What follows belongs to an exercise in optimizing a design on an open flow for small area; a production flow would make more cautious choices. Where RTL was checked, it was by simulation tests only, not by an equivalence proof against the original. Some runs may be left out. An edit can pass the tests and still lose a function that they never use. For run 6, only the layout was checked, not whether the RTL still works. In run 13 the design's own scripts or RTL, not TritonCTS, make the clock network. No driver is modelled on the clock port, so clock power and skew are understated where the tree is cut down; a real chip needs a root buffer or a tree. Power figures rest on the tool's default switching activity, not on a simulated workload.

$ cat design.v
module cordic(
    input signed [29:0] i_angle,
    input i_clk,
    input i_rst,
    input i_start,
    output signed [29:0] o_sin,
    output signed [29:0] o_cos,
    output o_done
);
localparam WD_EXT = 28;
localparam WD_INT = 62;
localparam START_VAL = 64'h26dd3b6a10d79a00;
localparam max_i = 8'd62;
reg signed [WD_INT+1:0] x;
reg signed [WD_INT+1:0] y; 
reg signed [WD_INT+1:0] z; 
reg signed [WD_INT+1:0] angle;
reg done;
assign o_done = done;
assign o_sin = y[(WD_INT+1):(WD_INT-WD_EXT)];
assign o_cos = x[(WD_INT+1):(WD_INT-WD_EXT)];
reg [7:0] i;
reg [7:0] state;
localparam 
    s_rst = 8'b0,
    s_work = 8'b1;
wire [WD_INT+1:0] atan [WD_INT:0];
assign atan[0] = 	63'h3243f6a8885a3000;
assign atan[1] = 	63'h1dac670561bb4f00;
assign atan[2] = 	63'hfadbafc96406e80;
assign atan[3] = 	63'h7f56ea6ab0bdb80;
assign atan[4] = 	63'h3feab76e59fbd40;
assign atan[5] = 	63'h1ffd55bba976250;
assign atan[6] = 	63'hfffaaadddb94d8;
assign atan[7] = 	63'h7fff5556eeea5c;
assign atan[8] = 	63'h3fffeaaab7776e;
assign atan[9] = 	63'h1ffffd5555bbbc;
assign atan[10] = 	63'hfffffaaaaadde;
assign atan[11] = 	63'h7fffff555556e;
assign atan[12] = 	63'h3fffffeaaaaaa;
assign atan[13] = 	63'h1ffffffd55554;
assign atan[14] = 	63'hfffffffaaaaa;
assign atan[15] = 	63'h7fffffff5554;
assign atan[16] = 	63'h3fffffffeaaa;
assign atan[17] = 	63'h1ffffffffd54;
assign atan[18] = 	63'hfffffffffaa;
assign atan[19] = 	63'h7fffffffff4;
assign atan[20] = 	63'h3fffffffffe;
assign atan[21] = 	63'h1fffffffffe;
assign atan[22] = 	63'hfffffffffe;
assign atan[23] = 	63'h7ffffffffe;
assign atan[24] = 	63'h3ffffffffe;
assign atan[25] = 	63'h1ffffffffe;
assign atan[26] = 	63'hffffffffe;
assign atan[27] = 	63'h800000000;
assign atan[28] = 	63'h400000000;
assign atan[29] = 	63'h200000000;
assign atan[30] = 	63'h100000000;
assign atan[31] = 	63'h80000000;
assign atan[32] = 	63'h40000000;
assign atan[33] = 	63'h20000000;
assign atan[34] = 	63'h10000000;
assign atan[35] = 	63'h8000000;
assign atan[36] = 	63'h4000000;
assign atan[37] = 	63'h2000000;
assign atan[38] = 	63'h1000000;
assign atan[39] = 	63'h800000;
assign atan[40] = 	63'h400000;
assign atan[41] = 	63'h200000;
assign atan[42] = 	63'h100000;
assign atan[43] = 	63'h80000;
assign atan[44] = 	63'h40000;
assign atan[45] = 	63'h20000;
assign atan[46] = 	63'h10000;
assign atan[47] = 	63'h8000;
assign atan[48] = 	63'h4000;
assign atan[49] = 	63'h2000;
assign atan[50] = 	63'h1000;
assign atan[51] = 	63'h800;
assign atan[52] = 	63'h400;
assign atan[53] = 	63'h200;
assign atan[54] = 	63'h100;
assign atan[55] = 	63'h80;
assign atan[56] = 	63'h40;
assign atan[57] = 	63'h20;
assign atan[58] = 	63'h10;
assign atan[59] = 	63'h8;
assign atan[60] = 	63'h4;
assign atan[61] = 	63'h2;
assign atan[62] = 	63'h1;
always @(posedge i_clk) begin
    if(i_rst) begin
        x <= 0;
        y <= 0;
        done <= 0;
        i <= 0;
        state <= s_rst;
    end
    else begin
        case (state)
            s_rst: begin
                if(i_start) begin
                    angle <= i_angle <<< (WD_INT-WD_EXT);
                    state <= s_work;
                    i <= 0;
                    x <= START_VAL;
                    y <= 0;
                    z <= 0;
                    done <= 0;
                end
            end
            s_work: begin
                if (z<=angle) begin
                    z <= z + atan[i];
                    x <= x - (y>>>i);
                    y <= y + (x>>>i);
                end
                else begin
                    z <= z - atan[i];
                    x <= x + (y>>>i);
                    y <= y - (x>>>i);
                end
                i <= i+1;
                if(i == max_i) begin
                    done <= 1'b1;
                    state <= s_rst;
                end
            end
        endcase
    end
end
endmodule
$ cat constraint.sdc
create_clock -name core_clock -period 11.0 [get_ports {i_clk}]
set_input_delay 2.2000 -clock core_clock [delete_from_list [all_inputs] [get_ports {i_clk}]]
set_output_delay 2.2000 -clock core_clock [all_outputs]
set_load 0.01 [all_outputs]
$ cat run.sh
#!/bin/bash
# synth_recipe.tcl (not shown) runs the flow's synth.tcl, then flattens the netlist and writes it again
# the make line also repeats each setting of config.mk as NAME=value (left out here)
make -C /OpenROAD-flow-scripts/flow DESIGN_CONFIG=/design/flow/config.mk WORK_HOME=/design/flow/orfs CLKGATE_MAP_FILE= SYNTH_SCRIPT=/design/flow/synth_recipe.tcl finish
$ cat config.mk
export PLATFORM = sky130hd
export DESIGN_NAME = cordic
export DESIGN_NICKNAME = cordic
export VERILOG_FILES = /design/flow/design.v
export SDC_FILE = /design/flow/constraint.sdc
export NUM_CORES = 4
export LEC_CHECK = 0
export CAP_MARGIN = 20
export CORE_MARGIN = 2
export CORE_UTILIZATION = 40
export SLEW_MARGIN = 20
==> run_1/m3.png <==
Drawn at 2 px/µm.
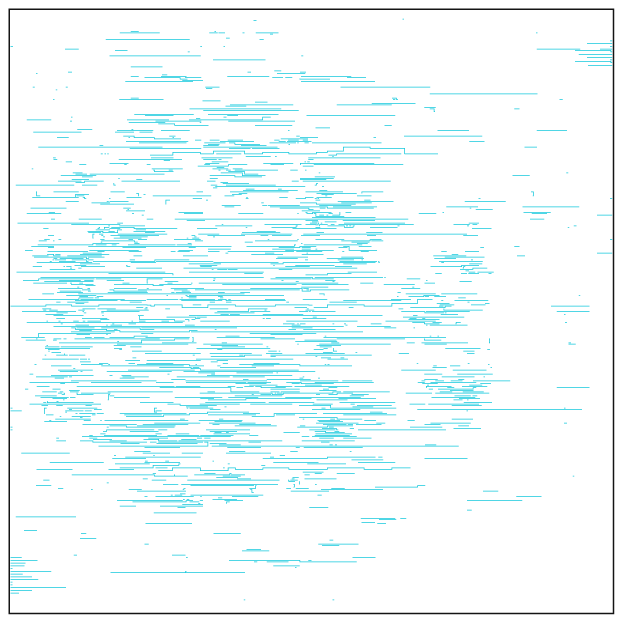
- nets with wire on the layer: 736
- wire length on this layer: 16,500 µm

==> run_1/chip.png <==
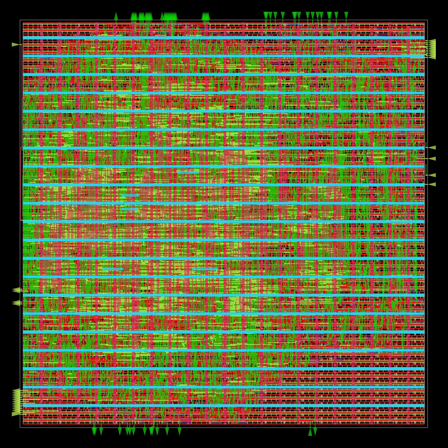
Non-Filler Instances: 5,872
Cell Rows: 109
Die X: 301.4 µm
Die ar.: 90,850 µm²
Final Cell Area: 37,870 µm²

==> run_1/layers.png <==
Drawn at 2 px/µm.
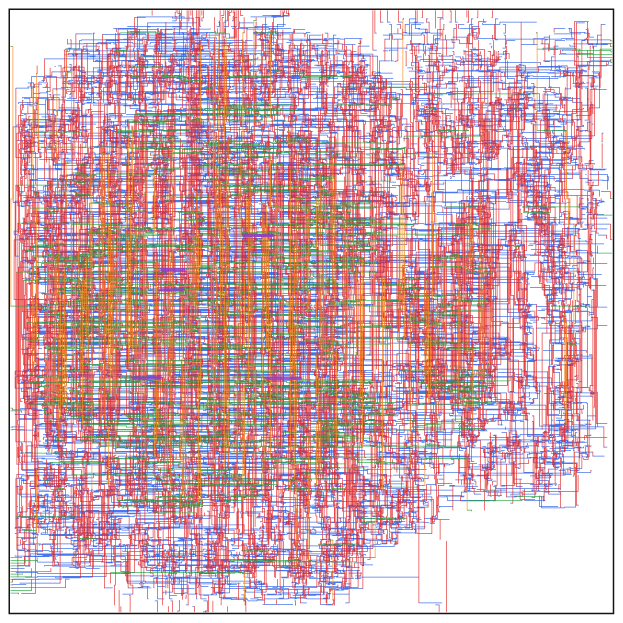
- purple: M5 (wire length 64.4 µm)
- orange: M4 (wire length 12,900 µm)
- blue: M1 (wire length 67.2 mm)
- green: M3 (wire length 16,500 µm)
- red: M2 (wire length 77.1 mm)

==> flow_metrics.env, run 1 <==
export IMPL_cts_hold_buffers=0
export IMPL_routedWlPerCell_um=29.59
export IMPL_synth_common_cells="nor2_1, nand2_1, a21oi_1"
export IMPL_drive_above_1_share_pct=7.570
export IMPL_grt_usage_pct=37.00
export IMPL_antenna_found_initial=7
export IMPL_gr_total_overflow=0
export IMPL_p_leak_nw=15.39
export IMPL_syn2layout_area_growth_pct=7.030
export IMPL_pg_seq_mw=1.63
export IMPL_io_buffers=93
export IMPL_highest_layer="met5"
export IMPL_use_met1_pct=45.31
export IMPL_clock_root_buffer="clkbuf_16"
export IMPL_coreArea_um2=87970
export IMPL_comb_power_share_pct=76.7
export IMPL_power_density_nw_per_um2=308.8
export IMPL_seqCellArea_um2=5609
export IMPL_grt_pass1_vias=36980
export IMPL_worst_skew_pair_late_latency_ns=0.62
export IMPL_place_area_um2=36780
export IMPL_pg_comb_mw=8.97
export IMPL_irDropWorstVdd_v=0.0002077
export IMPL_postCtsSetupBuffers=0
export IMPL_cp_max_fo=74
export IMPL_worstMarginPinSlew_ns=1.236
export IMPL_status="complete, no violations"
export IMPL_top_regs="x x64, y x64, z x64"
export IMPL_sequentialPowerShare_pct=13.9
export IMPL_criticalPathCategory="flip-flop to flip-flop"
export IMPL_max_cap_violations=0
export IMPL_grt_pass1_wl_um=251500
export IMPL_yosysMostFrequentCell="nor2_1"
export IMPL_p_sw_share_pct=54.83
export IMPL_cts_made_buffers=34
export IMPL_final_hold_viol_count=0
export IMPL_switchingPower_mw=6.411
export IMPL_max_stage_delay_ns=1.01
export IMPL_finalCritPeriodShare_pct=86.16
export IMPL_critPathTopFamily="simple AND/OR/NAND/NOR gates"
export IMPL_syn_num_nets=5083
export IMPL_ys_top_cells_by_area="ha_1, edfxtp_1, dfxtp_1"
-- run 1: layout make-up --
cell class / count / share of cell area [%]
diodes: 4 / 0.02643
repair buffers: 201 / 4.712
flip-flops and latches: 232 / 14.81
well taps: 1165 / 3.849
clock buffers: 47 / 2.538
multi-input cells: 4088 / 72.59
clock inverters: 14 / 0.2742
inverters: 121 / 1.199
-- run 1: placed cells by master (no fill, tap or decap), types with 67 or more instances in the layout --
cell             synthesis  routed
a211oi_1                76      75
a21o_1                 138     138
a21oi_1                364     364
a22oi_1                114     114
buf_4                   83     103
clkdlybuf4s50_1          0      92
dfxtp_1                138     129
edfxtp_1                94      94
ha_1                   232     232
inv_1                  117     115
mux2i_1                110     109
nand2_1                443     443
nand3_1                138     138
nand4_1                 70      70
nor2_1                 522     516
nor3_1                 105     104
o21ai_0                309     308
o22ai_1                 67      67
xnor2_1                190     190
xor2_1                 146     146
-- run 1: worst reg2reg max path: cells and delay by family, from the launching register on --
family / cells / cell delay [ns]
DFF: 1 / 1.01
adders and majority gates: 2 / 0.94
and+or+nand+nor: 13 / 3.29
xor gates and xnor gates: 2 / 0.31
AOI/OAI and AO/OA: 11 / 3.02
buffers and inverters: 2 / 0.64
-- run 1: final timing paths --
kind / startpoint / end / slack, ns / cells after the start
worst max-delay path: i[0]$_SDFFE_PP0N_ / z[63]$_SDFFCE_PN0P_ / 1.52 / 30
worst min-delay path: done$_SDFFE_PP0P_ / done$_SDFFE_PP0P_ / 0.48 / 2
worst max register to register: i[0]$_SDFFE_PP0N_ / z[63]$_SDFFCE_PN0P_ / 1.52 / 30
worst min register to register: done$_SDFFE_PP0P_ / done$_SDFFE_PP0P_ / 0.48 / 2
-- run 1: metrics by stage --
step,utilization [%],cells,setup slack (ns)
after CTS,43.02,5866,1.626
after global routing,43.04,5868,0.7710
final,43.05,5872,1.523
after floorplan,-,4815,3.264
after global placement,41.80,5805,1.680
after detailed placement,41.81,5805,1.675
-- run 1: kinds of logic (layout without fill, tap and decap cells) --
group / Yosys count / after routing / share of synthesized area [%]
DFF: 232 / 232 / 15.79
other: 0 / 4 / 0
muxes: 192 / 192 / 6.581
AOI/OAI and AO/OA: 1627 / 1627 / 30.78
buffers and inverters: 495 / 383 / 6.776
adders and majority gates: 235 / 235 / 8.374
and+or+nand+nor: 1697 / 1697 / 23.33
xor gates and xnor gates: 337 / 337 / 8.381
==> run_1/route_heat.png <==
Drawn at 1 px/µm. 30 x 30 tiles, from dark blue (low) to red (high), scaled to the fullest tile. Values are wire area over tile area, all layers added.
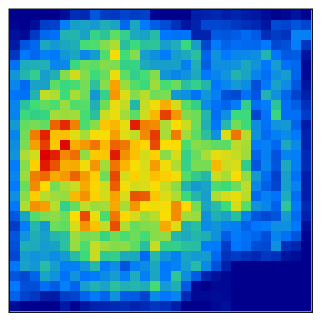

==> inputs of run 2 (changes only) <==
==> design.v (replaced) <==
module cordic(
    input signed [29:0] i_angle,
    input i_clk,
    input i_rst,
    input i_start,
    output signed [29:0] o_sin,
    output signed [29:0] o_cos,
    output o_done
);
localparam W = 36;
localparam D = 18;
reg [W-1:0] x;
reg [W-1:0] y;
reg [W-1:0] z;
reg [4:0] i;
reg c;           
reg busy;
reg done;
reg cx, cy, cz;  
assign o_done = done;
assign o_cos = x[W-1:W-30];
assign o_sin = y[W-1:W-30];
wire last = (i == 5'd30);
wire d = c ? ~z[D-1] : ~z[W-1];
wire sub_x = d;
wire sub_y = ~d;
reg [W-1:0] atan;
always @(*) begin
    case (i)
            5'd0: atan = 36'h3243f6a89;
            5'd1: atan = 36'h1dac67056;
            5'd2: atan = 36'h0fadbafc9;
            5'd3: atan = 36'h07f56ea6b;
            5'd4: atan = 36'h03feab76e;
            5'd5: atan = 36'h01ffd55bc;
            5'd6: atan = 36'h00fffaaae;
            5'd7: atan = 36'h007fff555;
            5'd8: atan = 36'h003fffeab;
            5'd9: atan = 36'h001ffffd5;
            5'd10: atan = 36'h000fffffb;
            5'd11: atan = 36'h0007fffff;
            5'd12: atan = 36'h000400000;
            5'd13: atan = 36'h000200000;
            5'd14: atan = 36'h000100000;
            5'd15: atan = 36'h000080000;
            5'd16: atan = 36'h000040000;
            5'd17: atan = 36'h000020000;
            5'd18: atan = 36'h000010000;
            5'd19: atan = 36'h000008000;
            5'd20: atan = 36'h000004000;
            5'd21: atan = 36'h000002000;
            5'd22: atan = 36'h000001000;
            5'd23: atan = 36'h000000800;
            5'd24: atan = 36'h000000400;
            5'd25: atan = 36'h000000200;
            5'd26: atan = 36'h000000100;
            5'd27: atan = 36'h000000080;
            5'd28: atan = 36'h000000040;
            5'd29: atan = 36'h000000020;
            5'd30: atan = 36'h000000010;
        default: atan = {W{1'b0}};
    endcase
end
wire fill_y = last ? sub_x : (c ? y[D-1] : y[W-1]);
wire fill_x = last ? sub_y : (c ? x[D-1] : x[W-1]);
wire [W+32:0] src_y = c ? {{(D+32){fill_y}}, y[D-1:0], 1'b0}
                        : {{32{fill_y}}, y[W-1] ^ last, y[W-2:0], 1'b0};
wire [W+32:0] src_x = c ? {{(D+32){fill_x}}, x[D-1:0], 1'b0}
                        : {{32{fill_x}}, x[W-1] ^ last, x[W-2:0], 1'b0};
wire [W+32:0] sh_y = src_y >> i;
wire [W+32:0] sh_x = src_x >> i;
wire [D-1:0] op_x = sh_y[D:1] ^ {D{sub_x}};
wire [D-1:0] op_y = sh_x[D:1] ^ {D{sub_y}};
wire [D-1:0] op_z = (c ? atan[W-1:D] : atan[D-1:0]) ^ {D{d}};
wire ci_x = c ? cx : sh_y[0] ^ sub_x;
wire ci_y = c ? cy : sh_x[0] ^ sub_y;
wire ci_z = c ? cz : d;
wire [D:0] sum_x = {1'b0, x[D-1:0]} + {1'b0, op_x} + {{D{1'b0}}, ci_x};
wire [D:0] sum_y = {1'b0, y[D-1:0]} + {1'b0, op_y} + {{D{1'b0}}, ci_y};
wire [D:0] sum_z = {1'b0, z[D-1:0]} + {1'b0, op_z} + {{D{1'b0}}, ci_z};
always @(posedge i_clk) begin
    if (i_rst) begin
        busy <= 1'b0;
        done <= 1'b0;
    end else if (i_start) begin
        busy <= 1'b1;
        done <= 1'b0;
        i <= 5'd0;
        c <= 1'b0;
        x <= 36'h26dd3b6a1;
        y <= {W{1'b0}};
        z <= {i_angle, 6'b0};
    end else if (busy) begin
        x <= {sum_x[D-1:0], x[W-1:D]};
        y <= {sum_y[D-1:0], y[W-1:D]};
        z <= {sum_z[D-1:0], z[W-1:D]};
        cx <= sum_x[D];
        cy <= sum_y[D];
        cz <= sum_z[D];
        c <= ~c;
        if (c) begin
            i <= i + 5'd1;
            if (last) begin
                busy <= 1'b0;
                done <= 1'b1;
            end
        end
    end
end
endmodule
==> run_2/route_heat.png <==
Drawn at 2 px/µm. 38 x 38 tiles, from dark blue (low) to red (high), scaled to the fullest tile. Values are wire area over tile area, all layers added.
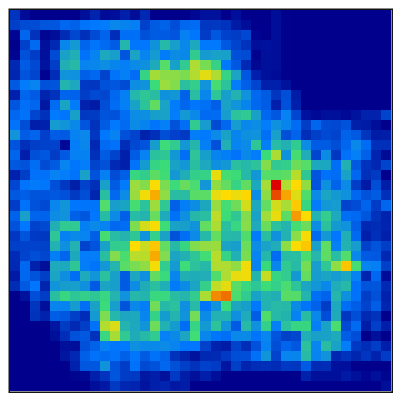
- mean over tiles: 0.21
- fullest tile: 0.84
- emptiest ninth of the die: top right
- nearly empty tiles: 15%
- densest ninth of the die: middle

==> run 2 against run 1 <==
Sequential cell count down 79. Still clean. Critical path type unchanged. Critical path depth down 12. Clock skew down 0.00090 ns. Count of clock-buffer cells in the layout down 25.
==> flow_metrics.env, run 2 <==
export IMPL_design_die_area_um2=36380
export IMPL_fin_area_um2=15490
export IMPL_nMultiInputCombCells=1183
export IMPL_finalCritPeriodShare_pct=58.34
export IMPL_place_area_um2=14910
export IMPL_reg2reg_to="y[34]$_SDFFCE_PP0P_"
export IMPL_worstMarginPinSlew_ns=1.006
export IMPL_cp_max_fo=69
export IMPL_largest_class="multi-input combinational cells"
export IMPL_diodes=0
export IMPL_cp_startpoint="c$_SDFFCE_PP0P_"
export IMPL_crit_end="y[34]$_SDFFCE_PP0P_"
export IMPL_coreArea_um2=34460
export IMPL_status="complete, no violations"
export IMPL_signal_buffers=119
export IMPL_bufAreaShareNonClock_pct=7.336
export IMPL_rrSetupSlack_ns=4.58
export IMPL_worst_skew_pair_late_latency_ns=0.47
export IMPL_top_regs="x x36, y x36, z x36"
export IMPL_num_tap_cells=455
export IMPL_criticalPathCategory="flip-flop to flip-flop"
export IMPL_final_critical_path_setup_slack_ns=4.582
export IMPL_use_met1_pct=38.26
export IMPL_syn_num_nets=1596
export IMPL_drive_above_1_share_pct=12.10
export IMPL_inv_count=26
export IMPL_ff2ff_path_depth=18
export IMPL_grt_pass1_vias=11430
export IMPL_synth_common_cells="nor2_1, edfxtp_1, nand2_1"
export IMPL_irDropWorstVdd_v=0.0001220
export IMPL_seq_area_share_pct=27.34
export IMPL_preCtsSetupSlack_ns=4.661
export IMPL_fin_cells=1968
==> run_2/layers.png <==
Drawn at 4 px/µm.
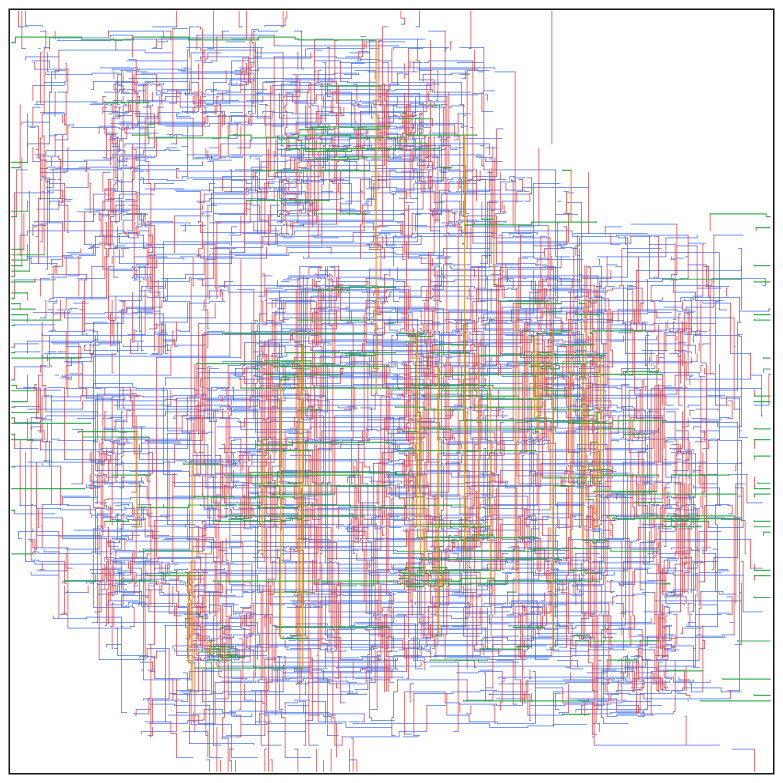
- green: M3 (wire length 2,860 µm)
- blue: M1 (wire length 22.1 mm)
- orange: M4 (wire length 1,350 µm)
- red: M2 (wire length 20.9 mm)
routed wire length: 47,150 µm
WL/cell: 23.96 µm
total number of vias: 12,140

## run 2: cell types whose count changed in the layout (fill, tap and decap cells not counted), moves of 93 or more
| cell | before | now |
|---|---|---|
| nor2_1 | 516 | 121 |
| nand2_1 | 443 | 117 |
| a21oi_1 | 364 | 94 |
| o21ai_0 | 308 | 85 |
| ha_1 | 232 | 61 |
| xor2_1 | 146 | 18 |
| a21o_1 | 138 | 13 |
| xnor2_1 | 190 | 75 |
| nand3_1 | 138 | 30 |
| a22oi_1 | 114 | 8 |
| dfxtp_1 | 129 | 36 |
## run 2: cells by family (layout without fill, tap and decap cells)
family                   count (synthesis)  count (layout)  share of synthesized area, %
AO/OA/AOI/OAI                          413             413                         19.86
adder cells (fa/ha/maj)                 67              67                         6.334
buffers and inverters                  160             177                         6.199
XOR/XNOR                                94              94                         5.957
AND/OR/NAND/NOR                        460             460                         16.44
flip-flops                             153             153                         30.36
multiplexers                           149             149                         14.85
## run 2: how the worst min path moves through the flow
stage | to | slack, ns | from
floorplan | z[0]$_SDFFCE_PP0P_ | 0.51 | z[18]$_DFFE_PP_
global placement | z[1]$_SDFFCE_PP0P_ | 0.52 | z[19]$_DFFE_PP_
detailed placement | z[2]$_SDFFCE_PP0P_ | 0.53 | z[20]$_DFFE_PP_
CTS | z[2]$_SDFFCE_PP0P_ | 0.54 | z[20]$_DFFE_PP_
global route | z[3]$_SDFFCE_PP0P_ | 0.55 | z[21]$_DFFE_PP_
finish | z[3]$_SDFFCE_PP0P_ | 0.54 | z[21]$_DFFE_PP_
## run 2: report_power, final
part | total, mW | leakage [nW] | internal, mW | switching [mW]
Combinational | 1.16 | 4.01 | 0.501 | 0.658
Clock | 0.592 | 0.291 | 0.326 | 0.265
Sequential | 0.812 | 1.42 | 0.724 | 0.0881
Total | 2.56 | 5.72 | 1.55 | 1.01
## run 2: critical path, stage by stage, from the launching register on
cell	delay (ns)
edfxtp_1	0.89
buf_4	0.76
nor2b_1	0.30
mux2i_1	0.10
buf_4	0.20
a2111oi_0	0.52
o31a_1	0.27
o211ai_2	0.10
xnor2_1	0.17
o21ai_1	0.15
fa_1	0.51
fa_1	0.49
a211o_1	0.34
a21oi_1	0.19
o21ai_0	0.25
a221oi_1	0.46
o2bb2ai_1	0.21
xor2_1	0.17
nor2_1	0.05
==> run_2/chip.png <==
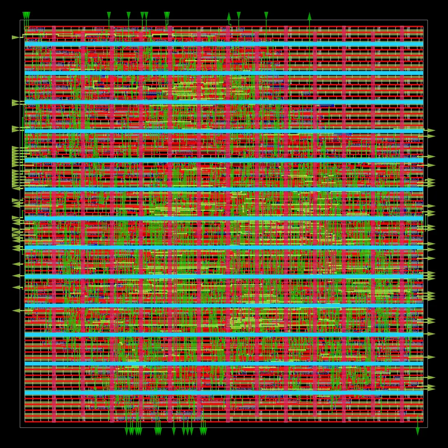

==> inputs of run 3 (changes only) <==
==> design.v (replaced) <==
module cordic(
    input signed [29:0] i_angle,
    input i_clk,
    input i_rst,
    input i_start,
    output signed [29:0] o_sin,
    output signed [29:0] o_cos,
    output o_done
);
localparam W = 36;
localparam D = 18;
reg [W-1:0] x;
reg [W-1:0] y;
reg [W-1:0] z;
reg [4:0] i;
reg c;           
reg busy;
reg done;
reg cx, cy, cz;  
assign o_done = done;
assign o_cos = x[W-1:W-30];
assign o_sin = y[W-1:W-30];
wire last = (i == 5'd30);
wire d = c ? ~z[D-1] : ~z[W-1];
wire sub_x = d;
wire sub_y = ~d;
localparam [31*W-1:0] ATAN = {
    36'h000000010,
    36'h000000020,
    36'h000000040,
    36'h000000080,
    36'h000000100,
    36'h000000200,
    36'h000000400,
    36'h000000800,
    36'h000001000,
    36'h000002000,
    36'h000004000,
    36'h000008000,
    36'h000010000,
    36'h000020000,
    36'h000040000,
    36'h000080000,
    36'h000100000,
    36'h000200000,
    36'h000400000,
    36'h0007fffff,
    36'h000fffffb,
    36'h001ffffd5,
    36'h003fffeab,
    36'h007fff555,
    36'h00fffaaae,
    36'h01ffd55bc,
    36'h03feab76e,
    36'h07f56ea6b,
    36'h0fadbafc9,
    36'h1dac67056,
    36'h3243f6a89
};
wire [W-1:0] atan = ATAN[W*i +: W];
wire fill_y = last ? sub_x : (c ? y[D-1] : y[W-1]);
wire fill_x = last ? sub_y : (c ? x[D-1] : x[W-1]);
wire [W+32:0] src_y = c ? {{(D+32){fill_y}}, y[D-1:0], 1'b0}
                        : {{32{fill_y}}, y[W-1] ^ last, y[W-2:0], 1'b0};
wire [W+32:0] src_x = c ? {{(D+32){fill_x}}, x[D-1:0], 1'b0}
                        : {{32{fill_x}}, x[W-1] ^ last, x[W-2:0], 1'b0};
wire [W+32:0] sh_y = src_y >> i;
wire [W+32:0] sh_x = src_x >> i;
wire [D-1:0] op_x = sh_y[D:1] ^ {D{sub_x}};
wire [D-1:0] op_y = sh_x[D:1] ^ {D{sub_y}};
wire [D-1:0] op_z = (c ? atan[W-1:D] : atan[D-1:0]) ^ {D{d}};
wire ci_x = c ? cx : sh_y[0] ^ sub_x;
wire ci_y = c ? cy : sh_x[0] ^ sub_y;
wire ci_z = c ? cz : d;
wire [D:0] k_x, k_y, k_z;
wire [D-1:0] sum_x, sum_y, sum_z;
assign k_x[0] = ci_x;
assign k_y[0] = ci_y;
assign k_z[0] = ci_z;
genvar g;
generate
    for (g = 0; g < D; g = g + 1) begin : rca
        assign sum_x[g] = x[g] ^ op_x[g] ^ k_x[g];
        assign k_x[g+1] = (x[g] & op_x[g]) | (k_x[g] & (x[g] ^ op_x[g]));
        assign sum_y[g] = y[g] ^ op_y[g] ^ k_y[g];
        assign k_y[g+1] = (y[g] & op_y[g]) | (k_y[g] & (y[g] ^ op_y[g]));
        assign sum_z[g] = z[g] ^ op_z[g] ^ k_z[g];
        assign k_z[g+1] = (z[g] & op_z[g]) | (k_z[g] & (z[g] ^ op_z[g]));
    end
endgenerate
always @(posedge i_clk) begin
    if (i_start) begin
        z <= {i_angle, 6'b0};
        i <= 5'd0;
        c <= 1'b0;
    end else begin
        z <= {sum_z, z[W-1:D]};
        c <= ~c;
        if (c)
            i <= i + 5'd1;
    end
    cx <= k_x[D];
    cy <= k_y[D];
    cz <= k_z[D];
end
always @(posedge i_clk) begin
    if (i_start) begin
        x <= 36'h26dd3b6a1;
        y <= {W{1'b0}};
    end else if (busy) begin
        x <= {sum_x, x[W-1:D]};
        y <= {sum_y, y[W-1:D]};
    end
end
always @(posedge i_clk) begin
    if (i_rst) begin
        busy <= 1'b0;
        done <= 1'b0;
    end else if (i_start) begin
        busy <= 1'b1;
        done <= 1'b0;
    end else if (busy && c && last) begin
        busy <= 1'b0;
        done <= 1'b1;
    end
end
endmodule
==> flow/run.sh (new file) <==
#!/bin/bash
# The standard layout, with the smallest buffer cell for the port buffers.
set -euo pipefail
bash standard.sh "BUFFER_PORTS_ARGS=-buffer_cell sky130_fd_sc_hd__buf_1" finish > standard.log 2>&1
==> standard.sh (new file) <==
#!/bin/bash
# synth_recipe.tcl (not shown) runs the flow's synth.tcl, then flattens the netlist and writes it again
# the make line also repeats each setting of config.mk as NAME=value (left out here)
make -C /OpenROAD-flow-scripts/flow DESIGN_CONFIG=/design/flow/config.mk WORK_HOME=/design/flow/orfs CLKGATE_MAP_FILE= SYNTH_SCRIPT=/design/flow/synth_recipe.tcl "${@:-finish}"
--- a/config.mk
+++ b/config.mk
@@ -5,6 +5,7 @@
 export SDC_FILE = /design/flow/constraint.sdc
 export NUM_CORES = 4
 export LEC_CHECK = 0
+export ABC_AREA = 1
 export CAP_MARGIN = 20
 export CORE_MARGIN = 2
 export CORE_UTILIZATION = 40
removed: run.sh
==> run_3/chip.png <==
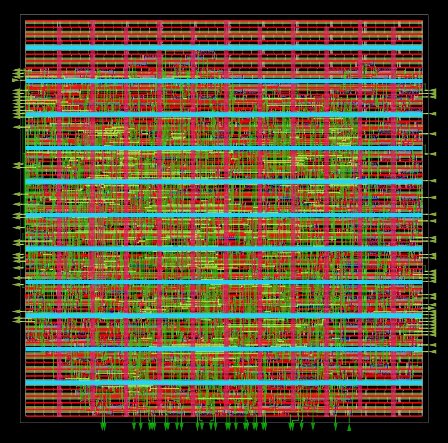
Cell Rows: 59
Die ar.: 27,460 µm²
Final Cell Area: 11,470 µm²
Non-Filler Instances: 1,975

==> run 3 against run 2 <==
Maximum frequency is 39% lower. Area after synthesis down 25%. Power down 11%. First-iteration DRC count up 15%. Worst setup slack worse by 4.0 ns. Sequential share of layout area down 6.5 points. Critical path type unchanged. Largest cell class unchanged. Highest routed layer unchanged.
==> flow_metrics.env, run 3 <==
export IMPL_clock_root_buffer="clkbuf_16"
export IMPL_rrSetupSlack_ns=0.53
export IMPL_antenna_found_initial=0
export IMPL_holdPathEnd="z[1]$_SDFF_PP0_"
export IMPL_critPathTopFamily="adder cells"
export IMPL_p_leak_nw=5.075
export IMPL_final_critical_path_setup_slack_ns=0.5326
export IMPL_worstMarginPinSlew_ns=0.9793
export IMPL_max_cap_violations=0
export IMPL_status="complete, no violations"
export IMPL_hold_start="z[19]$_DFF_P_"
export IMPL_coreArea_um2=25840
export IMPL_cp_max_fo=36
export IMPL_ff2ff_path_depth=39
export IMPL_drive_above_1_share_pct=8.171
export IMPL_drt_total_wl_um=40110
export IMPL_gr_total_overflow=0
export IMPL_preCtsSetupSlack_ns=0.4587
export IMPL_reg2reg_to="x[35]$_SDFFE_PP0P_"
export IMPL_highest_layer="met4"
export IMPL_grt_pass1_vias=10530
export IMPL_cts_hold_buffers=0
export IMPL_whs_path_depth=2
export IMPL_ys_top_cells_by_area="dfxtp_1, nand3_1, nand2_1"
export IMPL_final_cell_mix="nand2_1, nand3_1, o21ai_0, dfxtp_1, inv_1"
export IMPL_seqCellArea_um2=2391
export IMPL_place_area_um2=10830
export IMPL_top_regs="x x36, y x36, z x36"
export IMPL_rr_startpoint="i[0]$_SDFFE_PP0P_"
export IMPL_power_density_nw_per_um2=199.3
export IMPL_final_hold_viol_count=0
export IMPL_die_w_um=165.7
export IMPL_yosysMostFrequentCell="nand2_1"
export IMPL_cts_made_buffers=17
export IMPL_dp_cells=1943
export IMPL_syn2layout_area_growth_pct=9.629
export IMPL_criticalPathCategory="flip-flop to flip-flop"
export IMPL_cp_common_cell="fa_1"
==> run_3/route_heat.png <==
Drawn at 2 px/µm. 33 x 33 tiles, from dark blue (low) to red (high), scaled to the fullest tile. Values are wire area over tile area, all layers added.
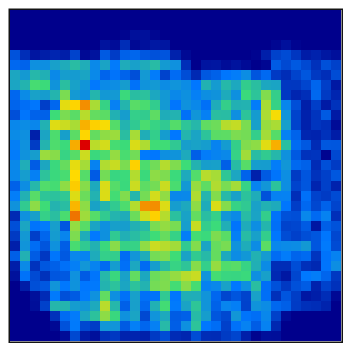
- tiles over half the peak: 17%
- mean over tiles: 0.24
- fullest tile: 0.84
total number of vias: 11,370
WL/cell: 20.31 µm
gr usage total: 28.96%

-- run 3: cell types whose count changed after synthesis, moves of 50 or more --
cell | previous run | this run
nand3_1 | 30 | 321
nand2_1 | 117 | 369
edfxtp_1 | 117 | 0
o21ai_0 | 87 | 175
dfxtp_1 | 36 | 119
inv_1 | 23 | 105
xnor2_1 | 75 | 0
mux2i_1 | 69 | 4
nor2_1 | 122 | 62
ha_1 | 61 | 10
nor2b_1 | 50 | 0
-- run 3: worst max path at each step --
| stage | from | endpoint |
|---|---|---|
| 6_report | i[0]$_SDFFE_PP0P_ | x[35]$_SDFFE_PP0P_ |
| 5_1_grt | i[0]$_SDFFE_PP0P_ | y[35]$_SDFFE_PP0P_ |
| 4_1_cts | i[0]$_SDFFE_PP0P_ | x[35]$_SDFFE_PP0P_ |
| 3_5_place_dp | i[0]$_SDFFE_PP0P_ | x[35]$_SDFFE_PP0P_ |
| 3_3_place_gp | i[0]$_SDFFE_PP0P_ | x[35]$_SDFFE_PP0P_ |
| 2_1_floorplan | i[0]$_SDFFE_PP0P_ | x[35]$_SDFFE_PP0P_ |
-- run 3: cell families (layout without fill, tap and decap cells) --
kind of cell,Yosys count,after routing,synth area share (%)
multiplexers,4,4,0.3828
XOR/XNOR,25,25,2.093
AO/OA/AOI/OAI,341,341,17.58
adder cells (fa/ha/maj),64,64,11.53
AND/OR/NAND/NOR,813,813,34.88
buffers and inverters,254,274,10.75
flip-flops,119,119,22.78
-- run 3: what timing repair did --
action | CTS | global route
buffers inserted | 0 | 0
resized for setup | 0 | 3
hold endpoints to repair | 0 | 0
endpoints found under the setup margin | 0 | 2
-- run 3: layout make-up --
| class | instances | share of cell area [%] |
|---|---|---|
| clock buffers | 19 | 3.863 |
| well taps | 335 | 3.655 |
| clock inverters | 13 | 1.484 |
| inverters | 113 | 3.732 |
| flip-flops and latches | 119 | 20.85 |
| repair buffers | 129 | 5.521 |
| multi-input cells | 1247 | 60.89 |
-- run 3: per-layer routing --
layer,up-vias,GRT usage [%]
li1,5408,-
met1,5317,39.93
met2,555,45.90
met3,94,4.731
met4,0,10.40
met5,-,0
-- run 3: where the power goes --
group | internal, mW | leakage [nW] | total, mW | switching [mW]
Combinational | 0.374 | 3.79 | 1.08 | 0.709
Clock | 0.365 | 0.291 | 0.607 | 0.242
Sequential | 0.529 | 0.992 | 0.595 | 0.0655
==> run_3/layers.png <==
Drawn at 4 px/µm.
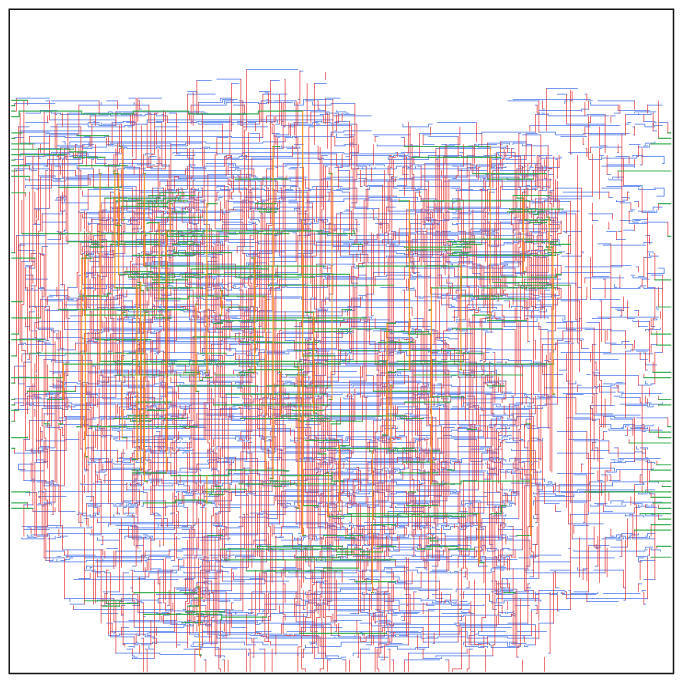

==> inputs of run 4 (changes only) <==
--- a/config.mk
+++ b/config.mk
@@ -9,4 +9,5 @@
 export CAP_MARGIN = 20
 export CORE_MARGIN = 2
 export CORE_UTILIZATION = 40
+export CTS_BUF_LIST = sky130_fd_sc_hd__clkbuf_8
 export SLEW_MARGIN = 20
==> run_4/layers.png <==
Drawn at 4 px/µm.
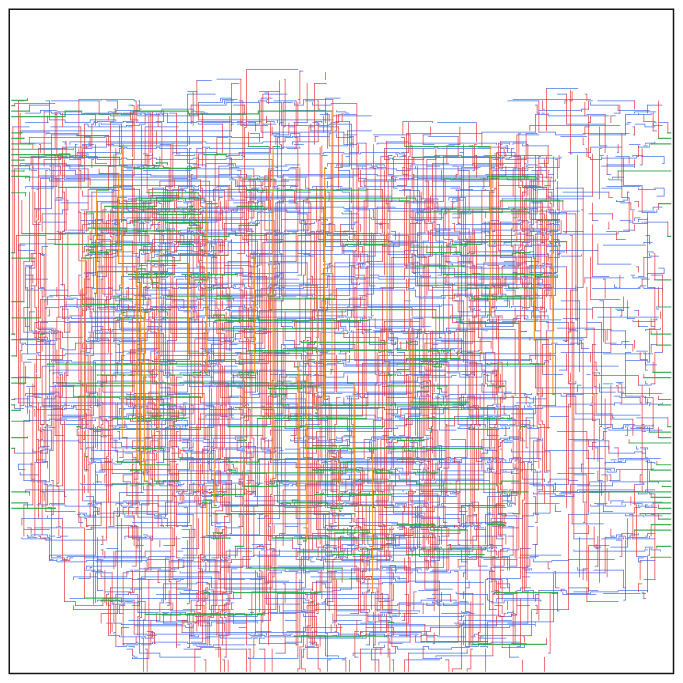
- red: M2 (wire length 18,300 µm)
- orange: M4 (wire length 1,300 µm)
- blue: M1 (wire length 17,200 µm)
- green: M3 (wire length 3,320 µm)
WL/cell: 20.34 µm
total number of vias: 11,390
gr usage total: 28.93%

==> run_4/pinout.png <==
Drawn at 3 px/µm. Pins as bars across the die edge, other pins in grey.
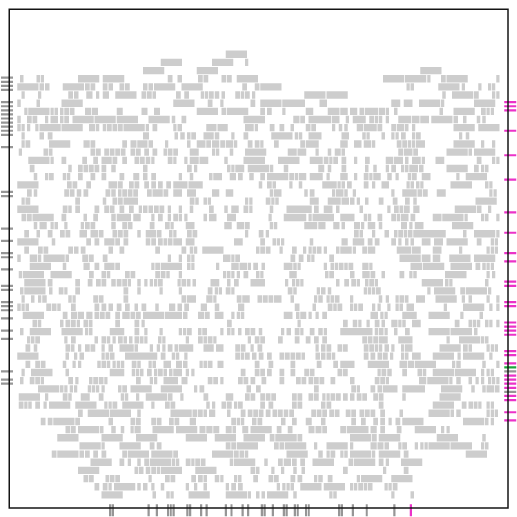
- magenta: `i_angle` (pins 30; direction input; edge 29 right, 1 bottom)
- green: `o_done` (pins 1; direction output; edge right)

==> run 4 against run 3 <==
Still clean. Sequential cell count unchanged. Global-route usage barely moved. Clock skew grew 0.0084 ns. Cell area fell by 1.7%. First-iteration DRC count decreased by 6.1%. Sequential share of layout area up 0.36 points. Highest routed layer unchanged.
==> flow_metrics.env, run 4 <==
export IMPL_cp_common_cell="fa_1"
export IMPL_fin_area_um2=11270
export IMPL_worst_skew_pair_late_latency_ns=0.48
export IMPL_synth_top_family_by_area="simple AND/OR/NAND/NOR gates"
export IMPL_drt_total_wl_um=40170
export IMPL_syn_num_nets=1717
export IMPL_io_buffers=93
export IMPL_clock_root_buffer="clkbuf_8"
export IMPL_power_density_nw_per_um2=189.4
export IMPL_synthXorXnorAreaFrac_pct=2.093
export IMPL_coreArea_um2=25840
export IMPL_synth_common_cells="nand2_1, nand3_1, o21ai_0"
export IMPL_cts_made_buffers=17
export IMPL_syn2layout_area_growth_pct=7.751
export IMPL_postCtsSetupBuffers=0
export IMPL_gr_total_overflow=0
export IMPL_final_hold_viol_count=0
export IMPL_p_leak_nw=4.992
export IMPL_muxShareOfSynthArea_pct=0.3828
export IMPL_slowest_stage="dfxtp_2"
export IMPL_final_cell_mix="nand2_1, nand3_1, o21ai_0, dfxtp_1, inv_1"
export IMPL_antenna_found_initial=0
export IMPL_grt_pass1_vias=10520
export IMPL_diodes=0
export IMPL_cts_hold_buffers=0
export IMPL_finalCritPeriodShare_pct=95.38
export IMPL_status="complete, no violations"
export IMPL_row_count=59
export IMPL_drive_above_1_share_pct=8.110
export IMPL_preCtsSetupSlack_ns=0.4587
export IMPL_place_area_um2=10830
export IMPL_synth_fa_ha_area_share_pct=11.53
export IMPL_max_cap_violations=0
export IMPL_top_regs="x x36, y x36, z x36"
export IMPL_postLayoutCoreUtil_pct=43.62
export IMPL_max_stage_delay_ns=0.47
export IMPL_worstMarginPinSlew_ns=0.9909
export IMPL_synth_compound_area_share_pct=17.58
[run 4: final cells by class]
cell class	count	area, µm²
timing repair buffer	129	633.1
sequential	119	2391
inverter	113	427.9
clock inverter	14	173.9
clock buffer	18	247.7
multi-input combinational	1247	6978
tap	335	419.2
fill	2787	14570
[run 4: metrics by stage]
step	setup TNS, ns	instances	hold slack (ns)
3_3_place_gp	0	1943	0.3916
5_1_grt	-0.0002087	1975	0.4259
3_5_place_dp	0	1943	0.3970
2_1_floorplan	0	1620	0.3883
4_1_cts	0	1975	0.4102
6_report	0	1975	0.4080
[run 4: cell families (layout without fill, tap and decap cells)]
logic type                 Yosys count  after routing
and+or+nand+nor                    813            813
AOI/OAI and AO/OA                  341            341
buffers and inverters              254            274
DFF                                119            119
adders and majority gates           64             64
xor gates and xnor gates            25             25
muxes                                4              4
[run 4: worst paths after layout]
check / start / end / slack (ns) / cells past startpoint
worst max-delay path: i[1]$_SDFFE_PP0P_ / x[35]$_SDFFE_PP0P_ / 0.51 / 37
worst min-delay path: z[19]$_DFF_P_ / z[1]$_SDFF_PP0_ / 0.41 / 2
worst max register to register: i[1]$_SDFFE_PP0P_ / x[35]$_SDFFE_PP0P_ / 0.51 / 37
worst min register to register: z[19]$_DFF_P_ / z[1]$_SDFF_PP0_ / 0.41 / 2
[run 4: metal layers]
| layer | up-vias | share of wire, % | GRT usage (%) | routed length [µm] |
|---|---|---|---|---|
| met3 | 85 | 8.3 | 4.205 | 3317 |
| met1 | 5326 | 43 | 40.25 | 17240 |
| li1 | 5408 | - | - | - |
| met5 | - | 0 | 0 | 0 |
| met2 | 569 | 46 | 46.00 | 18310 |
| met4 | 0 | 3.2 | 10.02 | 1295 |
[run 4: critical path: cells and delay by family (launching register included)]
kind / cells / cell delay [ns]
AOI/OAI and AO/OA: 3 / 0.50
adders and majority gates: 19 / 7.76
buffers and inverters: 4 / 0.30
DFF: 1 / 0.47
and+or+nand+nor: 11 / 1.27
[run 4: what timing repair did]
item,CTS,global route
endpoints found under the setup margin,0,2
gates resized for setup,0,3
hold endpoints to repair,0,0
[run 4: where the power goes]
| group | switching [mW] | internal [mW] | leakage [nW] |
|---|---|---|---|
| combinational | 0.710 | 0.375 | 3.79 |
| clock | 0.223 | 0.232 | 0.207 |
| sequential | 0.0661 | 0.529 | 0.992 |
==> run_4/route_heat.png <==
Drawn at 2 px/µm. 33 x 33 tiles, from dark blue (low) to red (high), scaled to the fullest tile. Values are wire area over tile area, all layers added.
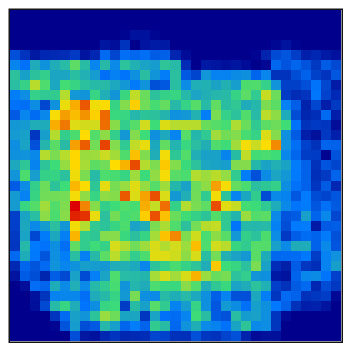

==> inputs of run 5 (changes only) <==
==> run.sh (new file) <==
#!/bin/bash
# synth_recipe.tcl (not shown) runs the flow's synth.tcl, then flattens the netlist and writes it again
# the make line also repeats each setting of config.mk as NAME=value (left out here)
make -C /OpenROAD-flow-scripts/flow DESIGN_CONFIG=/design/flow/config.mk WORK_HOME=/design/flow/orfs CLKGATE_MAP_FILE= SYNTH_SCRIPT=/design/flow/synth_recipe.tcl finish
--- a/config.mk
+++ b/config.mk
@@ -9,5 +9,4 @@
 export CAP_MARGIN = 20
 export CORE_MARGIN = 2
 export CORE_UTILIZATION = 40
-export CTS_BUF_LIST = sky130_fd_sc_hd__clkbuf_8
 export SLEW_MARGIN = 20
removed: flow/run.sh
removed: standard.sh
==> run_5/route_heat.png <==
Drawn at 2 px/µm. 33 x 33 tiles, from dark blue (low) to red (high), scaled to the fullest tile. Values are wire area over tile area, all layers added.
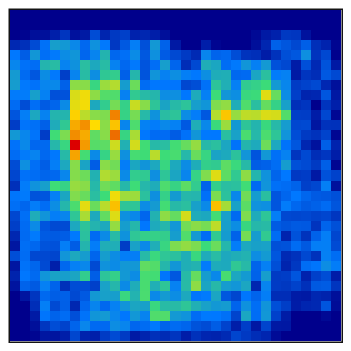
- tiles over half the peak: 13%
- nearly empty tiles: 11%
- fullest tile: 0.90
- mean over tiles: 0.25

==> run_5/chip.png <==
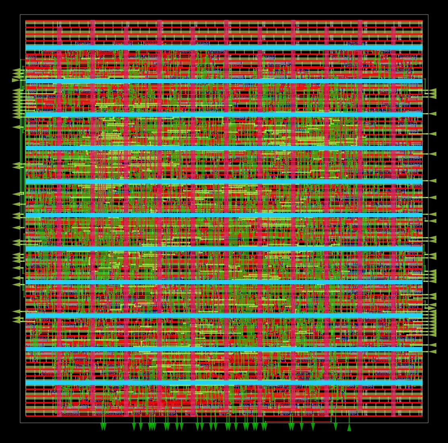
Die X: 165.7 µm
Final Util: 46.77%
number of placed I/O pins: 94
Die Y: 165.7 µm
Non-Filler Instances: 1,980

==> run 5 against run 4 <==
Still clean. Sequential power rose by 0.7%. Cell area rose by 7.2%. Sequential share of layout area fell by 1.4 points. Via count rose by 0.18%. Maximum frequency fell by 0.21%. Worst setup slack got worse by 0.022 ns. Utilization rose by 3.1 points. Final cell count rose by 0.25%. Register-to-register slack got worse by 0.02 ns. Critical path depth fell by 2. Die area did not move. Count of clock-buffer cells in the layout did not move. Highest routed layer unchanged.
==> flow_metrics.env, run 5 <==
export IMPL_status="complete, no violations"
export IMPL_synth_simple_area_share_pct=34.88
export IMPL_worst_skew_pair_late_latency_ns=0.45
export IMPL_synthXorXnorAreaFrac_pct=2.093
export IMPL_clock_root_buffer="clkbuf_16"
export IMPL_grt_usage_pct=29.97
export IMPL_final_critical_path_setup_slack_ns=0.4861
export IMPL_tns_ns=0
export IMPL_power_density_nw_per_um2=194.6
export IMPL_cts_hold_buffers=0
export IMPL_grt_pass1_wl_um=64050
export IMPL_worstMarginPinSlew_ns=0.9062
export IMPL_rr_startpoint="c$_SDFF_PP0_"
export IMPL_synth_common_cells="nand2_1, nand3_1, o21ai_0"
export IMPL_seqCellArea_um2=2391
export IMPL_grt_pass1_vias=10730
export IMPL_gr_total_overflow=0
export IMPL_slowest_stage="o21ai_0"
export IMPL_io_buffers=93
export IMPL_coreArea_um2=25840
export IMPL_cp_startpoint="c$_SDFF_PP0_"
export IMPL_drt_total_wl_um=41390
export IMPL_synth_fa_ha_area_share_pct=11.53
export IMPL_antenna_found_initial=1
export IMPL_critPathTopFamily="adder cells"
export IMPL_top_regs="x x36, y x36, z x36"
export IMPL_fill_cells=2699
export IMPL_finalCritPeriodShare_pct=95.58
export IMPL_drive_above_1_share_pct=8.389
export IMPL_yosysMostFrequentCell="nand2_1"
export IMPL_cp_common_cell="fa_1"
export IMPL_routedWlPerCell_um=20.90
export IMPL_syn_num_nets=1717
export IMPL_timing_hold_ws_ns=0.4002
export IMPL_irDropWorstVdd_v=0.00008781
export IMPL_synth_top_family_by_area="simple AND/OR/NAND/NOR gates"
export IMPL_num_vias=11410
export IMPL_critPathBufInv=3
==> run 5: cell counts after synthesis <==
No cell type changed its count.
==> run 5: routing by layer <==
metal	vias up	wire, µm	global-route usage (%)
li1	5425	-	-
met1	5339	17860	40.69
met2	569	19220	48.22
met3	75	2908	4.803
met4	0	1407	10.96
met5	-	0	0
==> run 5: metrics by stage <==
stage	instances	power [mW]	util, %
detailed placement	1948	1.734	44.33
global route	1980	2.532	46.77
global placement	1948	1.725	44.33
CTS	1980	2.365	46.76
finish	1980	2.352	46.77
floorplan	1620	1.325	-
==> run 5: report_power, final <==
group          internal (mW)  switching [mW]  total, mW  leakage (nW)
Combinational          0.420           0.707       1.13          4.07
Sequential             0.529          0.0701      0.599         0.992
Clock                  0.369           0.256      0.625         0.305
==> run 5: path summary, 6_finish.rpt <==
| check | end | slack, ns | cells after the start |
|---|---|---|---|
| max | x[35]$_SDFFE_PP0P_ | 0.49 | 35 |
| min | z[5]$_SDFF_PP0_ | 0.40 | 2 |
| max reg2reg | x[35]$_SDFFE_PP0P_ | 0.49 | 35 |
| min reg2reg | z[5]$_SDFF_PP0_ | 0.40 | 2 |
==> run 5: layout make-up <==
cell class,count,area share (%)
Multi-Input combinational cell,1247,57.61
Inverter,113,3.531
Clock inverter,14,1.553
Timing Repair Buffer,134,10.42
Clock buffer,18,3.635
Sequential cell,119,19.79
Tap cell,335,3.469
==> run 5: worst register-to-register path: cells and delay by family, from the launching register on <==
kind                       cells  cell delay [ns]
adders and majority gates     18             7.52
and+or+nand+nor               10             1.21
AOI/OAI and AO/OA              4             0.94
DFF                            1             0.46
buffers and inverters          3             0.22
==> run 5: cell families after synthesis <==
group                    Yosys count
XOR/XNOR                          25
buffers and inverters            254
flip-flops                       119
adder cells (fa/ha/maj)           64
AND/OR/NAND/NOR                  813
AO/OA/AOI/OAI                    341
multiplexers                       4
==> run_5/m3.png <==
Drawn at 3 px/µm.
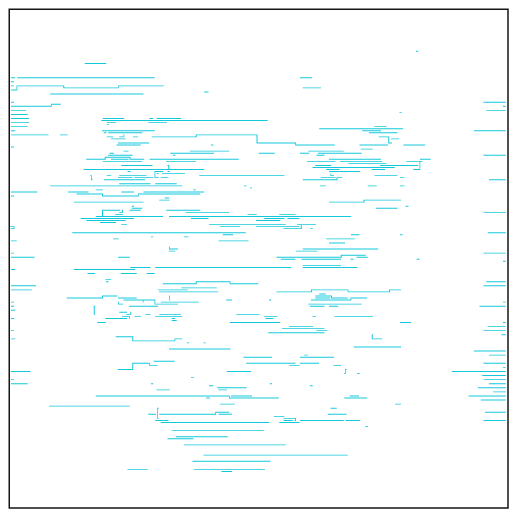

--- run 6 (changed files replaced; the others as in run 5) ---
removed: run.sh
==> design.v <==
module cordic(
    input signed [29:0] i_angle,
    input i_clk,
    input i_rst,
    input i_start,
    output signed [29:0] o_sin,
    output signed [29:0] o_cos,
    output o_done
);
localparam W = 36;    
localparam D = 18;
localparam WA = 34;   
localparam DA = 17;
reg [W-1:0] x;
reg [W-1:0] y;
reg [WA-1:0] w;
reg [4:0] i;
reg c;           
reg busy;
reg done;
reg cx, cy, cw;  
reg mw;          
assign o_done = done;
assign o_cos = x[W-1:W-30];
assign o_sin = y[W-1:W-30];
wire last = (i == 5'd30);
wire d = c ? ~w[DA-1] : ~w[WA-1];
wire sub_x = d;
wire sub_y = ~d;
localparam [31*WA-1:0] ATAN = {
    34'h100000000,
    34'h100000000,
    34'h100000000,
    34'h100000000,
    34'h100000000,
    34'h100000000,
    34'h100000000,
    34'h100000000,
    34'h100000000,
    34'h100000000,
    34'h100000000,
    34'h100000000,
    34'h100000000,
    34'h100000000,
    34'h100000000,
    34'h0ffffffff,
    34'h0fffffffb,
    34'h0ffffffeb,
    34'h0ffffffab,
    34'h0fffffeab,
    34'h0fffffaab,
    34'h0ffffeaab,
    34'h0ffffaaab,
    34'h0fffeaaae,
    34'h0fffaaade,
    34'h0ffeaaddd,
    34'h0ffaaddb9,
    34'h0feadd4d5,
    34'h0fadbafc9,
    34'h0ed63382b,
    34'h0c90fdaa2
};
wire [WA-1:0] atan = ATAN[WA*i +: WA];
wire fill_y = last ? sub_x : (c ? y[D-1] : y[W-1]);
wire fill_x = last ? sub_y : (c ? x[D-1] : x[W-1]);
wire [W+32:0] src_y = c ? {{(D+32){fill_y}}, y[D-1:0], 1'b0}
                        : {{32{fill_y}}, y[W-1] ^ last, y[W-2:0], 1'b0};
wire [W+32:0] src_x = c ? {{(D+32){fill_x}}, x[D-1:0], 1'b0}
                        : {{32{fill_x}}, x[W-1] ^ last, x[W-2:0], 1'b0};
wire [W+32:0] sh_y = src_y >> i;
wire [W+32:0] sh_x = src_x >> i;
wire [D-1:0] op_x = sh_y[D:1] ^ {D{sub_x}};
wire [D-1:0] op_y = sh_x[D:1] ^ {D{sub_y}};
wire [DA-1:0] op_w = (c ? atan[WA-1:DA] : atan[DA-1:0]) ^ {DA{d}};
wire ci_x = c ? cx : sh_y[0] ^ sub_x;
wire ci_y = c ? cy : sh_x[0] ^ sub_y;
wire ci_w = c ? cw : d;
wire [D:0] k_x, k_y;
wire [DA:0] k_w;
wire [D-1:0] sum_x, sum_y;
wire [DA-1:0] sum_w;
assign k_x[0] = ci_x;
assign k_y[0] = ci_y;
assign k_w[0] = ci_w;
genvar g;
generate
    for (g = 0; g < D; g = g + 1) begin : rca
        assign sum_x[g] = x[g] ^ op_x[g] ^ k_x[g];
        assign k_x[g+1] = (x[g] & op_x[g]) | (k_x[g] & (x[g] ^ op_x[g]));
        assign sum_y[g] = y[g] ^ op_y[g] ^ k_y[g];
        assign k_y[g+1] = (y[g] & op_y[g]) | (k_y[g] & (y[g] ^ op_y[g]));
    end
    for (g = 0; g < DA; g = g + 1) begin : rcaw
        assign sum_w[g] = w[g] ^ op_w[g] ^ k_w[g];
        assign k_w[g+1] = (w[g] & op_w[g]) | (k_w[g] & (w[g] ^ op_w[g]));
    end
endgenerate
always @(posedge i_clk) begin
    if (i_start) begin
        w <= {i_angle, 4'b0};
        i <= 5'd0;
        c <= 1'b0;
    end else begin
        w <= {sum_w[DA-2:0], c ? mw : 1'b0, w[WA-1:DA]};
        c <= ~c;
        if (c)
            i <= i + 5'd1;
    end
    cx <= k_x[D];
    cy <= k_y[D];
    cw <= k_w[DA];
    mw <= sum_w[DA-1];
end
always @(posedge i_clk) begin
    if (i_start) begin
        x <= 36'h26dd3b6a1;
        y <= {W{1'b0}};
    end else if (busy) begin
        x <= {sum_x, x[W-1:D]};
        y <= {sum_y, y[W-1:D]};
    end
end
always @(posedge i_clk) begin
    if (i_rst) begin
        busy <= 1'b0;
        done <= 1'b0;
    end else if (i_start) begin
        busy <= 1'b1;
        done <= 1'b0;
    end else if (busy && c && last) begin
        busy <= 1'b0;
        done <= 1'b1;
    end
end
endmodule
==> flow/run.sh <==
#!/bin/bash
# The standard layout with two changes:
#  - synthesis is the standard flow's own script (synth_recipe.tcl), except that the final ABC
#    mapping uses flow/area.abc, an area-only standard-cell mapping (amap); every
#    step before it, and so every register, is the standard synthesis's;
#  - the port buffers use the smallest buffer cell.
set -euo pipefail
here=$(pwd)
cat > "$here/own_synth.tcl" <<EOT
proc abc {args} {
  set i [lsearch -exact \$args -script]
  if { \$i >= 0 } { lset args [expr {\$i + 1}] $here/flow/area.abc }
  yosys abc {*}\$args
}
source $here/synth_recipe.tcl
EOT
bash standard.sh "SYNTH_SCRIPT=$here/own_synth.tcl" \
  "BUFFER_PORTS_ARGS=-buffer_cell sky130_fd_sc_hd__buf_1" finish > standard.log 2>&1
==> flow/area.abc <==
strash
dch -f
amap
==> standard.sh <==
#!/bin/bash
# synth_recipe.tcl (not shown) runs the flow's synth.tcl, then flattens the netlist and writes it again
# the make line also repeats each setting of config.mk as NAME=value (left out here)
make -C /OpenROAD-flow-scripts/flow DESIGN_CONFIG=/design/flow/config.mk WORK_HOME=/design/flow/orfs CLKGATE_MAP_FILE= SYNTH_SCRIPT=/design/flow/synth_recipe.tcl "${@:-finish}"
==> config.mk <==
export PLATFORM = sky130hd
export DESIGN_NAME = cordic
export DESIGN_NICKNAME = cordic
export VERILOG_FILES = /design/flow/design.v
export SDC_FILE = /design/flow/constraint.sdc
export NUM_CORES = 4
export LEC_CHECK = 0
export ABC_AREA = 1
export CAP_MARGIN = 20
export CORE_MARGIN = 2
export CORE_UTILIZATION = 40
export CTS_BUF_LIST = sky130_fd_sc_hd__clkbuf_8
export SLEW_MARGIN = 20
==> run_6/m3.png <==
Drawn at 4 px/µm.
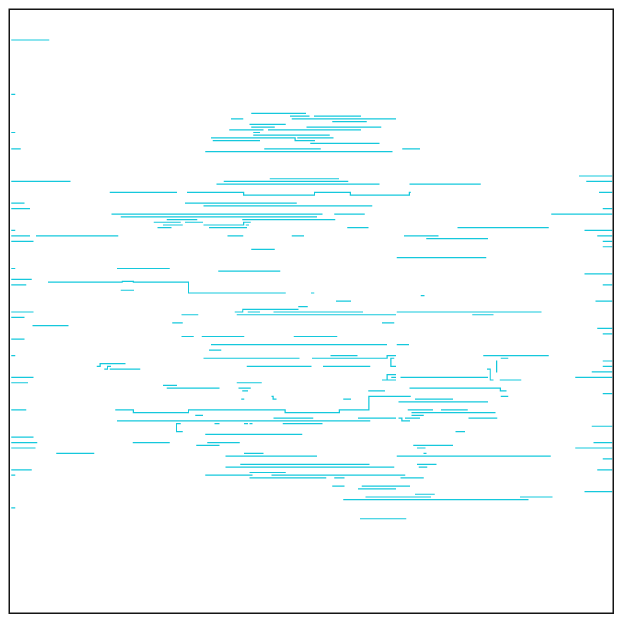
- longest straight run: 63.0 µm
- wire length on this layer: 2,220 µm

==> run 6 against run 5 <==
Still clean. Area after synthesis down 18%. Clock skew is 0.0049 ns lower. Die area is 17% lower. Count of clock-buffer cells in the layout fell by 1. Clock power shrank 35%. Maximum frequency decreased by 1.0%. Synthesized cell count decreased by 33%. Highest routed layer unchanged.
==> flow_metrics.env, run 6 <==
export IMPL_critPathBufInv=5
export IMPL_criticalPathCategory="flip-flop to flip-flop"
export IMPL_postLayoutCoreUtil_pct=47.40
export IMPL_yosysMostFrequentCell="o21ai_0"
export IMPL_p_sw_share_pct=43.76
export IMPL_cp_common_cell="fa_1"
export IMPL_routedWlPerCell_um=19.69
export IMPL_clock_root_buffer="clkbuf_8"
export IMPL_worst_skew_pair_late_latency_ns=0.46
export IMPL_critPathTopFamily="adder cells"
export IMPL_slowest_stage="fa_1"
export IMPL_slew_headroom_pct=45.09
export IMPL_comb_power_share_pct=49.2
export IMPL_max_stage_delay_ns=0.44
export IMPL_rr_startpoint="c$_SDFF_PP0_"
export IMPL_status="complete, no violations"
export IMPL_final_hold_viol_count=0
export IMPL_met3_usage_pct=5.242
export IMPL_diodes=0
export IMPL_cp_max_fo=10
export IMPL_use_met1_pct=39.16
export IMPL_gr_total_overflow=0
export IMPL_layout_commonest_cell="o21ai_0"
export IMPL_drt_total_wl_um=29500
export IMPL_irDropWorstVdd_v=0.0001030
export IMPL_power_density_nw_per_um2=195.7
export IMPL_final_cell_mix="o21ai_0, o22ai_1, a21oi_1, o22a_1, dfxtp_1"
export IMPL_dp_cells=1461
export IMPL_top_regs="x x36, y x36, w x34"
export IMPL_row_count=53
export IMPL_max_cap_violations=0
export IMPL_grt_usage_pct=26.25
export IMPL_hold_start="w[19]$_DFF_P_"
export IMPL_gr_usage_met2_pct=39.05
export IMPL_sequentialPowerShare_pct=29.8
export IMPL_io_pins=94
export IMPL_ys_top_cells_by_area="dfxtp_1, fa_1, o22a_1"
export IMPL_tns_ns=0
export IMPL_intPower_mw=1.100
export IMPL_grt_pass1_vias=8004
export IMPL_cts_made_buffers=17
export IMPL_num_vias=9045
export IMPL_finalCritPeriodShare_pct=96.59
export IMPL_fin_cells=1498
export IMPL_grt_busiest_layer="met1"
export IMPL_design_die_area_um2=22690
export IMPL_worstMarginPinSlew_ns=0.8236
export IMPL_cp_startpoint="c$_SDFF_PP0_"
export IMPL_grt_pass1_wl_um=46050
export IMPL_synth_common_cells="o21ai_0, o22ai_1, a21oi_1"
==> run_6/pinout.png <==
Drawn at 3 px/µm. Pins as bars across the die edge, other pins in grey.
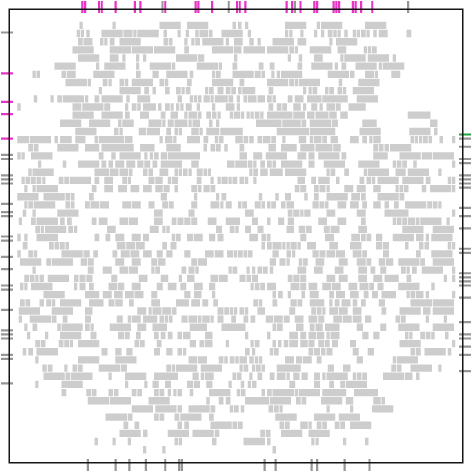
- green: `o_done` (pins 1; direction output; edge right)
- magenta: `i_angle` (pins 30; direction input; edge 26 top, 4 left)
- all pins by edge: 30 top, 26 left, 25 right, 13 bottom
Die X: 150.6 µm
Port Buffer Count: 93
Die Y: 150.6 µm

==> run 6: cell count changes in the layout (fill, tap and decap cells not counted), moves of 62 or more <==
cell and change:
nand2_1 -295, clkdlybuf4s50_1 -92, nand3_1 -318, clkinv_1 +62
buf_1 +92, o22ai_1 +124, o22a_1 +111, inv_1 -102
==> run 6: kinds of logic (layout without fill, tap and decap cells) <==
logic type	after synthesis	in the layout	synth area share [%]
compound gates	600	600	43.91
fa+ha+maj	64	64	13.93
buf+inv	98	233	5.324
flops	118	118	27.46
simple gates	205	208	9.367
==> run 6: final timing paths <==
check,depth (start not counted),endpoint,slack [ns]
setup / recovery,36,x[35]$_SDFFE_PP0P_,0.37
hold / removal,1,w[2]$_SDFF_PP0_,0.44
hold reg to reg,1,w[2]$_SDFF_PP0_,0.44
setup reg to reg,36,x[35]$_SDFFE_PP0P_,0.37
==> run 6: layer usage <==
layer	up-vias	share of wire, %
met5	-	0
met4	0	1.5
met3	34	7.5
met2	358	43
met1	4241	48
li1	4412	-
==> run 6: worst register-to-register path: cells and delay by family, from the launching register on <==
family          cells  cell delay (ns)
compound gates     11             1.90
fa+ha+maj          18             7.19
buf+inv             5             0.56
flops               1             0.39
simple gates        2             0.46
==> run 6: final cells by class <==
class | instances | area [µm²]
fillers | 2162 | 11090
inverters | 74 | 334.1
repair buffers | 127 | 634.4
flip-flops and latches | 118 | 2384
multi-input cells | 872 | 5912
well taps | 275 | 344.1
clock buffers | 17 | 234.0
clock inverters | 15 | 152.6
==> run 6: per-stage QoR <==
step	hold slack [ns]	total power [mW]	area (µm²)	setup WS, ns
floorplan	0.4138	1.242	8708	0.004051
global placement	0.4176	1.527	9489	0.1454
detailed placement	0.4237	1.530	9489	0.04201
CTS	0.4431	1.947	9899	0.01612
global route	0.4612	2.122	9995	0.02940
finish	0.4420	1.956	9995	0.3747
==> run 6: timing repair <==
action,in CTS,in global routing
buffers inserted,0,2
setup endpoints to repair,1,2
resized for setup,3,21
hold buffers,0,0
gates cloned,2,1
pin swaps,2,3
==> run 6: power by group through the flow <==
stage | logic [mW] | clock network [mW] | registers [mW]
floorplan | 0.645 | 0 | 0.597
global placement | 0.935 | 0 | 0.592
detailed placement | 0.937 | 0 | 0.593
CTS | 0.948 | 0.416 | 0.583
global route | 1.09 | 0.437 | 0.594
finish | 0.963 | 0.409 | 0.584
==> run_6/chip.png <==
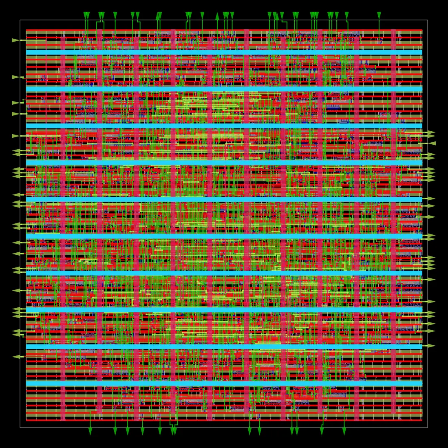

==> inputs of run 7 (changes only) <==
--- a/design.v
+++ b/design.v
@@ -61,19 +61,53 @@
     34'h0c90fdaa2
 };
 wire [WA-1:0] atan = ATAN[WA*i +: WA];
-wire fill_y = last ? sub_x : (c ? y[D-1] : y[W-1]);
-wire fill_x = last ? sub_y : (c ? x[D-1] : x[W-1]);
-wire [W+32:0] src_y = c ? {{(D+32){fill_y}}, y[D-1:0], 1'b0}
-                        : {{32{fill_y}}, y[W-1] ^ last, y[W-2:0], 1'b0};
-wire [W+32:0] src_x = c ? {{(D+32){fill_x}}, x[D-1:0], 1'b0}
-                        : {{32{fill_x}}, x[W-1] ^ last, x[W-2:0], 1'b0};
-wire [W+32:0] sh_y = src_y >> i;
-wire [W+32:0] sh_x = src_x >> i;
-wire [D-1:0] op_x = sh_y[D:1] ^ {D{sub_x}};
-wire [D-1:0] op_y = sh_x[D:1] ^ {D{sub_y}};
+wire [W-1:0] src [0:1];
+wire [1:0] sub;
+assign src[0] = y;
+assign src[1] = x;
+assign sub[0] = sub_x;
+assign sub[1] = sub_y;
+wire [D:0] sh [0:1];
+genvar g, k;
+generate
+    for (g = 0; g < 2; g = g + 1) begin : lane
+        wire fill = last ? sub[g] : (c ? src[g][D-1] : src[g][W-1]);
+        wire [W:0] p = {src[g][W-1] ^ last, src[g][W-2:0], 1'b0};
+        wire [D+15:0] s1;
+        wire [D+7:0] s2;
+        wire [D+3:0] s3;
+        wire [D+1:0] s4;
+        wire [D:0] s5;
+        for (k = 0; k < D + 16; k = k + 1) begin : st16
+            if (k + 16 <= D)
+                assign s1[k] = i[4] ? p[k+16] : p[k];
+            else if (k <= D)
+                assign s1[k] = i[4] ? (c ? fill : p[k+16]) : p[k];
+            else if (k + 16 <= W)
+                assign s1[k] = c ? fill : (i[4] ? p[k+16] : p[k]);
+            else
+                assign s1[k] = (c | i[4]) ? fill : p[k];
+        end
+        for (k = 0; k < D + 8; k = k + 1) begin : st8
+            assign s2[k] = i[3] ? (k + 8 < D + 16 ? s1[k+8] : fill) : s1[k];
+        end
+        for (k = 0; k < D + 4; k = k + 1) begin : st4
+            assign s3[k] = i[2] ? s2[k+4] : s2[k];
+        end
+        for (k = 0; k < D + 2; k = k + 1) begin : st2
+            assign s4[k] = i[1] ? s3[k+2] : s3[k];
+        end
+        for (k = 0; k < D + 1; k = k + 1) begin : st1
+            assign s5[k] = i[0] ? s4[k+1] : s4[k];
+        end
+        assign sh[g] = s5;
+    end
+endgenerate
+wire [D-1:0] op_x = sh[0][D:1] ^ {D{sub_x}};
+wire [D-1:0] op_y = sh[1][D:1] ^ {D{sub_y}};
 wire [DA-1:0] op_w = (c ? atan[WA-1:DA] : atan[DA-1:0]) ^ {DA{d}};
-wire ci_x = c ? cx : sh_y[0] ^ sub_x;
-wire ci_y = c ? cy : sh_x[0] ^ sub_y;
+wire ci_x = c ? cx : sh[0][0] ^ sub_x;
+wire ci_y = c ? cy : sh[1][0] ^ sub_y;
 wire ci_w = c ? cw : d;
 wire [D:0] k_x, k_y;
 wire [DA:0] k_w;
@@ -82,7 +116,6 @@
 assign k_x[0] = ci_x;
 assign k_y[0] = ci_y;
 assign k_w[0] = ci_w;
-genvar g;
 generate
     for (g = 0; g < D; g = g + 1) begin : rca
         assign sum_x[g] = x[g] ^ op_x[g] ^ k_x[g];
--- a/config.mk
+++ b/config.mk
@@ -9,5 +9,5 @@
 export CAP_MARGIN = 20
 export CORE_MARGIN = 2
 export CORE_UTILIZATION = 40
-export CTS_BUF_LIST = sky130_fd_sc_hd__clkbuf_8
+export CTS_BUF_LIST = sky130_fd_sc_hd__clkbuf_4 sky130_fd_sc_hd__clkbuf_8
 export SLEW_MARGIN = 20
==> run_7/chip.png <==
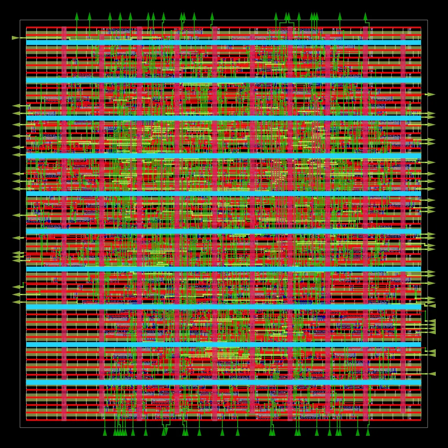
Cell Rows: 52
Final Util: 45.94%
Final Cell Area: 9236 µm²
Non-Filler Instances: 1,396
Die Y: 146.9 µm

==> run 7 against run 6 <==
Area after synthesis is 5.1% lower. Worst setup slack better by 0.12 ns. Still clean. Sequential share of layout area is 1.8 points higher. Final cell count is 6.8% lower. Synthesized cell count is 6.3% lower. Cell area is 7.6% lower. Via count is 11% lower.
==> flow_metrics.env, run 7 <==
export IMPL_criticalPathCategory="flip-flop to flip-flop"
export IMPL_cts_made_buffers=17
export IMPL_dp_cells=1358
export IMPL_coreArea_um2=20100
export IMPL_preCtsSetupSlack_ns=0.03326
export IMPL_slew_headroom_pct=51.88
export IMPL_cp_max_fo=8
export IMPL_max_stage_delay_ns=0.42
export IMPL_tns_ns=0
export IMPL_io_buffers=93
export IMPL_p_clk_share_pct=23.7
export IMPL_drt_total_wl_um=26190
export IMPL_worst_path_stages=42
export IMPL_ff2ff_path_depth=42
export IMPL_irDropWorstVdd_v=0.00007743
export IMPL_critPathBufInv=9
export IMPL_top_regs="x x36, y x36, w x34"
export IMPL_finalCritPeriodShare_pct=95.53
export IMPL_worstMarginPinSlew_ns=0.7208
export IMPL_cp_startpoint="i[0]$_SDFFE_PP0P_"
export IMPL_power_density_nw_per_um2=192.2
export IMPL_status="complete, no violations"
export IMPL_rrSetupSlack_ns=0.49
export IMPL_crit_end="y[35]$_SDFFE_PP0P_"
export IMPL_slowest_stage="fa_1"
export IMPL_grt_pass1_vias=7460
export IMPL_max_cap_violations=0
export IMPL_cp_common_cell="fa_1"
export IMPL_switchingPower_uw=734.3
export IMPL_p_leak_nw=3.232
export IMPL_comb_power_share_pct=43.3
export IMPL_sequentialPowerShare_pct=33.0
export IMPL_num_vias=8055
export IMPL_ys_top_cells_by_area="dfxtp_1, fa_1, a21oi_1"
export IMPL_syn_num_nets=1114
export IMPL_grt_pass1_wl_um=42020
export IMPL_clock_root_buffer="clkbuf_8"
export IMPL_p_sw_share_pct=41.37
export IMPL_gr_total_overflow=0
export IMPL_intPower_mw=1.040
export IMPL_reg2reg_to="y[35]$_SDFFE_PP0P_"
export IMPL_design_die_area_um2=21570
export IMPL_whs_path_depth=1
export IMPL_syn2layout_area_growth_pct=13.15
export IMPL_layout_commonest_cell="nor2_1"
export IMPL_worst_skew_pair_late_latency_ns=0.46
export IMPL_critPathTopFamily="adder cells"
export IMPL_timing_hold_ws_ns=0.4396
export IMPL_synth_common_cells="nor2_1, a21oi_1, o21ai_0"
==> run_7/pinout.png <==
Drawn at 3 px/µm. Pins as bars across the die edge, other pins in grey.
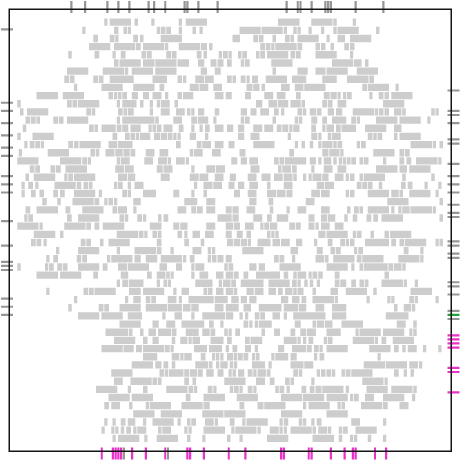
- magenta: `i_angle` (pins 30; direction input; edge 23 bottom, 7 right)
- green: `o_done` (pins 1; direction output; edge right)
- all pins by edge: 30 right, 25 bottom, 21 top, 18 left
Die X: 146.9 µm

## run 7: cell types whose count changed in the layout (fill, tap and decap cells not counted), moves of 8 or more
cell	delta
o32a_1	+8
o22a_1	-44
o221ai_1	+18
o21ai_0	-43
o22ai_1	-56
buf_4	+11
nor2_1	+22
## run 7: repair_timing
item / in CTS / in global routing
endpoints found under the setup margin: 0 / 5
resized for setup: 0 / 24
buffers inserted: 0 / 6
hold buffers: 0 / 0
## run 7: layout make-up
class / count / area [µm²]
tap: 270 / 337.8
inverter: 82 / 321.6
sequential: 118 / 2374
multi-input combinational: 759 / 5130
timing repair buffer: 135 / 665.6
clock buffer: 19 / 261.5
clock inverter: 13 / 146.4
fill: 2057 / 10870
## run 7: kinds of logic after synthesis
family	Yosys count	share of synthesized area (%)
compound gates	476	36.86
fa+ha+maj	64	14.68
buf+inv	140	9.105
flops	118	28.94
simple gates	219	10.41
## run 7: worst min-delay path by stage
| stage | startpoint | endpoint | slack (ns) |
|---|---|---|---|
| global route | w[18]$_DFF_P_ | w[1]$_SDFF_PP0_ | 0.46 |
| global placement | w[18]$_DFF_P_ | w[1]$_SDFF_PP0_ | 0.42 |
| finish | w[18]$_DFF_P_ | w[1]$_SDFF_PP0_ | 0.44 |
| floorplan | w[17]$_DFF_P_ | w[0]$_SDFF_PP0_ | 0.41 |
| detailed placement | w[18]$_DFF_P_ | w[1]$_SDFF_PP0_ | 0.42 |
| CTS | w[18]$_DFF_P_ | w[1]$_SDFF_PP0_ | 0.44 |
## run 7: per-layer routing
layer	vias up	routed length (µm)	track usage, %	share of wire, %
met4	0	801	9.029	3.1
li1	3933	-	-	-
met5	-	0	0	0
met3	56	1887	4.534	7.2
met2	334	11130	35.68	42
met1	3732	12370	36.75	47
## run 7: power groups by stage
stage	Sequential (mW)	Clock (mW)	Combinational (mW)
CTS	0.584	0.428	0.760
detailed placement	0.594	0	0.752
global route	0.597	0.449	0.883
finish	0.586	0.421	0.768
floorplan	0.581	0	0.563
global placement	0.593	0	0.751
## run 7: metrics by stage
stage | total power, mW | cell area, µm²
2_1_floorplan | 1.144 | 8188
3_3_place_gp | 1.344 | 8712
3_5_place_dp | 1.346 | 8712
4_1_cts | 1.772 | 9120
5_1_grt | 1.929 | 9236
6_report | 1.775 | 9236
==> inputs of run 8 (changes only) <==
--- a/config.mk
+++ b/config.mk
@@ -9,5 +9,5 @@
 export CAP_MARGIN = 20
 export CORE_MARGIN = 2
 export CORE_UTILIZATION = 40
-export CTS_BUF_LIST = sky130_fd_sc_hd__clkbuf_4 sky130_fd_sc_hd__clkbuf_8
+export CTS_BUF_LIST = sky130_fd_sc_hd__clkbuf_8
 export SLEW_MARGIN = 20
==> run_8/layers.png <==
Drawn at 4 px/µm.
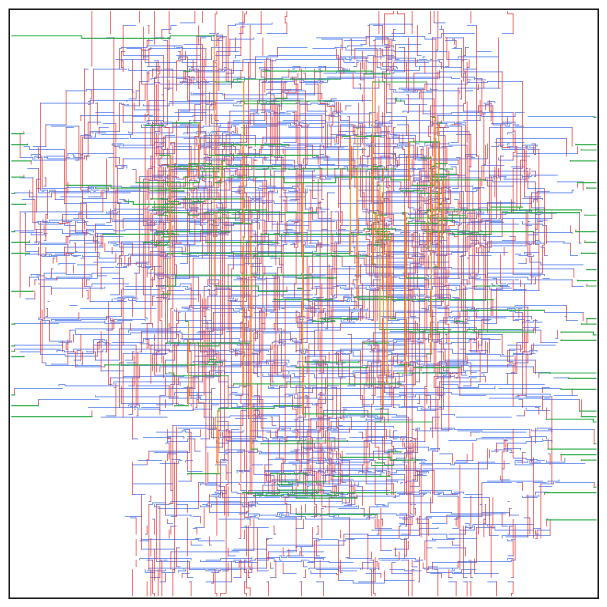
- orange: M4 (wire length 802 µm)
- blue: M1 (wire length 12,400 µm)
- green: M3 (wire length 1,890 µm)
- red: M2 (wire length 11,100 µm)
WL/cell: 18.76 µm
total number of vias: 8,055
gr usage total: 24.72%
routed wire length: 26,190 µm

==> run_8/m3.png <==
Drawn at 4 px/µm.
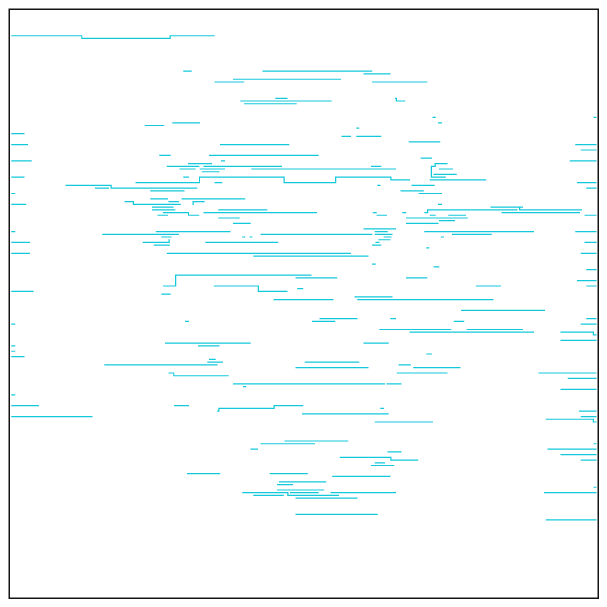
- main direction: horizontal
- wire length on this layer: 1,890 µm
- share of all routed wire: 7.2%
met3 Use GR: 4.534%

==> run 8 against run 7 <==
Synthesized cell count is the same. Clock power is essentially flat. Area after synthesis is the same. Via count is the same. Non-clock buffer count is the same. Worst hold slack is the same. Cell area is the same. Sequential share of layout area is the same. Critical path depth is the same. Power is the same. Worst setup slack is the same. Critical path type unchanged. Largest cell class unchanged.
==> flow_metrics.env, run 8 <==
export IMPL_antenna_found_initial=0
export IMPL_synth_cell_type_count=31
export IMPL_fin_area_um2=9236
export IMPL_clockBufferDepth=2
export IMPL_fill_cells=2057
export IMPL_muxShareOfSynthArea_pct=0
export IMPL_io_pins=94
export IMPL_die_w_um=146.9
export IMPL_grt_pass1_vias=7460
export IMPL_final_hold_viol_count=0
export IMPL_critPathBufInv=9
export IMPL_yosysMostFrequentCell="nor2_1"
export IMPL_slew_headroom_pct=51.88
export IMPL_syn2layout_area_growth_pct=13.15
export IMPL_max_cap_violations=0
export IMPL_synth_fa_ha_area_share_pct=14.68
export IMPL_cp_max_fo=8
export IMPL_design_die_area_um2=21570
export IMPL_avgSynthCellArea_um2=8.026
export IMPL_setup_viol=0
export IMPL_synth_compound_area_share_pct=36.86
export IMPL_power_density_nw_per_um2=192.2
export IMPL_max_stage_delay_ns=0.42
export IMPL_cts_made_buffers=17
export IMPL_cp_common_cell="fa_1"
export IMPL_synth_top_family_by_area="compound AO/OA/AOI/OAI gates"
export IMPL_io_buffers=93
export IMPL_final_cell_mix="nor2_1, o21ai_0, a21oi_1, dfxtp_1, buf_1"
export IMPL_grt_pass1_wl_um=42020
export IMPL_finalCritPeriodShare_pct=95.53
export IMPL_synth_edf_count=0
export IMPL_drive_above_1_share_pct=9.680
export IMPL_synthXorXnorAreaFrac_pct=0
export IMPL_syn_num_nets=1114
export IMPL_gr_total_overflow=0
export IMPL_place_area_um2=8712
export IMPL_yosysWarnings=1
export IMPL_layout_commonest_cell="nor2_1"
export IMPL_status="complete, no violations"
export IMPL_slowest_stage="fa_1"
export IMPL_finClkSkew_ns=0.01279
export IMPL_synth_common_cells="nor2_1, a21oi_1, o21ai_0"
export IMPL_cp_start_kind="flip-flop"
export IMPL_p_leak_nw=3.232
export IMPL_critPathTopFamily="adder cells"
export IMPL_top_regs="x x36, y x36, w x34"
export IMPL_synth_simple_area_share_pct=10.41
export IMPL_criticalPathCategory="flip-flop to flip-flop"
export IMPL_ys_top_cells_by_area="dfxtp_1, fa_1, a21oi_1"
export IMPL_irDropWorstVdd_v=0.00007743
export IMPL_worst_skew_pair_late_latency_ns=0.46
export IMPL_fin_total_pwr_mw=1.775
export IMPL_clock_root_buffer="clkbuf_8"
export IMPL_diodes=0
export IMPL_die_y_um=146.9
[run 8: worst register-to-register path, delay by kind of cell, from the launching register on]
family	cells	cell delay, ns
DFF	1	0.36
and+or+nand+nor	6	0.60
adders and majority gates	19	7.12
AOI/OAI and AO/OA	8	1.44
buffers and inverters	9	0.91
[run 8: layer usage]
metal / GRT usage (%) / vias to the layer above / part of all wire (%)
li1: - / 3933 / -
met1: 36.75 / 3732 / 47
met2: 35.68 / 334 / 42
met3: 4.534 / 56 / 7.2
met4: 9.029 / 0 / 3.1
met5: 0 / - / 0
[run 8: layout make-up]
class,count,area [µm²],area share (%)
inverters,82,321.6,3.481
clock inverters,13,146.4,1.585
multi-input cells,759,5130,55.54
repair buffers,135,665.6,7.207
clock buffers,19,261.5,2.831
flip-flops and latches,118,2374,25.70
well taps,270,337.8,3.658
[run 8: path summary, 6_finish.rpt]
| path | startpoint | endpoint | slack, ns | depth (start not counted) |
|---|---|---|---|---|
| min reg2reg | w[18]$_DFF_P_ | w[1]$_SDFF_PP0_ | 0.44 | 1 |
| min | w[18]$_DFF_P_ | w[1]$_SDFF_PP0_ | 0.44 | 1 |
| max reg2reg | i[0]$_SDFFE_PP0P_ | y[35]$_SDFFE_PP0P_ | 0.49 | 42 |
| max | i[0]$_SDFFE_PP0P_ | y[35]$_SDFFE_PP0P_ | 0.49 | 42 |
[run 8: report_power, final]
group          switching, mW  leakage [nW]  total, mW  internal [mW]
registers             0.0672         0.985      0.586          0.519
clock network          0.205         0.203      0.421          0.216
logic                  0.462          2.04      0.768          0.306
[run 8: through the flow]
step / hold slack (ns) / utilization, % / TNS (ns) / worst slack [ns] / cells
after detailed placement: 0.4242 / 43.33 / 0 / 0.03326 / 1358
after global placement: 0.4159 / 43.33 / 0 / 0.1021 / 1358
after global routing: 0.4596 / 45.94 / -0.01712 / -0.01712 / 1396
after floorplan: 0.4138 / - / 0 / 0.05339 / 1017
after CTS: 0.4429 / 45.36 / 0 / 0.01466 / 1390
final: 0.4396 / 45.94 / 0 / 0.4916 / 1396
[run 8: timing repair]
item,in CTS,in global routing
setup buffers,0,6
resized for setup,0,24
hold buffers,0,0
endpoints found under the setup margin,0,5
[run 8: kinds of logic after synthesis]
family                   count (synthesis)
AO/OA/AOI/OAI                          476
flip-flops                             118
buffers and inverters                  140
adder cells (fa/ha/maj)                 64
AND/OR/NAND/NOR                        219
==> inputs of run 9 (changes only) <==
--- a/config.mk
+++ b/config.mk
@@ -10,4 +10,6 @@
 export CORE_MARGIN = 2
 export CORE_UTILIZATION = 40
 export CTS_BUF_LIST = sky130_fd_sc_hd__clkbuf_8
+export CTS_CLUSTER_DIAMETER = 100
+export CTS_CLUSTER_SIZE = 30
 export SLEW_MARGIN = 20
==> run_9/route_heat.png <==
Drawn at 2 px/µm. 29 x 29 tiles, from dark blue (low) to red (high), scaled to the fullest tile. Values are wire area over tile area, all layers added.
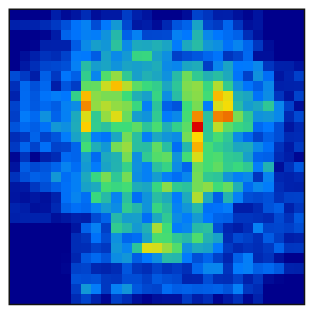
- emptiest ninth of the die: bottom left
- fullest tile: 0.83
- mean over tiles: 0.20
- densest ninth of the die: middle
- nearly empty tiles: 12%
- tiles over half the peak: 10%

==> run 9 against run 8 <==
Still clean on timing, DRC and antenna. Clock skew stayed put. Area after synthesis stayed put. First-iteration DRC count stayed put. Combinational power hardly changed. Die area stayed put. Largest power group unchanged.
==> flow_metrics.env, run 9 <==
export IMPL_status="complete, no violations"
export IMPL_syn2layout_area_growth_pct=13.15
export IMPL_criticalPathCategory="flip-flop to flip-flop"
export IMPL_fin_area_um2=9236
export IMPL_fin_total_pwr_mw=1.775
export IMPL_irDropWorstVdd_v=0.00007743
export IMPL_top_regs="x x36, y x36, w x34"
export IMPL_die_y_um=146.9
export IMPL_yosysWarnings=1
export IMPL_drive_above_1_share_pct=9.680
export IMPL_cp_max_fo=8
export IMPL_synth_edf_count=0
export IMPL_yosysMostFrequentCell="nor2_1"
export IMPL_diodes=0
export IMPL_routedWlPerCell_um=18.76
export IMPL_final_hold_viol_count=0
export IMPL_gr_total_overflow=0
export IMPL_p_clk_share_pct=23.7
export IMPL_slew_headroom_pct=51.88
export IMPL_clockBufferDepth=2
export IMPL_cts_made_buffers=17
export IMPL_max_stage_delay_ns=0.42
export IMPL_io_buffers=93
export IMPL_layout_commonest_cell="nor2_1"
export IMPL_place_area_um2=8712
export IMPL_die_w_um=146.9
export IMPL_finClkSkew_ns=0.01279
export IMPL_cts_hold_buffers=0
export IMPL_hold_start="w[18]$_DFF_P_"
export IMPL_avgSynthCellArea_um2=8.026
export IMPL_sequentialPowerShare_pct=33.0
export IMPL_grt_pass1_wl_um=42020
export IMPL_fin_cells=1396
export IMPL_rr_startpoint="i[0]$_SDFFE_PP0P_"
export IMPL_cp_common_cell="fa_1"
export IMPL_final_cell_mix="nor2_1, o21ai_0, a21oi_1, dfxtp_1, buf_1"
export IMPL_intPower_mw=1.040
export IMPL_drt_total_wl_um=26190
export IMPL_highest_layer="met4"
export IMPL_io_pins=94
export IMPL_synth_cell_type_count=31
export IMPL_grt_usage_pct=24.72
export IMPL_worst_skew_pair_late_latency_ns=0.46
export IMPL_max_cap_violations=0
export IMPL_postLayoutCoreUtil_pct=45.94
export IMPL_met1_length_um=12370
export IMPL_dr_wl_met2_um=11130
export IMPL_dp_cells=1358
export IMPL_coreArea_um2=20100
export IMPL_finalCritPeriodShare_pct=95.53
export IMPL_p_sw_share_pct=41.37
export IMPL_num_vias=8055
-- run 9: worst paths after layout --
kind                             end  slack (ns)  cells past startpoint
setup / recovery  y[35]$_SDFFE_PP0P_        0.49                     42
hold / removal       w[1]$_SDFF_PP0_        0.44                      1
setup reg to reg  y[35]$_SDFFE_PP0P_        0.49                     42
hold reg to reg      w[1]$_SDFF_PP0_        0.44                      1
-- run 9: area by class of cell --
class,count,area (µm²)
clock inverters,13,146.4
multi-input cells,759,5130
repair buffers,135,665.6
well taps,270,337.8
flip-flops and latches,118,2374
fillers,2057,10870
inverters,82,321.6
clock buffers,19,261.5
-- run 9: what timing repair did --
action                                  in CTS  in global routing
endpoints found under the setup margin       0                  5
gates resized for setup                      0                 24
setup buffers                                0                  6
-- run 9: through the flow --
stage / setup TNS, ns / setup WS, ns
floorplan: 0 / 0.05339
global placement: 0 / 0.1021
detailed placement: 0 / 0.03326
CTS: 0 / 0.01466
global route: -0.01712 / -0.01712
finish: 0 / 0.4916
-- run 9: cell families after synthesis --
group | after synthesis | share of synthesized area (%)
and+or+nand+nor | 219 | 10.41
AOI/OAI and AO/OA | 476 | 36.86
DFF | 118 | 28.94
adders and majority gates | 64 | 14.68
buffers and inverters | 140 | 9.105
-- run 9: critical path: cells and delay by family (launching register included) --
kind / cells / cell delay, ns
fa+ha+maj: 19 / 7.11
flops: 1 / 0.36
compound gates: 8 / 1.44
buf+inv: 9 / 0.91
simple gates: 6 / 0.59
-- run 9: layer usage --
| metal | GRT usage (%) | up-vias |
|---|---|---|
| met5 | 0 | - |
| met4 | 9.029 | 0 |
| met3 | 4.534 | 56 |
| met2 | 35.68 | 334 |
| met1 | 36.75 | 3732 |
| li1 | - | 3933 |
-- run 9: power by group through the flow --
| stage | Combinational, mW | Clock [mW] | Sequential (mW) |
|---|---|---|---|
| after floorplan | 0.563 | 0 | 0.581 |
| after global placement | 0.751 | 0 | 0.593 |
| final | 0.768 | 0.421 | 0.586 |
| after global routing | 0.883 | 0.449 | 0.597 |
| after detailed placement | 0.752 | 0 | 0.594 |
| after CTS | 0.760 | 0.428 | 0.584 |
==> inputs of run 10 (changes only) <==
--- a/config.mk
+++ b/config.mk
@@ -6,10 +6,9 @@
 export NUM_CORES = 4
 export LEC_CHECK = 0
 export ABC_AREA = 1
-export CAP_MARGIN = 20
+export CAP_MARGIN = 0
 export CORE_MARGIN = 2
 export CORE_UTILIZATION = 40
 export CTS_BUF_LIST = sky130_fd_sc_hd__clkbuf_8
-export CTS_CLUSTER_DIAMETER = 100
-export CTS_CLUSTER_SIZE = 30
-export SLEW_MARGIN = 20
+export GPL_TIMING_DRIVEN = 0
+export SLEW_MARGIN = 0
==> run_10/route_heat.png <==
Drawn at 2 px/µm. 29 x 29 tiles, from dark blue (low) to red (high), scaled to the fullest tile. Values are wire area over tile area, all layers added.
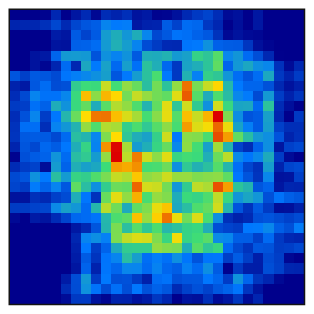
- nearly empty tiles: 13%
- densest ninth of the die: middle
- mean over tiles: 0.21
- fullest tile: 0.75
- tiles over half the peak: 20%
- emptiest ninth of the die: bottom left
total number of vias: 8,303
routed wire length: 27,230 µm
WL/cell: 18.92 µm

==> run_10/chip.png <==
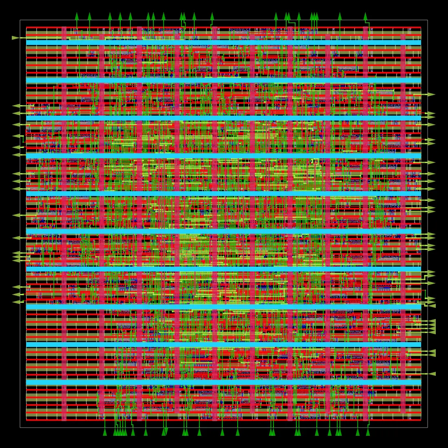
Non-Filler Instances: 1,439
Final Util: 48.93%

==> run 10 against run 9 <==
Global-route usage grew 0.31 points. Area after synthesis is the same. Critical path depth shrank 1. Critical path type unchanged.
==> flow_metrics.env, run 10 <==
export IMPL_gr_usage_met2_pct=37.42
export IMPL_drive_above_1_share_pct=14.71
export IMPL_irDropWorstVdd_v=0.00007937
export IMPL_multi_input_comb_area_um2=5254
export IMPL_rr_startpoint="i[0]$_SDFFE_PP0P_"
export IMPL_antenna_found_initial=0
export IMPL_clock_root_buffer="clkbuf_8"
export IMPL_p_leak_nw=3.513
export IMPL_cp_common_cell="fa_1"
export IMPL_whs_path_depth=1
export IMPL_grt_busiest_layer="met2"
export IMPL_fill_cells=2023
export IMPL_hold_start="w[20]$_DFF_P_"
export IMPL_top_regs="x x36, y x36, w x34"
export IMPL_syn_num_nets=1114
export IMPL_grt_pass1_wl_um=41980
export IMPL_worstMarginPinSlew_ns=1.200
export IMPL_yosysWarnings=1
export IMPL_synth_edf_count=0
export IMPL_synth_cell_type_count=31
export IMPL_status="complete, no violations"
export IMPL_rrSetupSlack_ns=0.36
export IMPL_row_count=52
export IMPL_timing_hold_ws_ns=0.4379
export IMPL_die_y_um=146.9
export IMPL_criticalPathCategory="flip-flop to flip-flop"
export IMPL_seqCellArea_um2=2386
export IMPL_yosysMostFrequentCell="nor2_1"
export IMPL_reg2reg_to="x[35]$_SDFFE_PP0P_"
export IMPL_clockBufferDepth=2
export IMPL_slowest_stage="fa_1"
export IMPL_critPathBufInv=7
export IMPL_ff2ff_path_depth=41
export IMPL_diodes=0
export IMPL_slew_headroom_pct=19.48
export IMPL_max_stage_delay_ns=0.43
export IMPL_syn2layout_area_growth_pct=20.51
export IMPL_critPathTopFamily="adder cells"
export IMPL_holdPathEnd="w[3]$_SDFF_PP0_"
export IMPL_cts_made_buffers=17
export IMPL_setup_viol=0
export IMPL_synth_common_cells="nor2_1, a21oi_1, o21ai_0"
export IMPL_max_cap_violations=0
export IMPL_worst_skew_pair_late_latency_ns=0.46
[run 10: cell counts after synthesis]
No cell type changed its count.
[run 10: routing by layer]
layer	vias up	share of wire [%]	wire [µm]
met2	387	43	11770
met1	3829	46	12500
met4	0	2.8	765
met5	-	0	0
li1	4036	-	-
met3	51	8.0	2185
[run 10: worst max-delay path by stage]
stage                            from                  to  slack (ns)  cells after the start
floorplan           i[3]$_SDFFE_PP0P_  x[35]$_SDFFE_PP0P_        0.05                     38
finish              i[0]$_SDFFE_PP0P_  x[35]$_SDFFE_PP0P_        0.36                     41
detailed placement  i[4]$_SDFFE_PP0P_  x[35]$_SDFFE_PP0P_       -1.82                     34
global placement    i[4]$_SDFFE_PP0P_  x[35]$_SDFFE_PP0P_       -1.82                     34
global route        i[0]$_SDFFE_PP0P_  x[35]$_SDFFE_PP0P_       -0.05                     40
CTS                 i[4]$_SDFFE_PP0P_  x[35]$_SDFFE_PP0P_      -0.003                     34
[run 10: stage by stage]
stage	total power, mW	TNS [ns]	area (µm²)	setup WS (ns)
6_report	1.824	0	9837	0.3569
5_1_grt	1.969	-0.07827	9837	-0.05083
4_1_cts	1.820	-0.003328	9691	-0.003328
3_5_place_dp	1.361	-11.08	8947	-1.821
3_3_place_gp	1.348	-11.53	8875	-1.820
2_1_floorplan	1.144	0	8188	0.05339
[run 10: area by class of cell]
type / instances / area share, %
multi-input cells: 761 / 53.41
repair inverters: 1 / 0.08904
inverters: 82 / 3.740
clock inverters: 14 / 1.641
clock buffers: 18 / 2.518
plain buffers: 58 / 4.426
repair buffers: 117 / 6.487
flip-flops and latches: 118 / 24.26
well taps: 270 / 3.434
[run 10: kinds of logic (layout without fill, tap and decap cells)]
| logic type | Yosys count | after routing | synth area share [%] |
|---|---|---|---|
| AOI/OAI and AO/OA | 476 | 476 | 36.86 |
| and+or+nand+nor | 219 | 221 | 10.41 |
| buffers and inverters | 140 | 290 | 9.105 |
| DFF | 118 | 118 | 28.94 |
| adders and majority gates | 64 | 64 | 14.68 |
[run 10: report_power, final]
group / switching [mW] / total, mW / internal, mW
clock: 0.191 / 0.419 / 0.228
combinational: 0.474 / 0.813 / 0.339
sequential: 0.0743 / 0.593 / 0.518
[run 10: timing repair]
action,4_1_cts,5_1_grt
pin swaps,5,10
setup buffers,16,5
resized for setup,33,31
gates cloned,3,0
endpoints found under the setup margin,12,5
==> run_10/pinout.png <==
Drawn at 3 px/µm. Pins as bars across the die edge, other pins in grey.
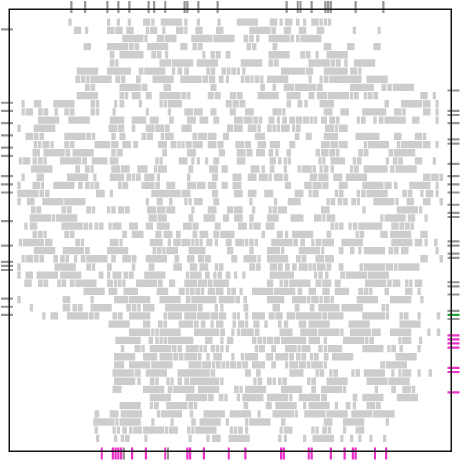

==> inputs of run 11 (changes only) <==
--- a/design.v
+++ b/design.v
@@ -144,13 +144,24 @@
     cw <= k_w[DA];
     mw <= sum_w[DA-1];
 end
+localparam G = W - 30;
+localparam [W-1:0] X0 = 36'h26dd3b6a1;
 always @(posedge i_clk) begin
     if (i_start) begin
-        x <= 36'h26dd3b6a1;
-        y <= {W{1'b0}};
+        x[G-1:0] <= X0[G-1:0];
+        y[G-1:0] <= {G{1'b0}};
+    end else begin
+        x[G-1:0] <= x[D+G-1:D];
+        y[G-1:0] <= y[D+G-1:D];
+    end
+end
+always @(posedge i_clk) begin
+    if (i_start) begin
+        x[W-1:G] <= X0[W-1:G];
+        y[W-1:G] <= {(W-G){1'b0}};
     end else if (busy) begin
-        x <= {sum_x, x[W-1:D]};
-        y <= {sum_y, y[W-1:D]};
+        x[W-1:G] <= {sum_x, x[W-1:D+G]};
+        y[W-1:G] <= {sum_y, y[W-1:D+G]};
     end
 end
 always @(posedge i_clk) begin
--- a/flow/run.sh
+++ b/flow/run.sh
@@ -1,7 +1,7 @@
 #!/bin/bash
 # The standard layout with two changes:
 #  - synthesis is the standard flow's own script (synth_recipe.tcl), except that the final ABC
-#    mapping uses flow/area.abc, an area-only standard-cell mapping (amap); every
+#    mapping uses flow/area.abc, a deeper logic optimisation (&deepsyn) and an area-only standard-cell mapping (amap); every
 #    step before it, and so every register, is the standard synthesis's;
 #  - the port buffers use the smallest buffer cell.
 set -euo pipefail
==> flow/area.abc (replaced) <==
strash
&get -n
&st
&deepsyn -T 30
&put
dch -f
amap -F 3 -A 6
--- a/config.mk
+++ b/config.mk
@@ -6,9 +6,8 @@
 export NUM_CORES = 4
 export LEC_CHECK = 0
 export ABC_AREA = 1
-export CAP_MARGIN = 0
+export CAP_MARGIN = 20
 export CORE_MARGIN = 2
-export CORE_UTILIZATION = 40
+export CORE_UTILIZATION = 60
 export CTS_BUF_LIST = sky130_fd_sc_hd__clkbuf_8
-export GPL_TIMING_DRIVEN = 0
-export SLEW_MARGIN = 0
+export SLEW_MARGIN = 20
==> run_11/pinout.png <==
Drawn at 4 px/µm. Pins as bars across the die edge, other pins in grey.
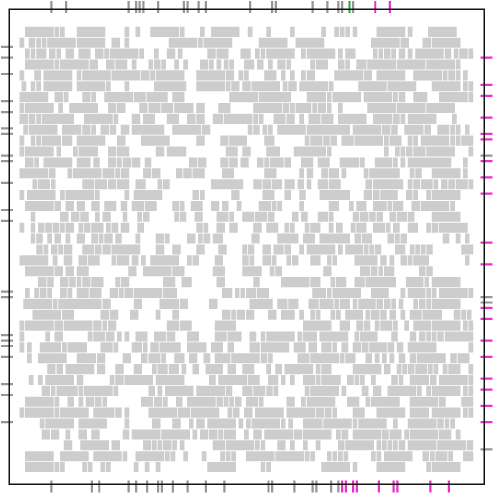
- magenta: `i_angle` (pins 30; direction input; edge 19 right, 9 bottom, 2 top)
- green: `o_done` (pins 1; direction output; edge top)
Die X: 118.3 µm
Die Y: 118.3 µm

==> run 11 against run 10 <==
Worst hold slack better by 0.010 ns. Power rose by 3.7%. Critical path depth down 3. Area after synthesis is 3.9% lower. Sequential power is 4.0% higher. Cell area decreased by 10%. Die area decreased by 35%. Largest cell class unchanged.
==> flow_metrics.env, run 11 <==
export IMPL_use_met1_pct=47.53
export IMPL_multi_input_comb_area_um2=4708
export IMPL_routedWlPerCell_um=22.36
export IMPL_synth_fa_ha_area_share_pct=15.28
export IMPL_power_density_nw_per_um2=213.9
export IMPL_top_regs="x x36, y x36, w x34"
export IMPL_clock_root_buffer="clkbuf_8"
export IMPL_muxShareOfSynthArea_pct=0
export IMPL_drive_above_1_share_pct=10.34
export IMPL_fill_cells=1048
export IMPL_synth_simple_area_share_pct=9.043
export IMPL_gr_total_overflow=0
export IMPL_diodes=0
export IMPL_io_pins=94
export IMPL_final_cell_mix="o22ai_1, clkinv_1, nor2_1, dfxtp_1, buf_1"
export IMPL_cp_max_fo=6
export IMPL_clockBufferDepth=2
export IMPL_antenna_found_initial=0
export IMPL_status="complete, no violations"
export IMPL_place_area_um2=8249
export IMPL_ys_top_cells_by_area="dfxtp_1, fa_1, o22ai_1"
export IMPL_criticalPathCategory="flip-flop to flip-flop"
export IMPL_gr_usage_met2_pct=63.29
export IMPL_max_cap_violations=0
export IMPL_max_stage_delay_ns=0.45
export IMPL_num_vias=8212
export IMPL_io_buffers=93
export IMPL_finClkSkew_ns=0.01387
export IMPL_grt_pass1_wl_um=42750
export IMPL_design_die_area_um2=14010
export IMPL_syn_num_nets=1056
==> run_11/m3.png <==
Drawn at 4 px/µm.
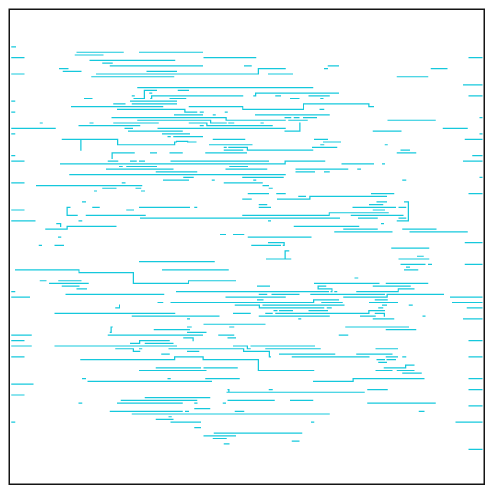
- wire length on this layer: 2,850 µm
- nets with wire on the layer: 207
- share of all routed wire: 10%
- longest straight run: 56.1 µm

run 11: area by class of cell:
type                            count  share of cell area (%)
Clock buffer                       19                   2.956
Clock inverter                     13                   1.924
Inverter                          128                   5.488
Multi-Input combinational cell    655                   53.22
Sequential cell                   118                   26.78
Tap cell                          172                   2.433
Timing Repair Buffer              131                   7.199
run 11: power by group through the flow:
stage	clock [mW]	sequential (mW)	combinational, mW
after floorplan	0	0.597	0.598
after CTS	0.438	0.613	0.809
after global placement	0	0.619	0.764
after global routing	0.456	0.624	0.932
final	0.438	0.617	0.837
after detailed placement	0	0.621	0.802
run 11: worst paths after layout:
| path | from | endpoint | slack (ns) | depth (start not counted) |
|---|---|---|---|---|
| max | i[0]$_SDFFE_PP0P_ | x[35]$_SDFFE_PP0P_ | 0.30 | 38 |
| min reg2reg | w[19]$_DFF_P_ | w[2]$_SDFF_PP0_ | 0.45 | 1 |
| min | w[19]$_DFF_P_ | w[2]$_SDFF_PP0_ | 0.45 | 1 |
| max reg2reg | i[0]$_SDFFE_PP0P_ | x[35]$_SDFFE_PP0P_ | 0.30 | 38 |
run 11: critical path: cells and delay by family (launching register included):
family | cells | cell delay [ns]
DFF | 1 | 0.33
adders and majority gates | 19 | 7.40
buffers and inverters | 7 | 0.65
AOI/OAI and AO/OA | 8 | 1.60
and+or+nand+nor | 4 | 0.61
run 11: stage by stage:
stage / cells / util, % / setup TNS (ns) / power, mW / setup WS (ns)
2_1_floorplan: 959 / - / -0.3704 / 1.195 / -0.3704
3_5_place_dp: 1200 / 65.10 / -0.2060 / 1.424 / -0.2060
6_report: 1236 / 69.81 / 0 / 1.892 / 0.3028
3_3_place_gp: 1200 / 65.10 / 0 / 1.383 / 0.1867
5_1_grt: 1236 / 69.81 / -0.08697 / 2.012 / -0.06480
4_1_cts: 1234 / 68.89 / 0 / 1.860 / 0.003213
run 11: cell families after synthesis:
logic type / count (synthesis)
AO/OA/AOI/OAI: 410
buffers and inverters: 186
adder cells (fa/ha/maj): 64
flip-flops: 118
AND/OR/NAND/NOR: 181
run 11: timing repair:
action                     in CTS  in global routing
pin swaps                       3                  8
resized for setup               8                 30
setup endpoints to repair       1                  5
gates cloned                    0                  1
setup buffers                   2                  1
run 11: routing by layer:
layer  vias up  wire length (µm)
met1      3836             10440
met3       136              2854
met4         0              1683
met2       557             12660
li1       3683                 -
met5         -                 0
==> run_11/chip.png <==
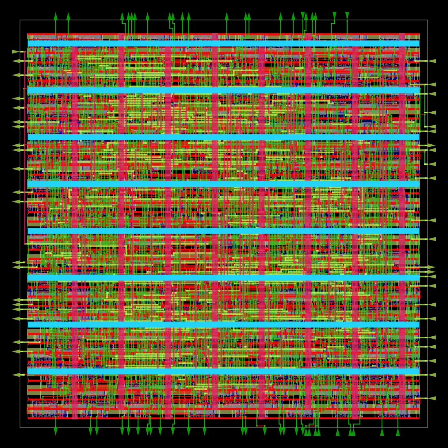

==> inputs of run 12 (changes only) <==
--- a/config.mk
+++ b/config.mk
@@ -8,6 +8,6 @@
 export ABC_AREA = 1
 export CAP_MARGIN = 20
 export CORE_MARGIN = 2
-export CORE_UTILIZATION = 60
+export CORE_UTILIZATION = 40
 export CTS_BUF_LIST = sky130_fd_sc_hd__clkbuf_8
 export SLEW_MARGIN = 20
==> run_12/chip.png <==
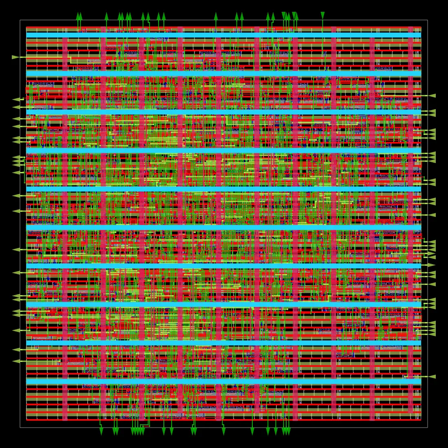
Die X: 144.0 µm
Final Util: 46.02%
Final Cell Area: 8899 µm²
Die Y: 144.0 µm
Cell Rows: 51

==> run 12 against run 11 <==
Synthesized cell count unchanged. Count of clock-buffer cells in the layout is 1 higher. Register-to-register slack better by 0.15 ns. Non-clock buffer count decreased by 1. Combinational power fell by 4.1%. Still clean on timing, DRC and antenna.
==> flow_metrics.env, run 12 <==
export IMPL_grt_busiest_layer="met2"
export IMPL_cts_made_buffers=17
export IMPL_max_cap_violations=0
export IMPL_p_leak_nw=3.066
export IMPL_gr_usage_met2_pct=42.91
export IMPL_antenna_found_initial=0
export IMPL_finClkSkew_ns=0.01519
export IMPL_final_critical_path_setup_slack_ns=0.4509
export IMPL_diodes=0
export IMPL_fin_total_pwr_mw=1.825
export IMPL_drive_above_1_share_pct=10.08
export IMPL_top_regs="x x36, y x36, w x34"
export IMPL_cp_max_fo=8
export IMPL_preCtsSetupSlack_ns=-0.03342
export IMPL_layout_commonest_cell="o22ai_1"
export IMPL_grt_pass1_vias=7224
export IMPL_status="complete, no violations"
export IMPL_synth_edf_count=0
export IMPL_p_clk_share_pct=22.5
export IMPL_cp_start_kind="flip-flop"
export IMPL_slowest_stage="a222oi_1"
export IMPL_setup_viol=0
export IMPL_clock_root_buffer="clkbuf_8"
export IMPL_crit_end="x[35]$_SDFFE_PP0P_"
export IMPL_final_hold_viol_count=0
export IMPL_switchingPower_uw=762.7
export IMPL_highest_layer="met4"
export IMPL_met3_usage_pct=5.099
export IMPL_cp_startpoint="i[0]$_SDFFE_PP0P_"
export IMPL_criticalPathCategory="flip-flop to flip-flop"
==> run_12/layers.png <==
Drawn at 4 px/µm.
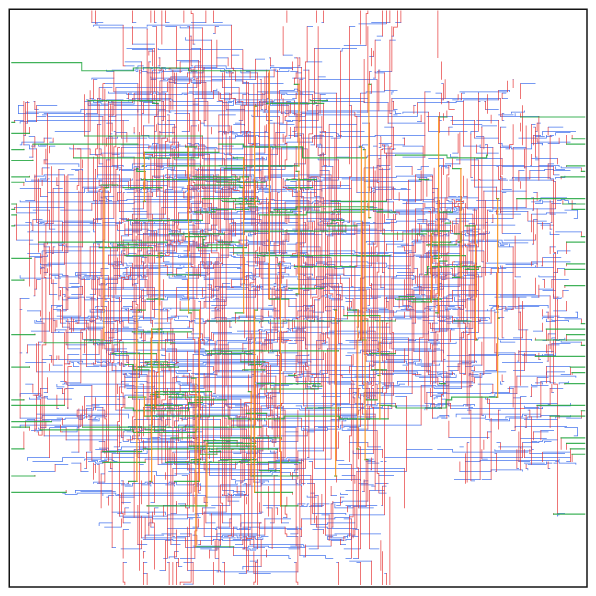
- blue: M1 (wire length 11,500 µm)
- red: M2 (wire length 12,500 µm)
- orange: M4 (wire length 1,050 µm)
- green: M3 (wire length 1,950 µm)
gr usage total: 26.60%
WL/cell: 20.34 µm
total number of vias: 7,717

## run 12: cell types whose count changed in the layout (fill, tap and decap cells not counted), sizes merged
cell	delta
bufinv	-1
clkbuf	+1
clkinv	-1
clkinvlp	+3
inv	-3
buf	-1
## run 12: area by class of cell
cell class                      count  area, µm²
Fill cell                        2035      10440
Multi-Input combinational cell    655       4686
Sequential cell                   118       2369
Timing Repair Buffer              130      628.1
Inverter                          128      484.2
Tap cell                          265      331.6
Clock buffer                       20      275.3
Clock inverter                     11      125.1
## run 12: worst min-delay path by stage
stage | from | endpoint | slack, ns | cells after the start
6_report | w[20]$_DFF_P_ | w[3]$_SDFF_PP0_ | 0.44 | 1
2_1_floorplan | w[17]$_DFF_P_ | w[0]$_SDFF_PP0_ | 0.41 | 1
3_5_place_dp | w[25]$_DFF_P_ | w[8]$_DFF_P_ | 0.43 | 1
5_1_grt | w[19]$_DFF_P_ | w[2]$_SDFF_PP0_ | 0.46 | 1
4_1_cts | w[20]$_DFF_P_ | w[3]$_SDFF_PP0_ | 0.44 | 1
3_3_place_gp | w[20]$_DFF_P_ | w[3]$_SDFF_PP0_ | 0.42 | 1
## run 12: per-stage QoR
stage	cells	cell area, µm²	hold WS [ns]	setup TNS (ns)
finish	1327	8899	0.4409	0
global placement	1294	8373	0.4174	0
detailed placement	1294	8373	0.4268	-0.03342
CTS	1325	8780	0.4444	0
floorplan	959	7860	0.4138	-0.3704
global route	1327	8899	0.4585	-0.05649
## run 12: critical path, delay by kind of cell (launching register included)
kind / cells / cell delay (ns)
fa+ha+maj: 19 / 7.36
flops: 1 / 0.34
buf+inv: 9 / 0.98
simple gates: 4 / 0.37
compound gates: 8 / 1.42
## run 12: power by group through the flow
stage | clock, mW | sequential, mW | combinational (mW)
after detailed placement | 0 | 0.619 | 0.793
final | 0.411 | 0.611 | 0.803
after floorplan | 0 | 0.597 | 0.598
after CTS | 0.417 | 0.611 | 0.798
after global routing | 0.435 | 0.621 | 0.916
after global placement | 0 | 0.619 | 0.788
## run 12: what timing repair did
item | 4_1_cts | 5_1_grt
pin swaps | 0 | 9
cloned | 0 | 0
hold buffers | 0 | 0
endpoints found under the setup margin | 1 | 4
buffers inserted | 0 | 2
resized for setup | 1 | 33
## run 12: kinds of logic after synthesis
logic type	count (synthesis)	share of synthesized area, %
simple gates	181	9.043
buf+inv	186	11.67
compound gates	410	33.89
fa+ha+maj	64	15.28
flops	118	30.11
==> run_12/route_heat.png <==
Drawn at 2 px/µm. 29 x 29 tiles, from dark blue (low) to red (high), scaled to the fullest tile. Values are wire area over tile area, all layers added.
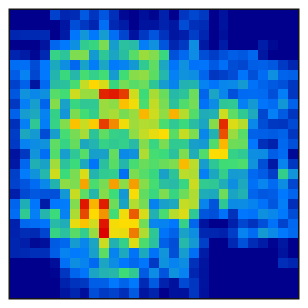

==> inputs of run 13 (changes only) <==
==> flow/run.sh (replaced) <==
#!/bin/bash
# The standard layout with three changes:
#  - synthesis is the standard flow's own script (synth_recipe.tcl), except that the final ABC
#    mapping uses flow/area.abc, a deeper logic optimisation (&deepsyn) and an area-only standard-cell mapping (amap); every
#    step before it, and so every register, is the standard synthesis's;
#  - the port buffers use the smallest buffer cell;
#  - the clock tree is one clkbuf_8 driving six clkbuf_16 cells, each driving
#    a cluster of flip-flops, built by flow/mtree.tcl in place of TritonCTS.
set -euo pipefail
here=$(pwd)
cat > "$here/own_synth.tcl" <<EOT
proc abc {args} {
  set i [lsearch -exact \$args -script]
  if { \$i >= 0 } { lset args [expr {\$i + 1}] $here/flow/area.abc }
  yosys abc {*}\$args
}
source $here/synth_recipe.tcl
EOT
bash standard.sh "SYNTH_SCRIPT=$here/own_synth.tcl" \
  "BUFFER_PORTS_ARGS=-buffer_cell sky130_fd_sc_hd__buf_1" \
  "PRE_CTS_TCL=$here/flow/mtree.tcl" finish > standard.log 2>&1
==> flow/mtree.tcl (new file) <==
# Manual clock tree, sourced by the CTS step (PRE_CTS_TCL): the clock port
# drives a root buffer, which drives NLEAF leaf buffers, each driving a
# cluster of the clock sinks (k-means on sink locations).
proc manual_clock_tree { nleaf master_name root_name } {
  set block [ord::get_db_block]
  set db [ord::get_db]
  set master [$db findMaster $master_name]
  set clk [$block findNet i_clk]
  set sinks {}
  foreach it [$clk getITerms] {
    set inst [$it getInst]
    set loc [$inst getLocation]
    lappend sinks [list $it [lindex $loc 0] [lindex $loc 1]]
  }
  set n [llength $sinks]
  # initial centres: sinks spread through the list sorted by x then y
  set sorted [lsort -real -index 1 $sinks]
  set cx {}; set cy {}
  for {set k 0} {$k < $nleaf} {incr k} {
    set s [lindex $sorted [expr {int(($k + 0.5) * $n / $nleaf)}]]
    lappend cx [lindex $s 1]; lappend cy [lindex $s 2]
  }
  for {set iter 0} {$iter < 30} {incr iter} {
    set sx [lrepeat $nleaf 0.0]; set sy [lrepeat $nleaf 0.0]; set cnt [lrepeat $nleaf 0]
    set assign {}
    foreach s $sinks {
      set best 0; set bd 1e30
      for {set k 0} {$k < $nleaf} {incr k} {
        set dx [expr {[lindex $s 1] - [lindex $cx $k]}]
        set dy [expr {[lindex $s 2] - [lindex $cy $k]}]
        set dd [expr {abs($dx) + abs($dy)}]
        if {$dd < $bd} {set bd $dd; set best $k}
      }
      lappend assign $best
      lset sx $best [expr {[lindex $sx $best] + [lindex $s 1]}]
      lset sy $best [expr {[lindex $sy $best] + [lindex $s 2]}]
      lset cnt $best [expr {[lindex $cnt $best] + 1}]
    }
    for {set k 0} {$k < $nleaf} {incr k} {
      if {[lindex $cnt $k] > 0} {
        lset cx $k [expr {[lindex $sx $k] / [lindex $cnt $k]}]
        lset cy $k [expr {[lindex $sy $k] / [lindex $cnt $k]}]
      }
    }
  }
  puts "manual clock tree: cluster sizes $cnt"
  # root buffer between the clock port and the leaf buffers, at their centre
  set root [odb::dbInst_create $block [$db findMaster $root_name] "clkbuf_m_root"]
  set rnet [odb::dbNet_create $block "clknet_m_root"]
  $rnet setSigType CLOCK
  [$root findITerm A] connect $clk
  [$root findITerm X] connect $rnet
  set mx 0.0; set my 0.0
  for {set k 0} {$k < $nleaf} {incr k} {
    set mx [expr {$mx + [lindex $cx $k] / $nleaf}]
    set my [expr {$my + [lindex $cy $k] / $nleaf}]
  }
  $root setLocation [expr {int($mx)}] [expr {int($my)}]
  $root setPlacementStatus PLACED
  for {set k 0} {$k < $nleaf} {incr k} {
    set inst [odb::dbInst_create $block $master "clkbuf_m_$k"]
    set net [odb::dbNet_create $block "clknet_m_$k"]
    $net setSigType CLOCK
    [$inst findITerm A] connect $rnet
    [$inst findITerm X] connect $net
    $inst setLocation [expr {int([lindex $cx $k])}] [expr {int([lindex $cy $k])}]
    $inst setPlacementStatus PLACED
    lappend nets $net
  }
  set idx 0
  foreach s $sinks {
    set it [lindex $s 0]
    set k [lindex $assign $idx]
    $it disconnect
    $it connect [lindex $nets $k]
    incr idx
  }
}

# Build the tree here, in place of TritonCTS: the clock port drives one
# clkbuf_8, which drives six clkbuf_16, each driving one cluster of about 20
# flip-flops. The
# CTS step then goes on as usual (legalisation, timing repair).
manual_clock_tree 6 sky130_fd_sc_hd__clkbuf_16 sky130_fd_sc_hd__clkbuf_8
proc clock_tree_synthesis {args} {
  puts "clock tree built by flow/mtree.tcl; TritonCTS not run"
  set_propagated_clock [all_clocks]
}
--- a/config.mk
+++ b/config.mk
@@ -6,8 +6,7 @@
 export NUM_CORES = 4
 export LEC_CHECK = 0
 export ABC_AREA = 1
-export CAP_MARGIN = 20
+export CAP_MARGIN = 0
 export CORE_MARGIN = 2
 export CORE_UTILIZATION = 40
-export CTS_BUF_LIST = sky130_fd_sc_hd__clkbuf_8
-export SLEW_MARGIN = 20
+export SLEW_MARGIN = 0
==> run_13/route_heat.png <==
Drawn at 2 px/µm. 29 x 29 tiles, from dark blue (low) to red (high), scaled to the fullest tile. Values are wire area over tile area, all layers added.
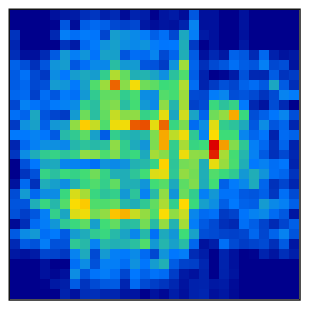
- fullest tile: 0.78
- tiles over half the peak: 15%
- nearly empty tiles: 12%
- densest ninth of the die: middle
- mean over tiles: 0.21

==> run 13 against run 12 <==
Area after synthesis is 0.80% higher. Sequential share of layout area rose by 0.51 points. Register-to-register slack improved by 0.04 ns. Sequential cell count unchanged. Routed wire length fell by 1.6%. Worst hold slack is essentially flat. Cell area is 1.8% lower. Via count shrank 0.76%. Critical endpoint is now y[35]$_SDFFE_PP0P_.
==> flow_metrics.env, run 13 <==
export IMPL_multi_input_comb_area_um2=4717
export IMPL_slew_headroom_pct=37.83
export IMPL_status="complete, no violations"
export IMPL_finalCritPeriodShare_pct=95.50
export IMPL_layout_commonest_cell="nor2_1"
export IMPL_power_density_nw_per_um2=189.1
export IMPL_antenna_found_initial=0
export IMPL_syn_num_nets=1087
export IMPL_fill_cells=2022
export IMPL_synth_common_cells="nor2_1, clkinv_1, o22ai_1"
export IMPL_criticalPathCategory="flip-flop to flip-flop"
export IMPL_gr_total_overflow=0
export IMPL_muxShareOfSynthArea_pct=0
export IMPL_final_critical_path_setup_slack_ns=0.4954
export IMPL_drive_above_1_share_pct=6.964
export IMPL_syn2layout_area_growth_pct=10.47
export IMPL_grt_pass1_vias=7062
export IMPL_max_cap_violations=0
export IMPL_slowest_stage="fa_1"
export IMPL_synthXorXnorAreaFrac_pct=0
export IMPL_tns_ns=0
export IMPL_seqCellArea_um2=2370
export IMPL_fin_total_pwr_mw=1.652
export IMPL_top_regs="x x36, y x36, w x34"
export IMPL_coreArea_um2=19460
export IMPL_finClkSkew_ns=0.01386
export IMPL_synth_edf_count=0
export IMPL_num_vias=7658
export IMPL_io_buffers=93
export IMPL_routedWlPerCell_um=19.79
export IMPL_cp_common_cell="fa_1"
export IMPL_setup_viol=0
export IMPL_postLayoutCoreUtil_pct=44.89
export IMPL_final_cell_mix="nor2_1, o22ai_1, clkinv_1, dfxtp_1, o21ai_0"
export IMPL_synth_compound_area_share_pct=33.70
export IMPL_yosysMostFrequentCell="nor2_1"
export IMPL_avgSynthCellArea_um2=7.987
export IMPL_final_hold_viol_count=0
==> run_13/chip.png <==
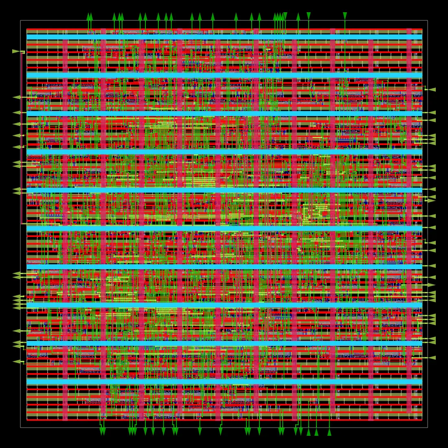
routed wire length: 26,560 µm
Die ar.: 20,910 µm²
Non-Filler Instances: 1,342
Die Y: 144.6 µm

-- run 13: cell count changes after synthesis, moves of 4 or more --
cell      before  now
a21oi_1       83   89
a31oi_1        6   10
clkinv_1     128  120
nand2_1       45   51
nor2_1       120  131
o21ai_0       64  111
o221ai_1      25   16
o22ai_1      146  119
-- run 13: path summary, 6_finish.rpt --
kind	start	end	slack (ns)	cells after the start
setup / recovery	i[0]$_SDFFE_PP0P_	y[35]$_SDFFE_PP0P_	0.50	40
hold / removal	w[20]$_DFF_P_	w[3]$_SDFF_PP0_	0.44	1
setup reg to reg	i[0]$_SDFFE_PP0P_	y[35]$_SDFFE_PP0P_	0.50	40
hold reg to reg	w[20]$_DFF_P_	w[3]$_SDFF_PP0_	0.44	1
-- run 13: what timing repair did --
action / 4_1_cts / 5_1_grt
endpoints found under the setup margin: 0 / 4
gates resized for setup: 0 / 11
endpoints found under the hold margin: 0 / 0
setup buffers: 0 / 0
-- run 13: report_power, final --
part           leakage (nW)  internal [mW]  switching (mW)  total [mW]
Sequential            0.978          0.534          0.0812       0.616
Clock                0.0811          0.105           0.141       0.246
Combinational          1.95          0.305           0.485       0.790
-- run 13: through the flow --
step / hold slack, ns / cell area [µm²] / std cells
floorplan: 0.4138 / 7935 / 990
global placement: 0.4203 / 8523 / 1335
detailed placement: 0.4223 / 8523 / 1335
CTS: 0.4421 / 8687 / 1342
global route: 0.4568 / 8736 / 1342
finish: 0.4405 / 8736 / 1342
-- run 13: final cells by class --
type | instances | share of cell area [%]
well taps | 265 | 3.795
repair buffers | 138 | 7.877
flip-flops and latches | 118 | 27.13
inverters | 120 | 5.328
multi-input cells | 694 | 54.00
plain buffers | 7 | 1.876
-- run 13: kinds of logic after synthesis --
family	after synthesis
buffers and inverters	178
flip-flops	118
AO/OA/AOI/OAI	428
AND/OR/NAND/NOR	202
adder cells (fa/ha/maj)	64
-- run 13: metal layers --
metal / routed length (µm) / up-vias / GRT usage, %
met5: 0 / - / 0
met4: 1146 / 0 / 8.993
met3: 1537 / 67 / 2.947
met2: 12210 / 286 / 41.13
met1: 11660 / 3557 / 34.44
li1: - / 3748 / -
-- run 13: worst max-delay path, delay by kind of cell (launching register included) --
family,cells,cell delay [ns]
AO/OA/AOI/OAI,8,1.32
adder cells (fa/ha/maj),19,7.04
AND/OR/NAND/NOR,6,0.84
buffers and inverters,7,0.80
flip-flops,1,0.37

==> screenshots <==
I/O pins on the die edge.
panel A
Drawn at 3 px/µm. Pins as bars across the die edge, other pins in grey.
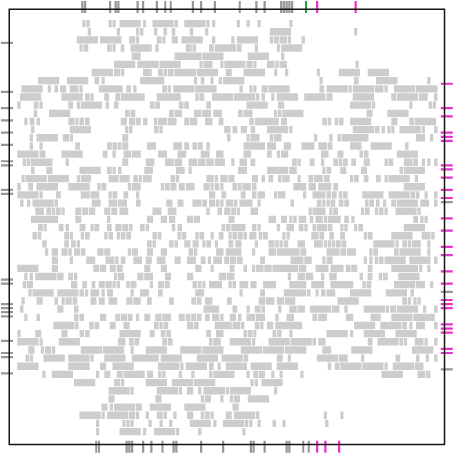
panel B
Drawn at 3 px/µm. Pins as bars across the die edge, other pins in grey.
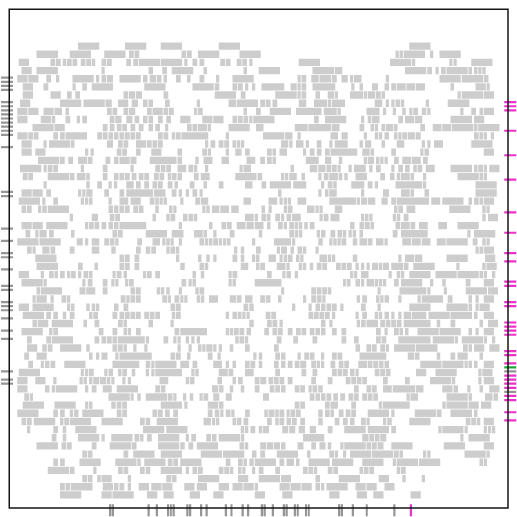
panel C
Drawn at 1.5 px/µm. Pins as bars across the die edge, other pins in grey.
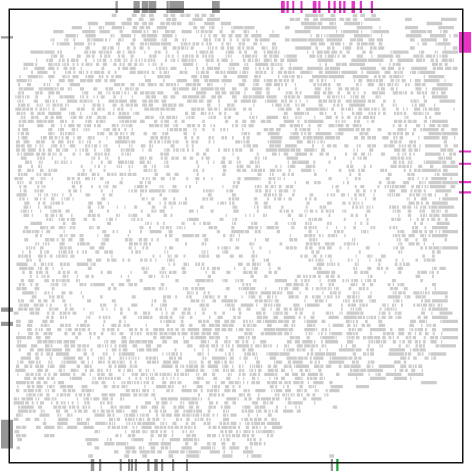
panel D
Drawn at 2 px/µm. Pins as bars across the die edge, other pins in grey.
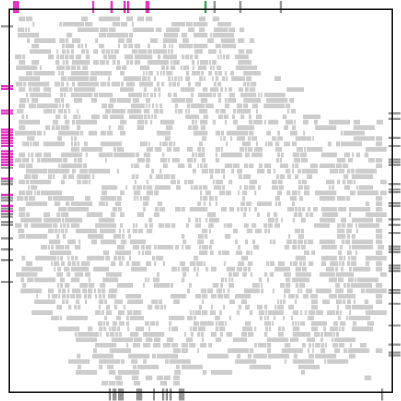
panel E
Drawn at 3 px/µm. Pins as bars across the die edge, other pins in grey.
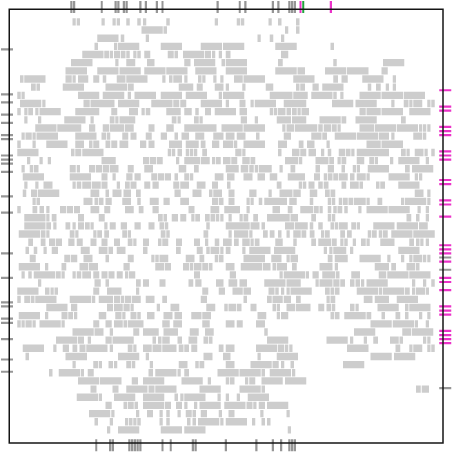
Panel C is run 1.
Panel A is run 13.
Panel B is run 5.
Panel E is run 12.
Panel D is run 2.

Key to panel A:
- magenta: `i_angle` (pins 30; direction input; edge 25 right, 3 bottom, 2 top)
- green: `o_done` (pins 1; direction output; edge top)
- all pins by edge: 28 right, 24 top, 22 bottom, 20 left


==> screenshots <==
Metal 3.
Plate I
Drawn at 3 px/µm.
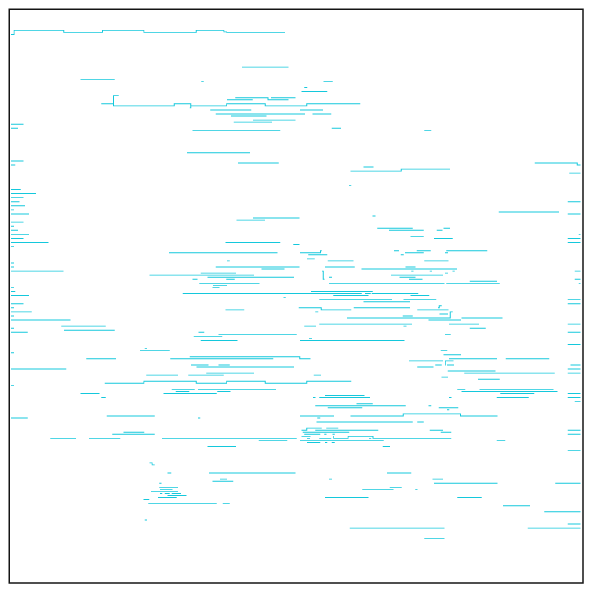
Plate II
Drawn at 3 px/µm.
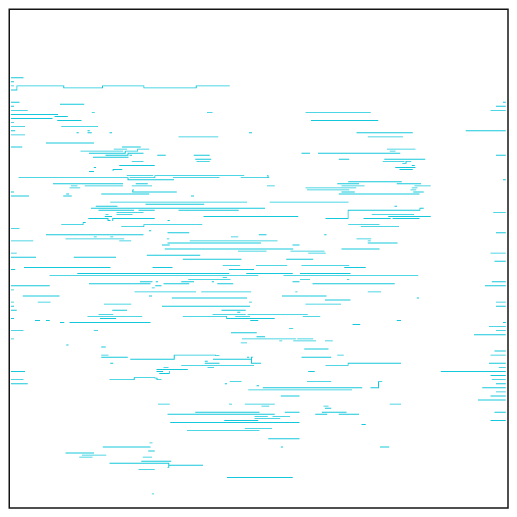
Plate III
Drawn at 4 px/µm.
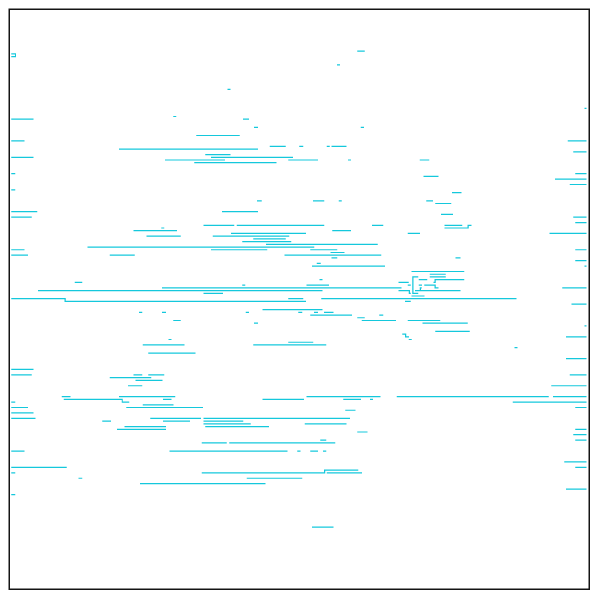
Plate IV
Drawn at 4 px/µm.
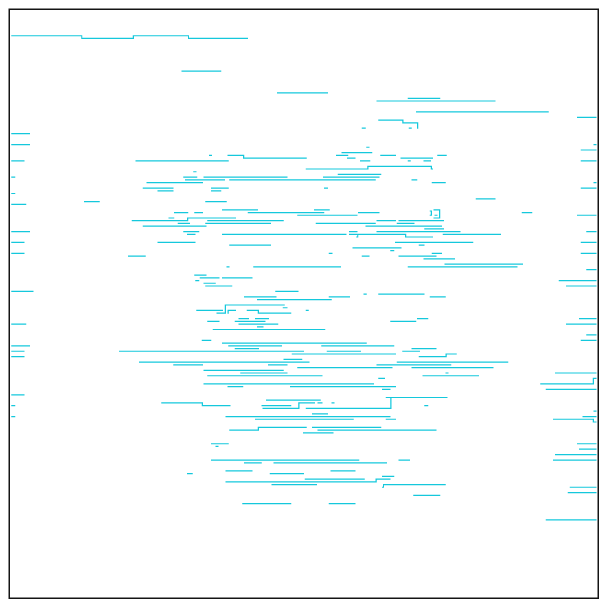
run 3 -> Plate II
run 13 -> Plate III
run 2 -> Plate I
run 10 -> Plate IV
- largest die: Plate I

Key to Plate I:
- wire length on this layer: 2,860 µm
- longest straight run: 59.3 µm
- share of all routed wire: 6.1%
- nets with wire on the layer: 198

-- what the ideal ports hide --
In the flow no input, the clock included, has a driving cell. The finished layouts below were timed again as built, in two steps. Step 1 sets driving cells, clkbuf_16 on the clock port and buf_2 on the other inputs (assumed; they add their load-dependent delay and slew). Step 2 adds t to the input delays and takes it off the output delays; t is the mean of the earliest and latest rising clock arrival at the registers after step 1. Input paths then give back, and output paths get back, about the clock's delay inside the block. a / b / c = ideal ports / drivers / drivers and shift; a / b = the first two.
| run | t, ns | setup WS [ns] | hold WS [ns] | worst slew at a driven data input, ns |
|---|---|---|---|---|
| run 1 | 0.683 | 1.523 / 1.523 / 1.523 | 0.481 / 0.481 / 0.481 | 0.05 |
| run 2 | 0.516 | 4.582 / 4.582 / 4.582 | 0.539 / 0.539 / 0.539 | 0.05 |
| run 3 | 0.487 | 0.533 / 0.533 / 0.533 | 0.404 / 0.404 / 0.404 | 0.04 |
| run 4 | 0.516 | 0.508 / 0.508 / 0.508 | 0.408 / 0.408 / 0.408 | 0.05 |
| run 5 | 0.493 | 0.486 / 0.486 / 0.486 | 0.400 / 0.400 / 0.400 | 0.04 |
| run 6 | 0.494 | 0.375 / 0.375 / 0.375 | 0.442 / 0.442 / 0.442 | 0.03 |
| run 7 | 0.498 | 0.492 / 0.492 / 0.492 | 0.440 / 0.440 / 0.440 | 0.03 |
| run 8 | 0.498 | 0.492 / 0.492 / 0.492 | 0.440 / 0.440 / 0.440 | 0.03 |
| run 9 | 0.498 | 0.492 / 0.492 / 0.492 | 0.440 / 0.440 / 0.440 | 0.03 |
| run 10 | 0.503 | 0.357 / 0.357 / 0.357 | 0.438 / 0.438 / 0.438 | 0.03 |
| run 11 | 0.498 | 0.303 / 0.303 / 0.303 | 0.448 / 0.448 / 0.448 | 0.04 |
| run 12 | 0.495 | 0.451 / 0.451 / 0.451 | 0.441 / 0.441 / 0.441 | 0.04 |
| run 13 | 0.470 | 0.495 / 0.495 / 0.495 | 0.440 / 0.440 / 0.440 | 0.04 |
After both steps setup and hold are still met in every run listed.
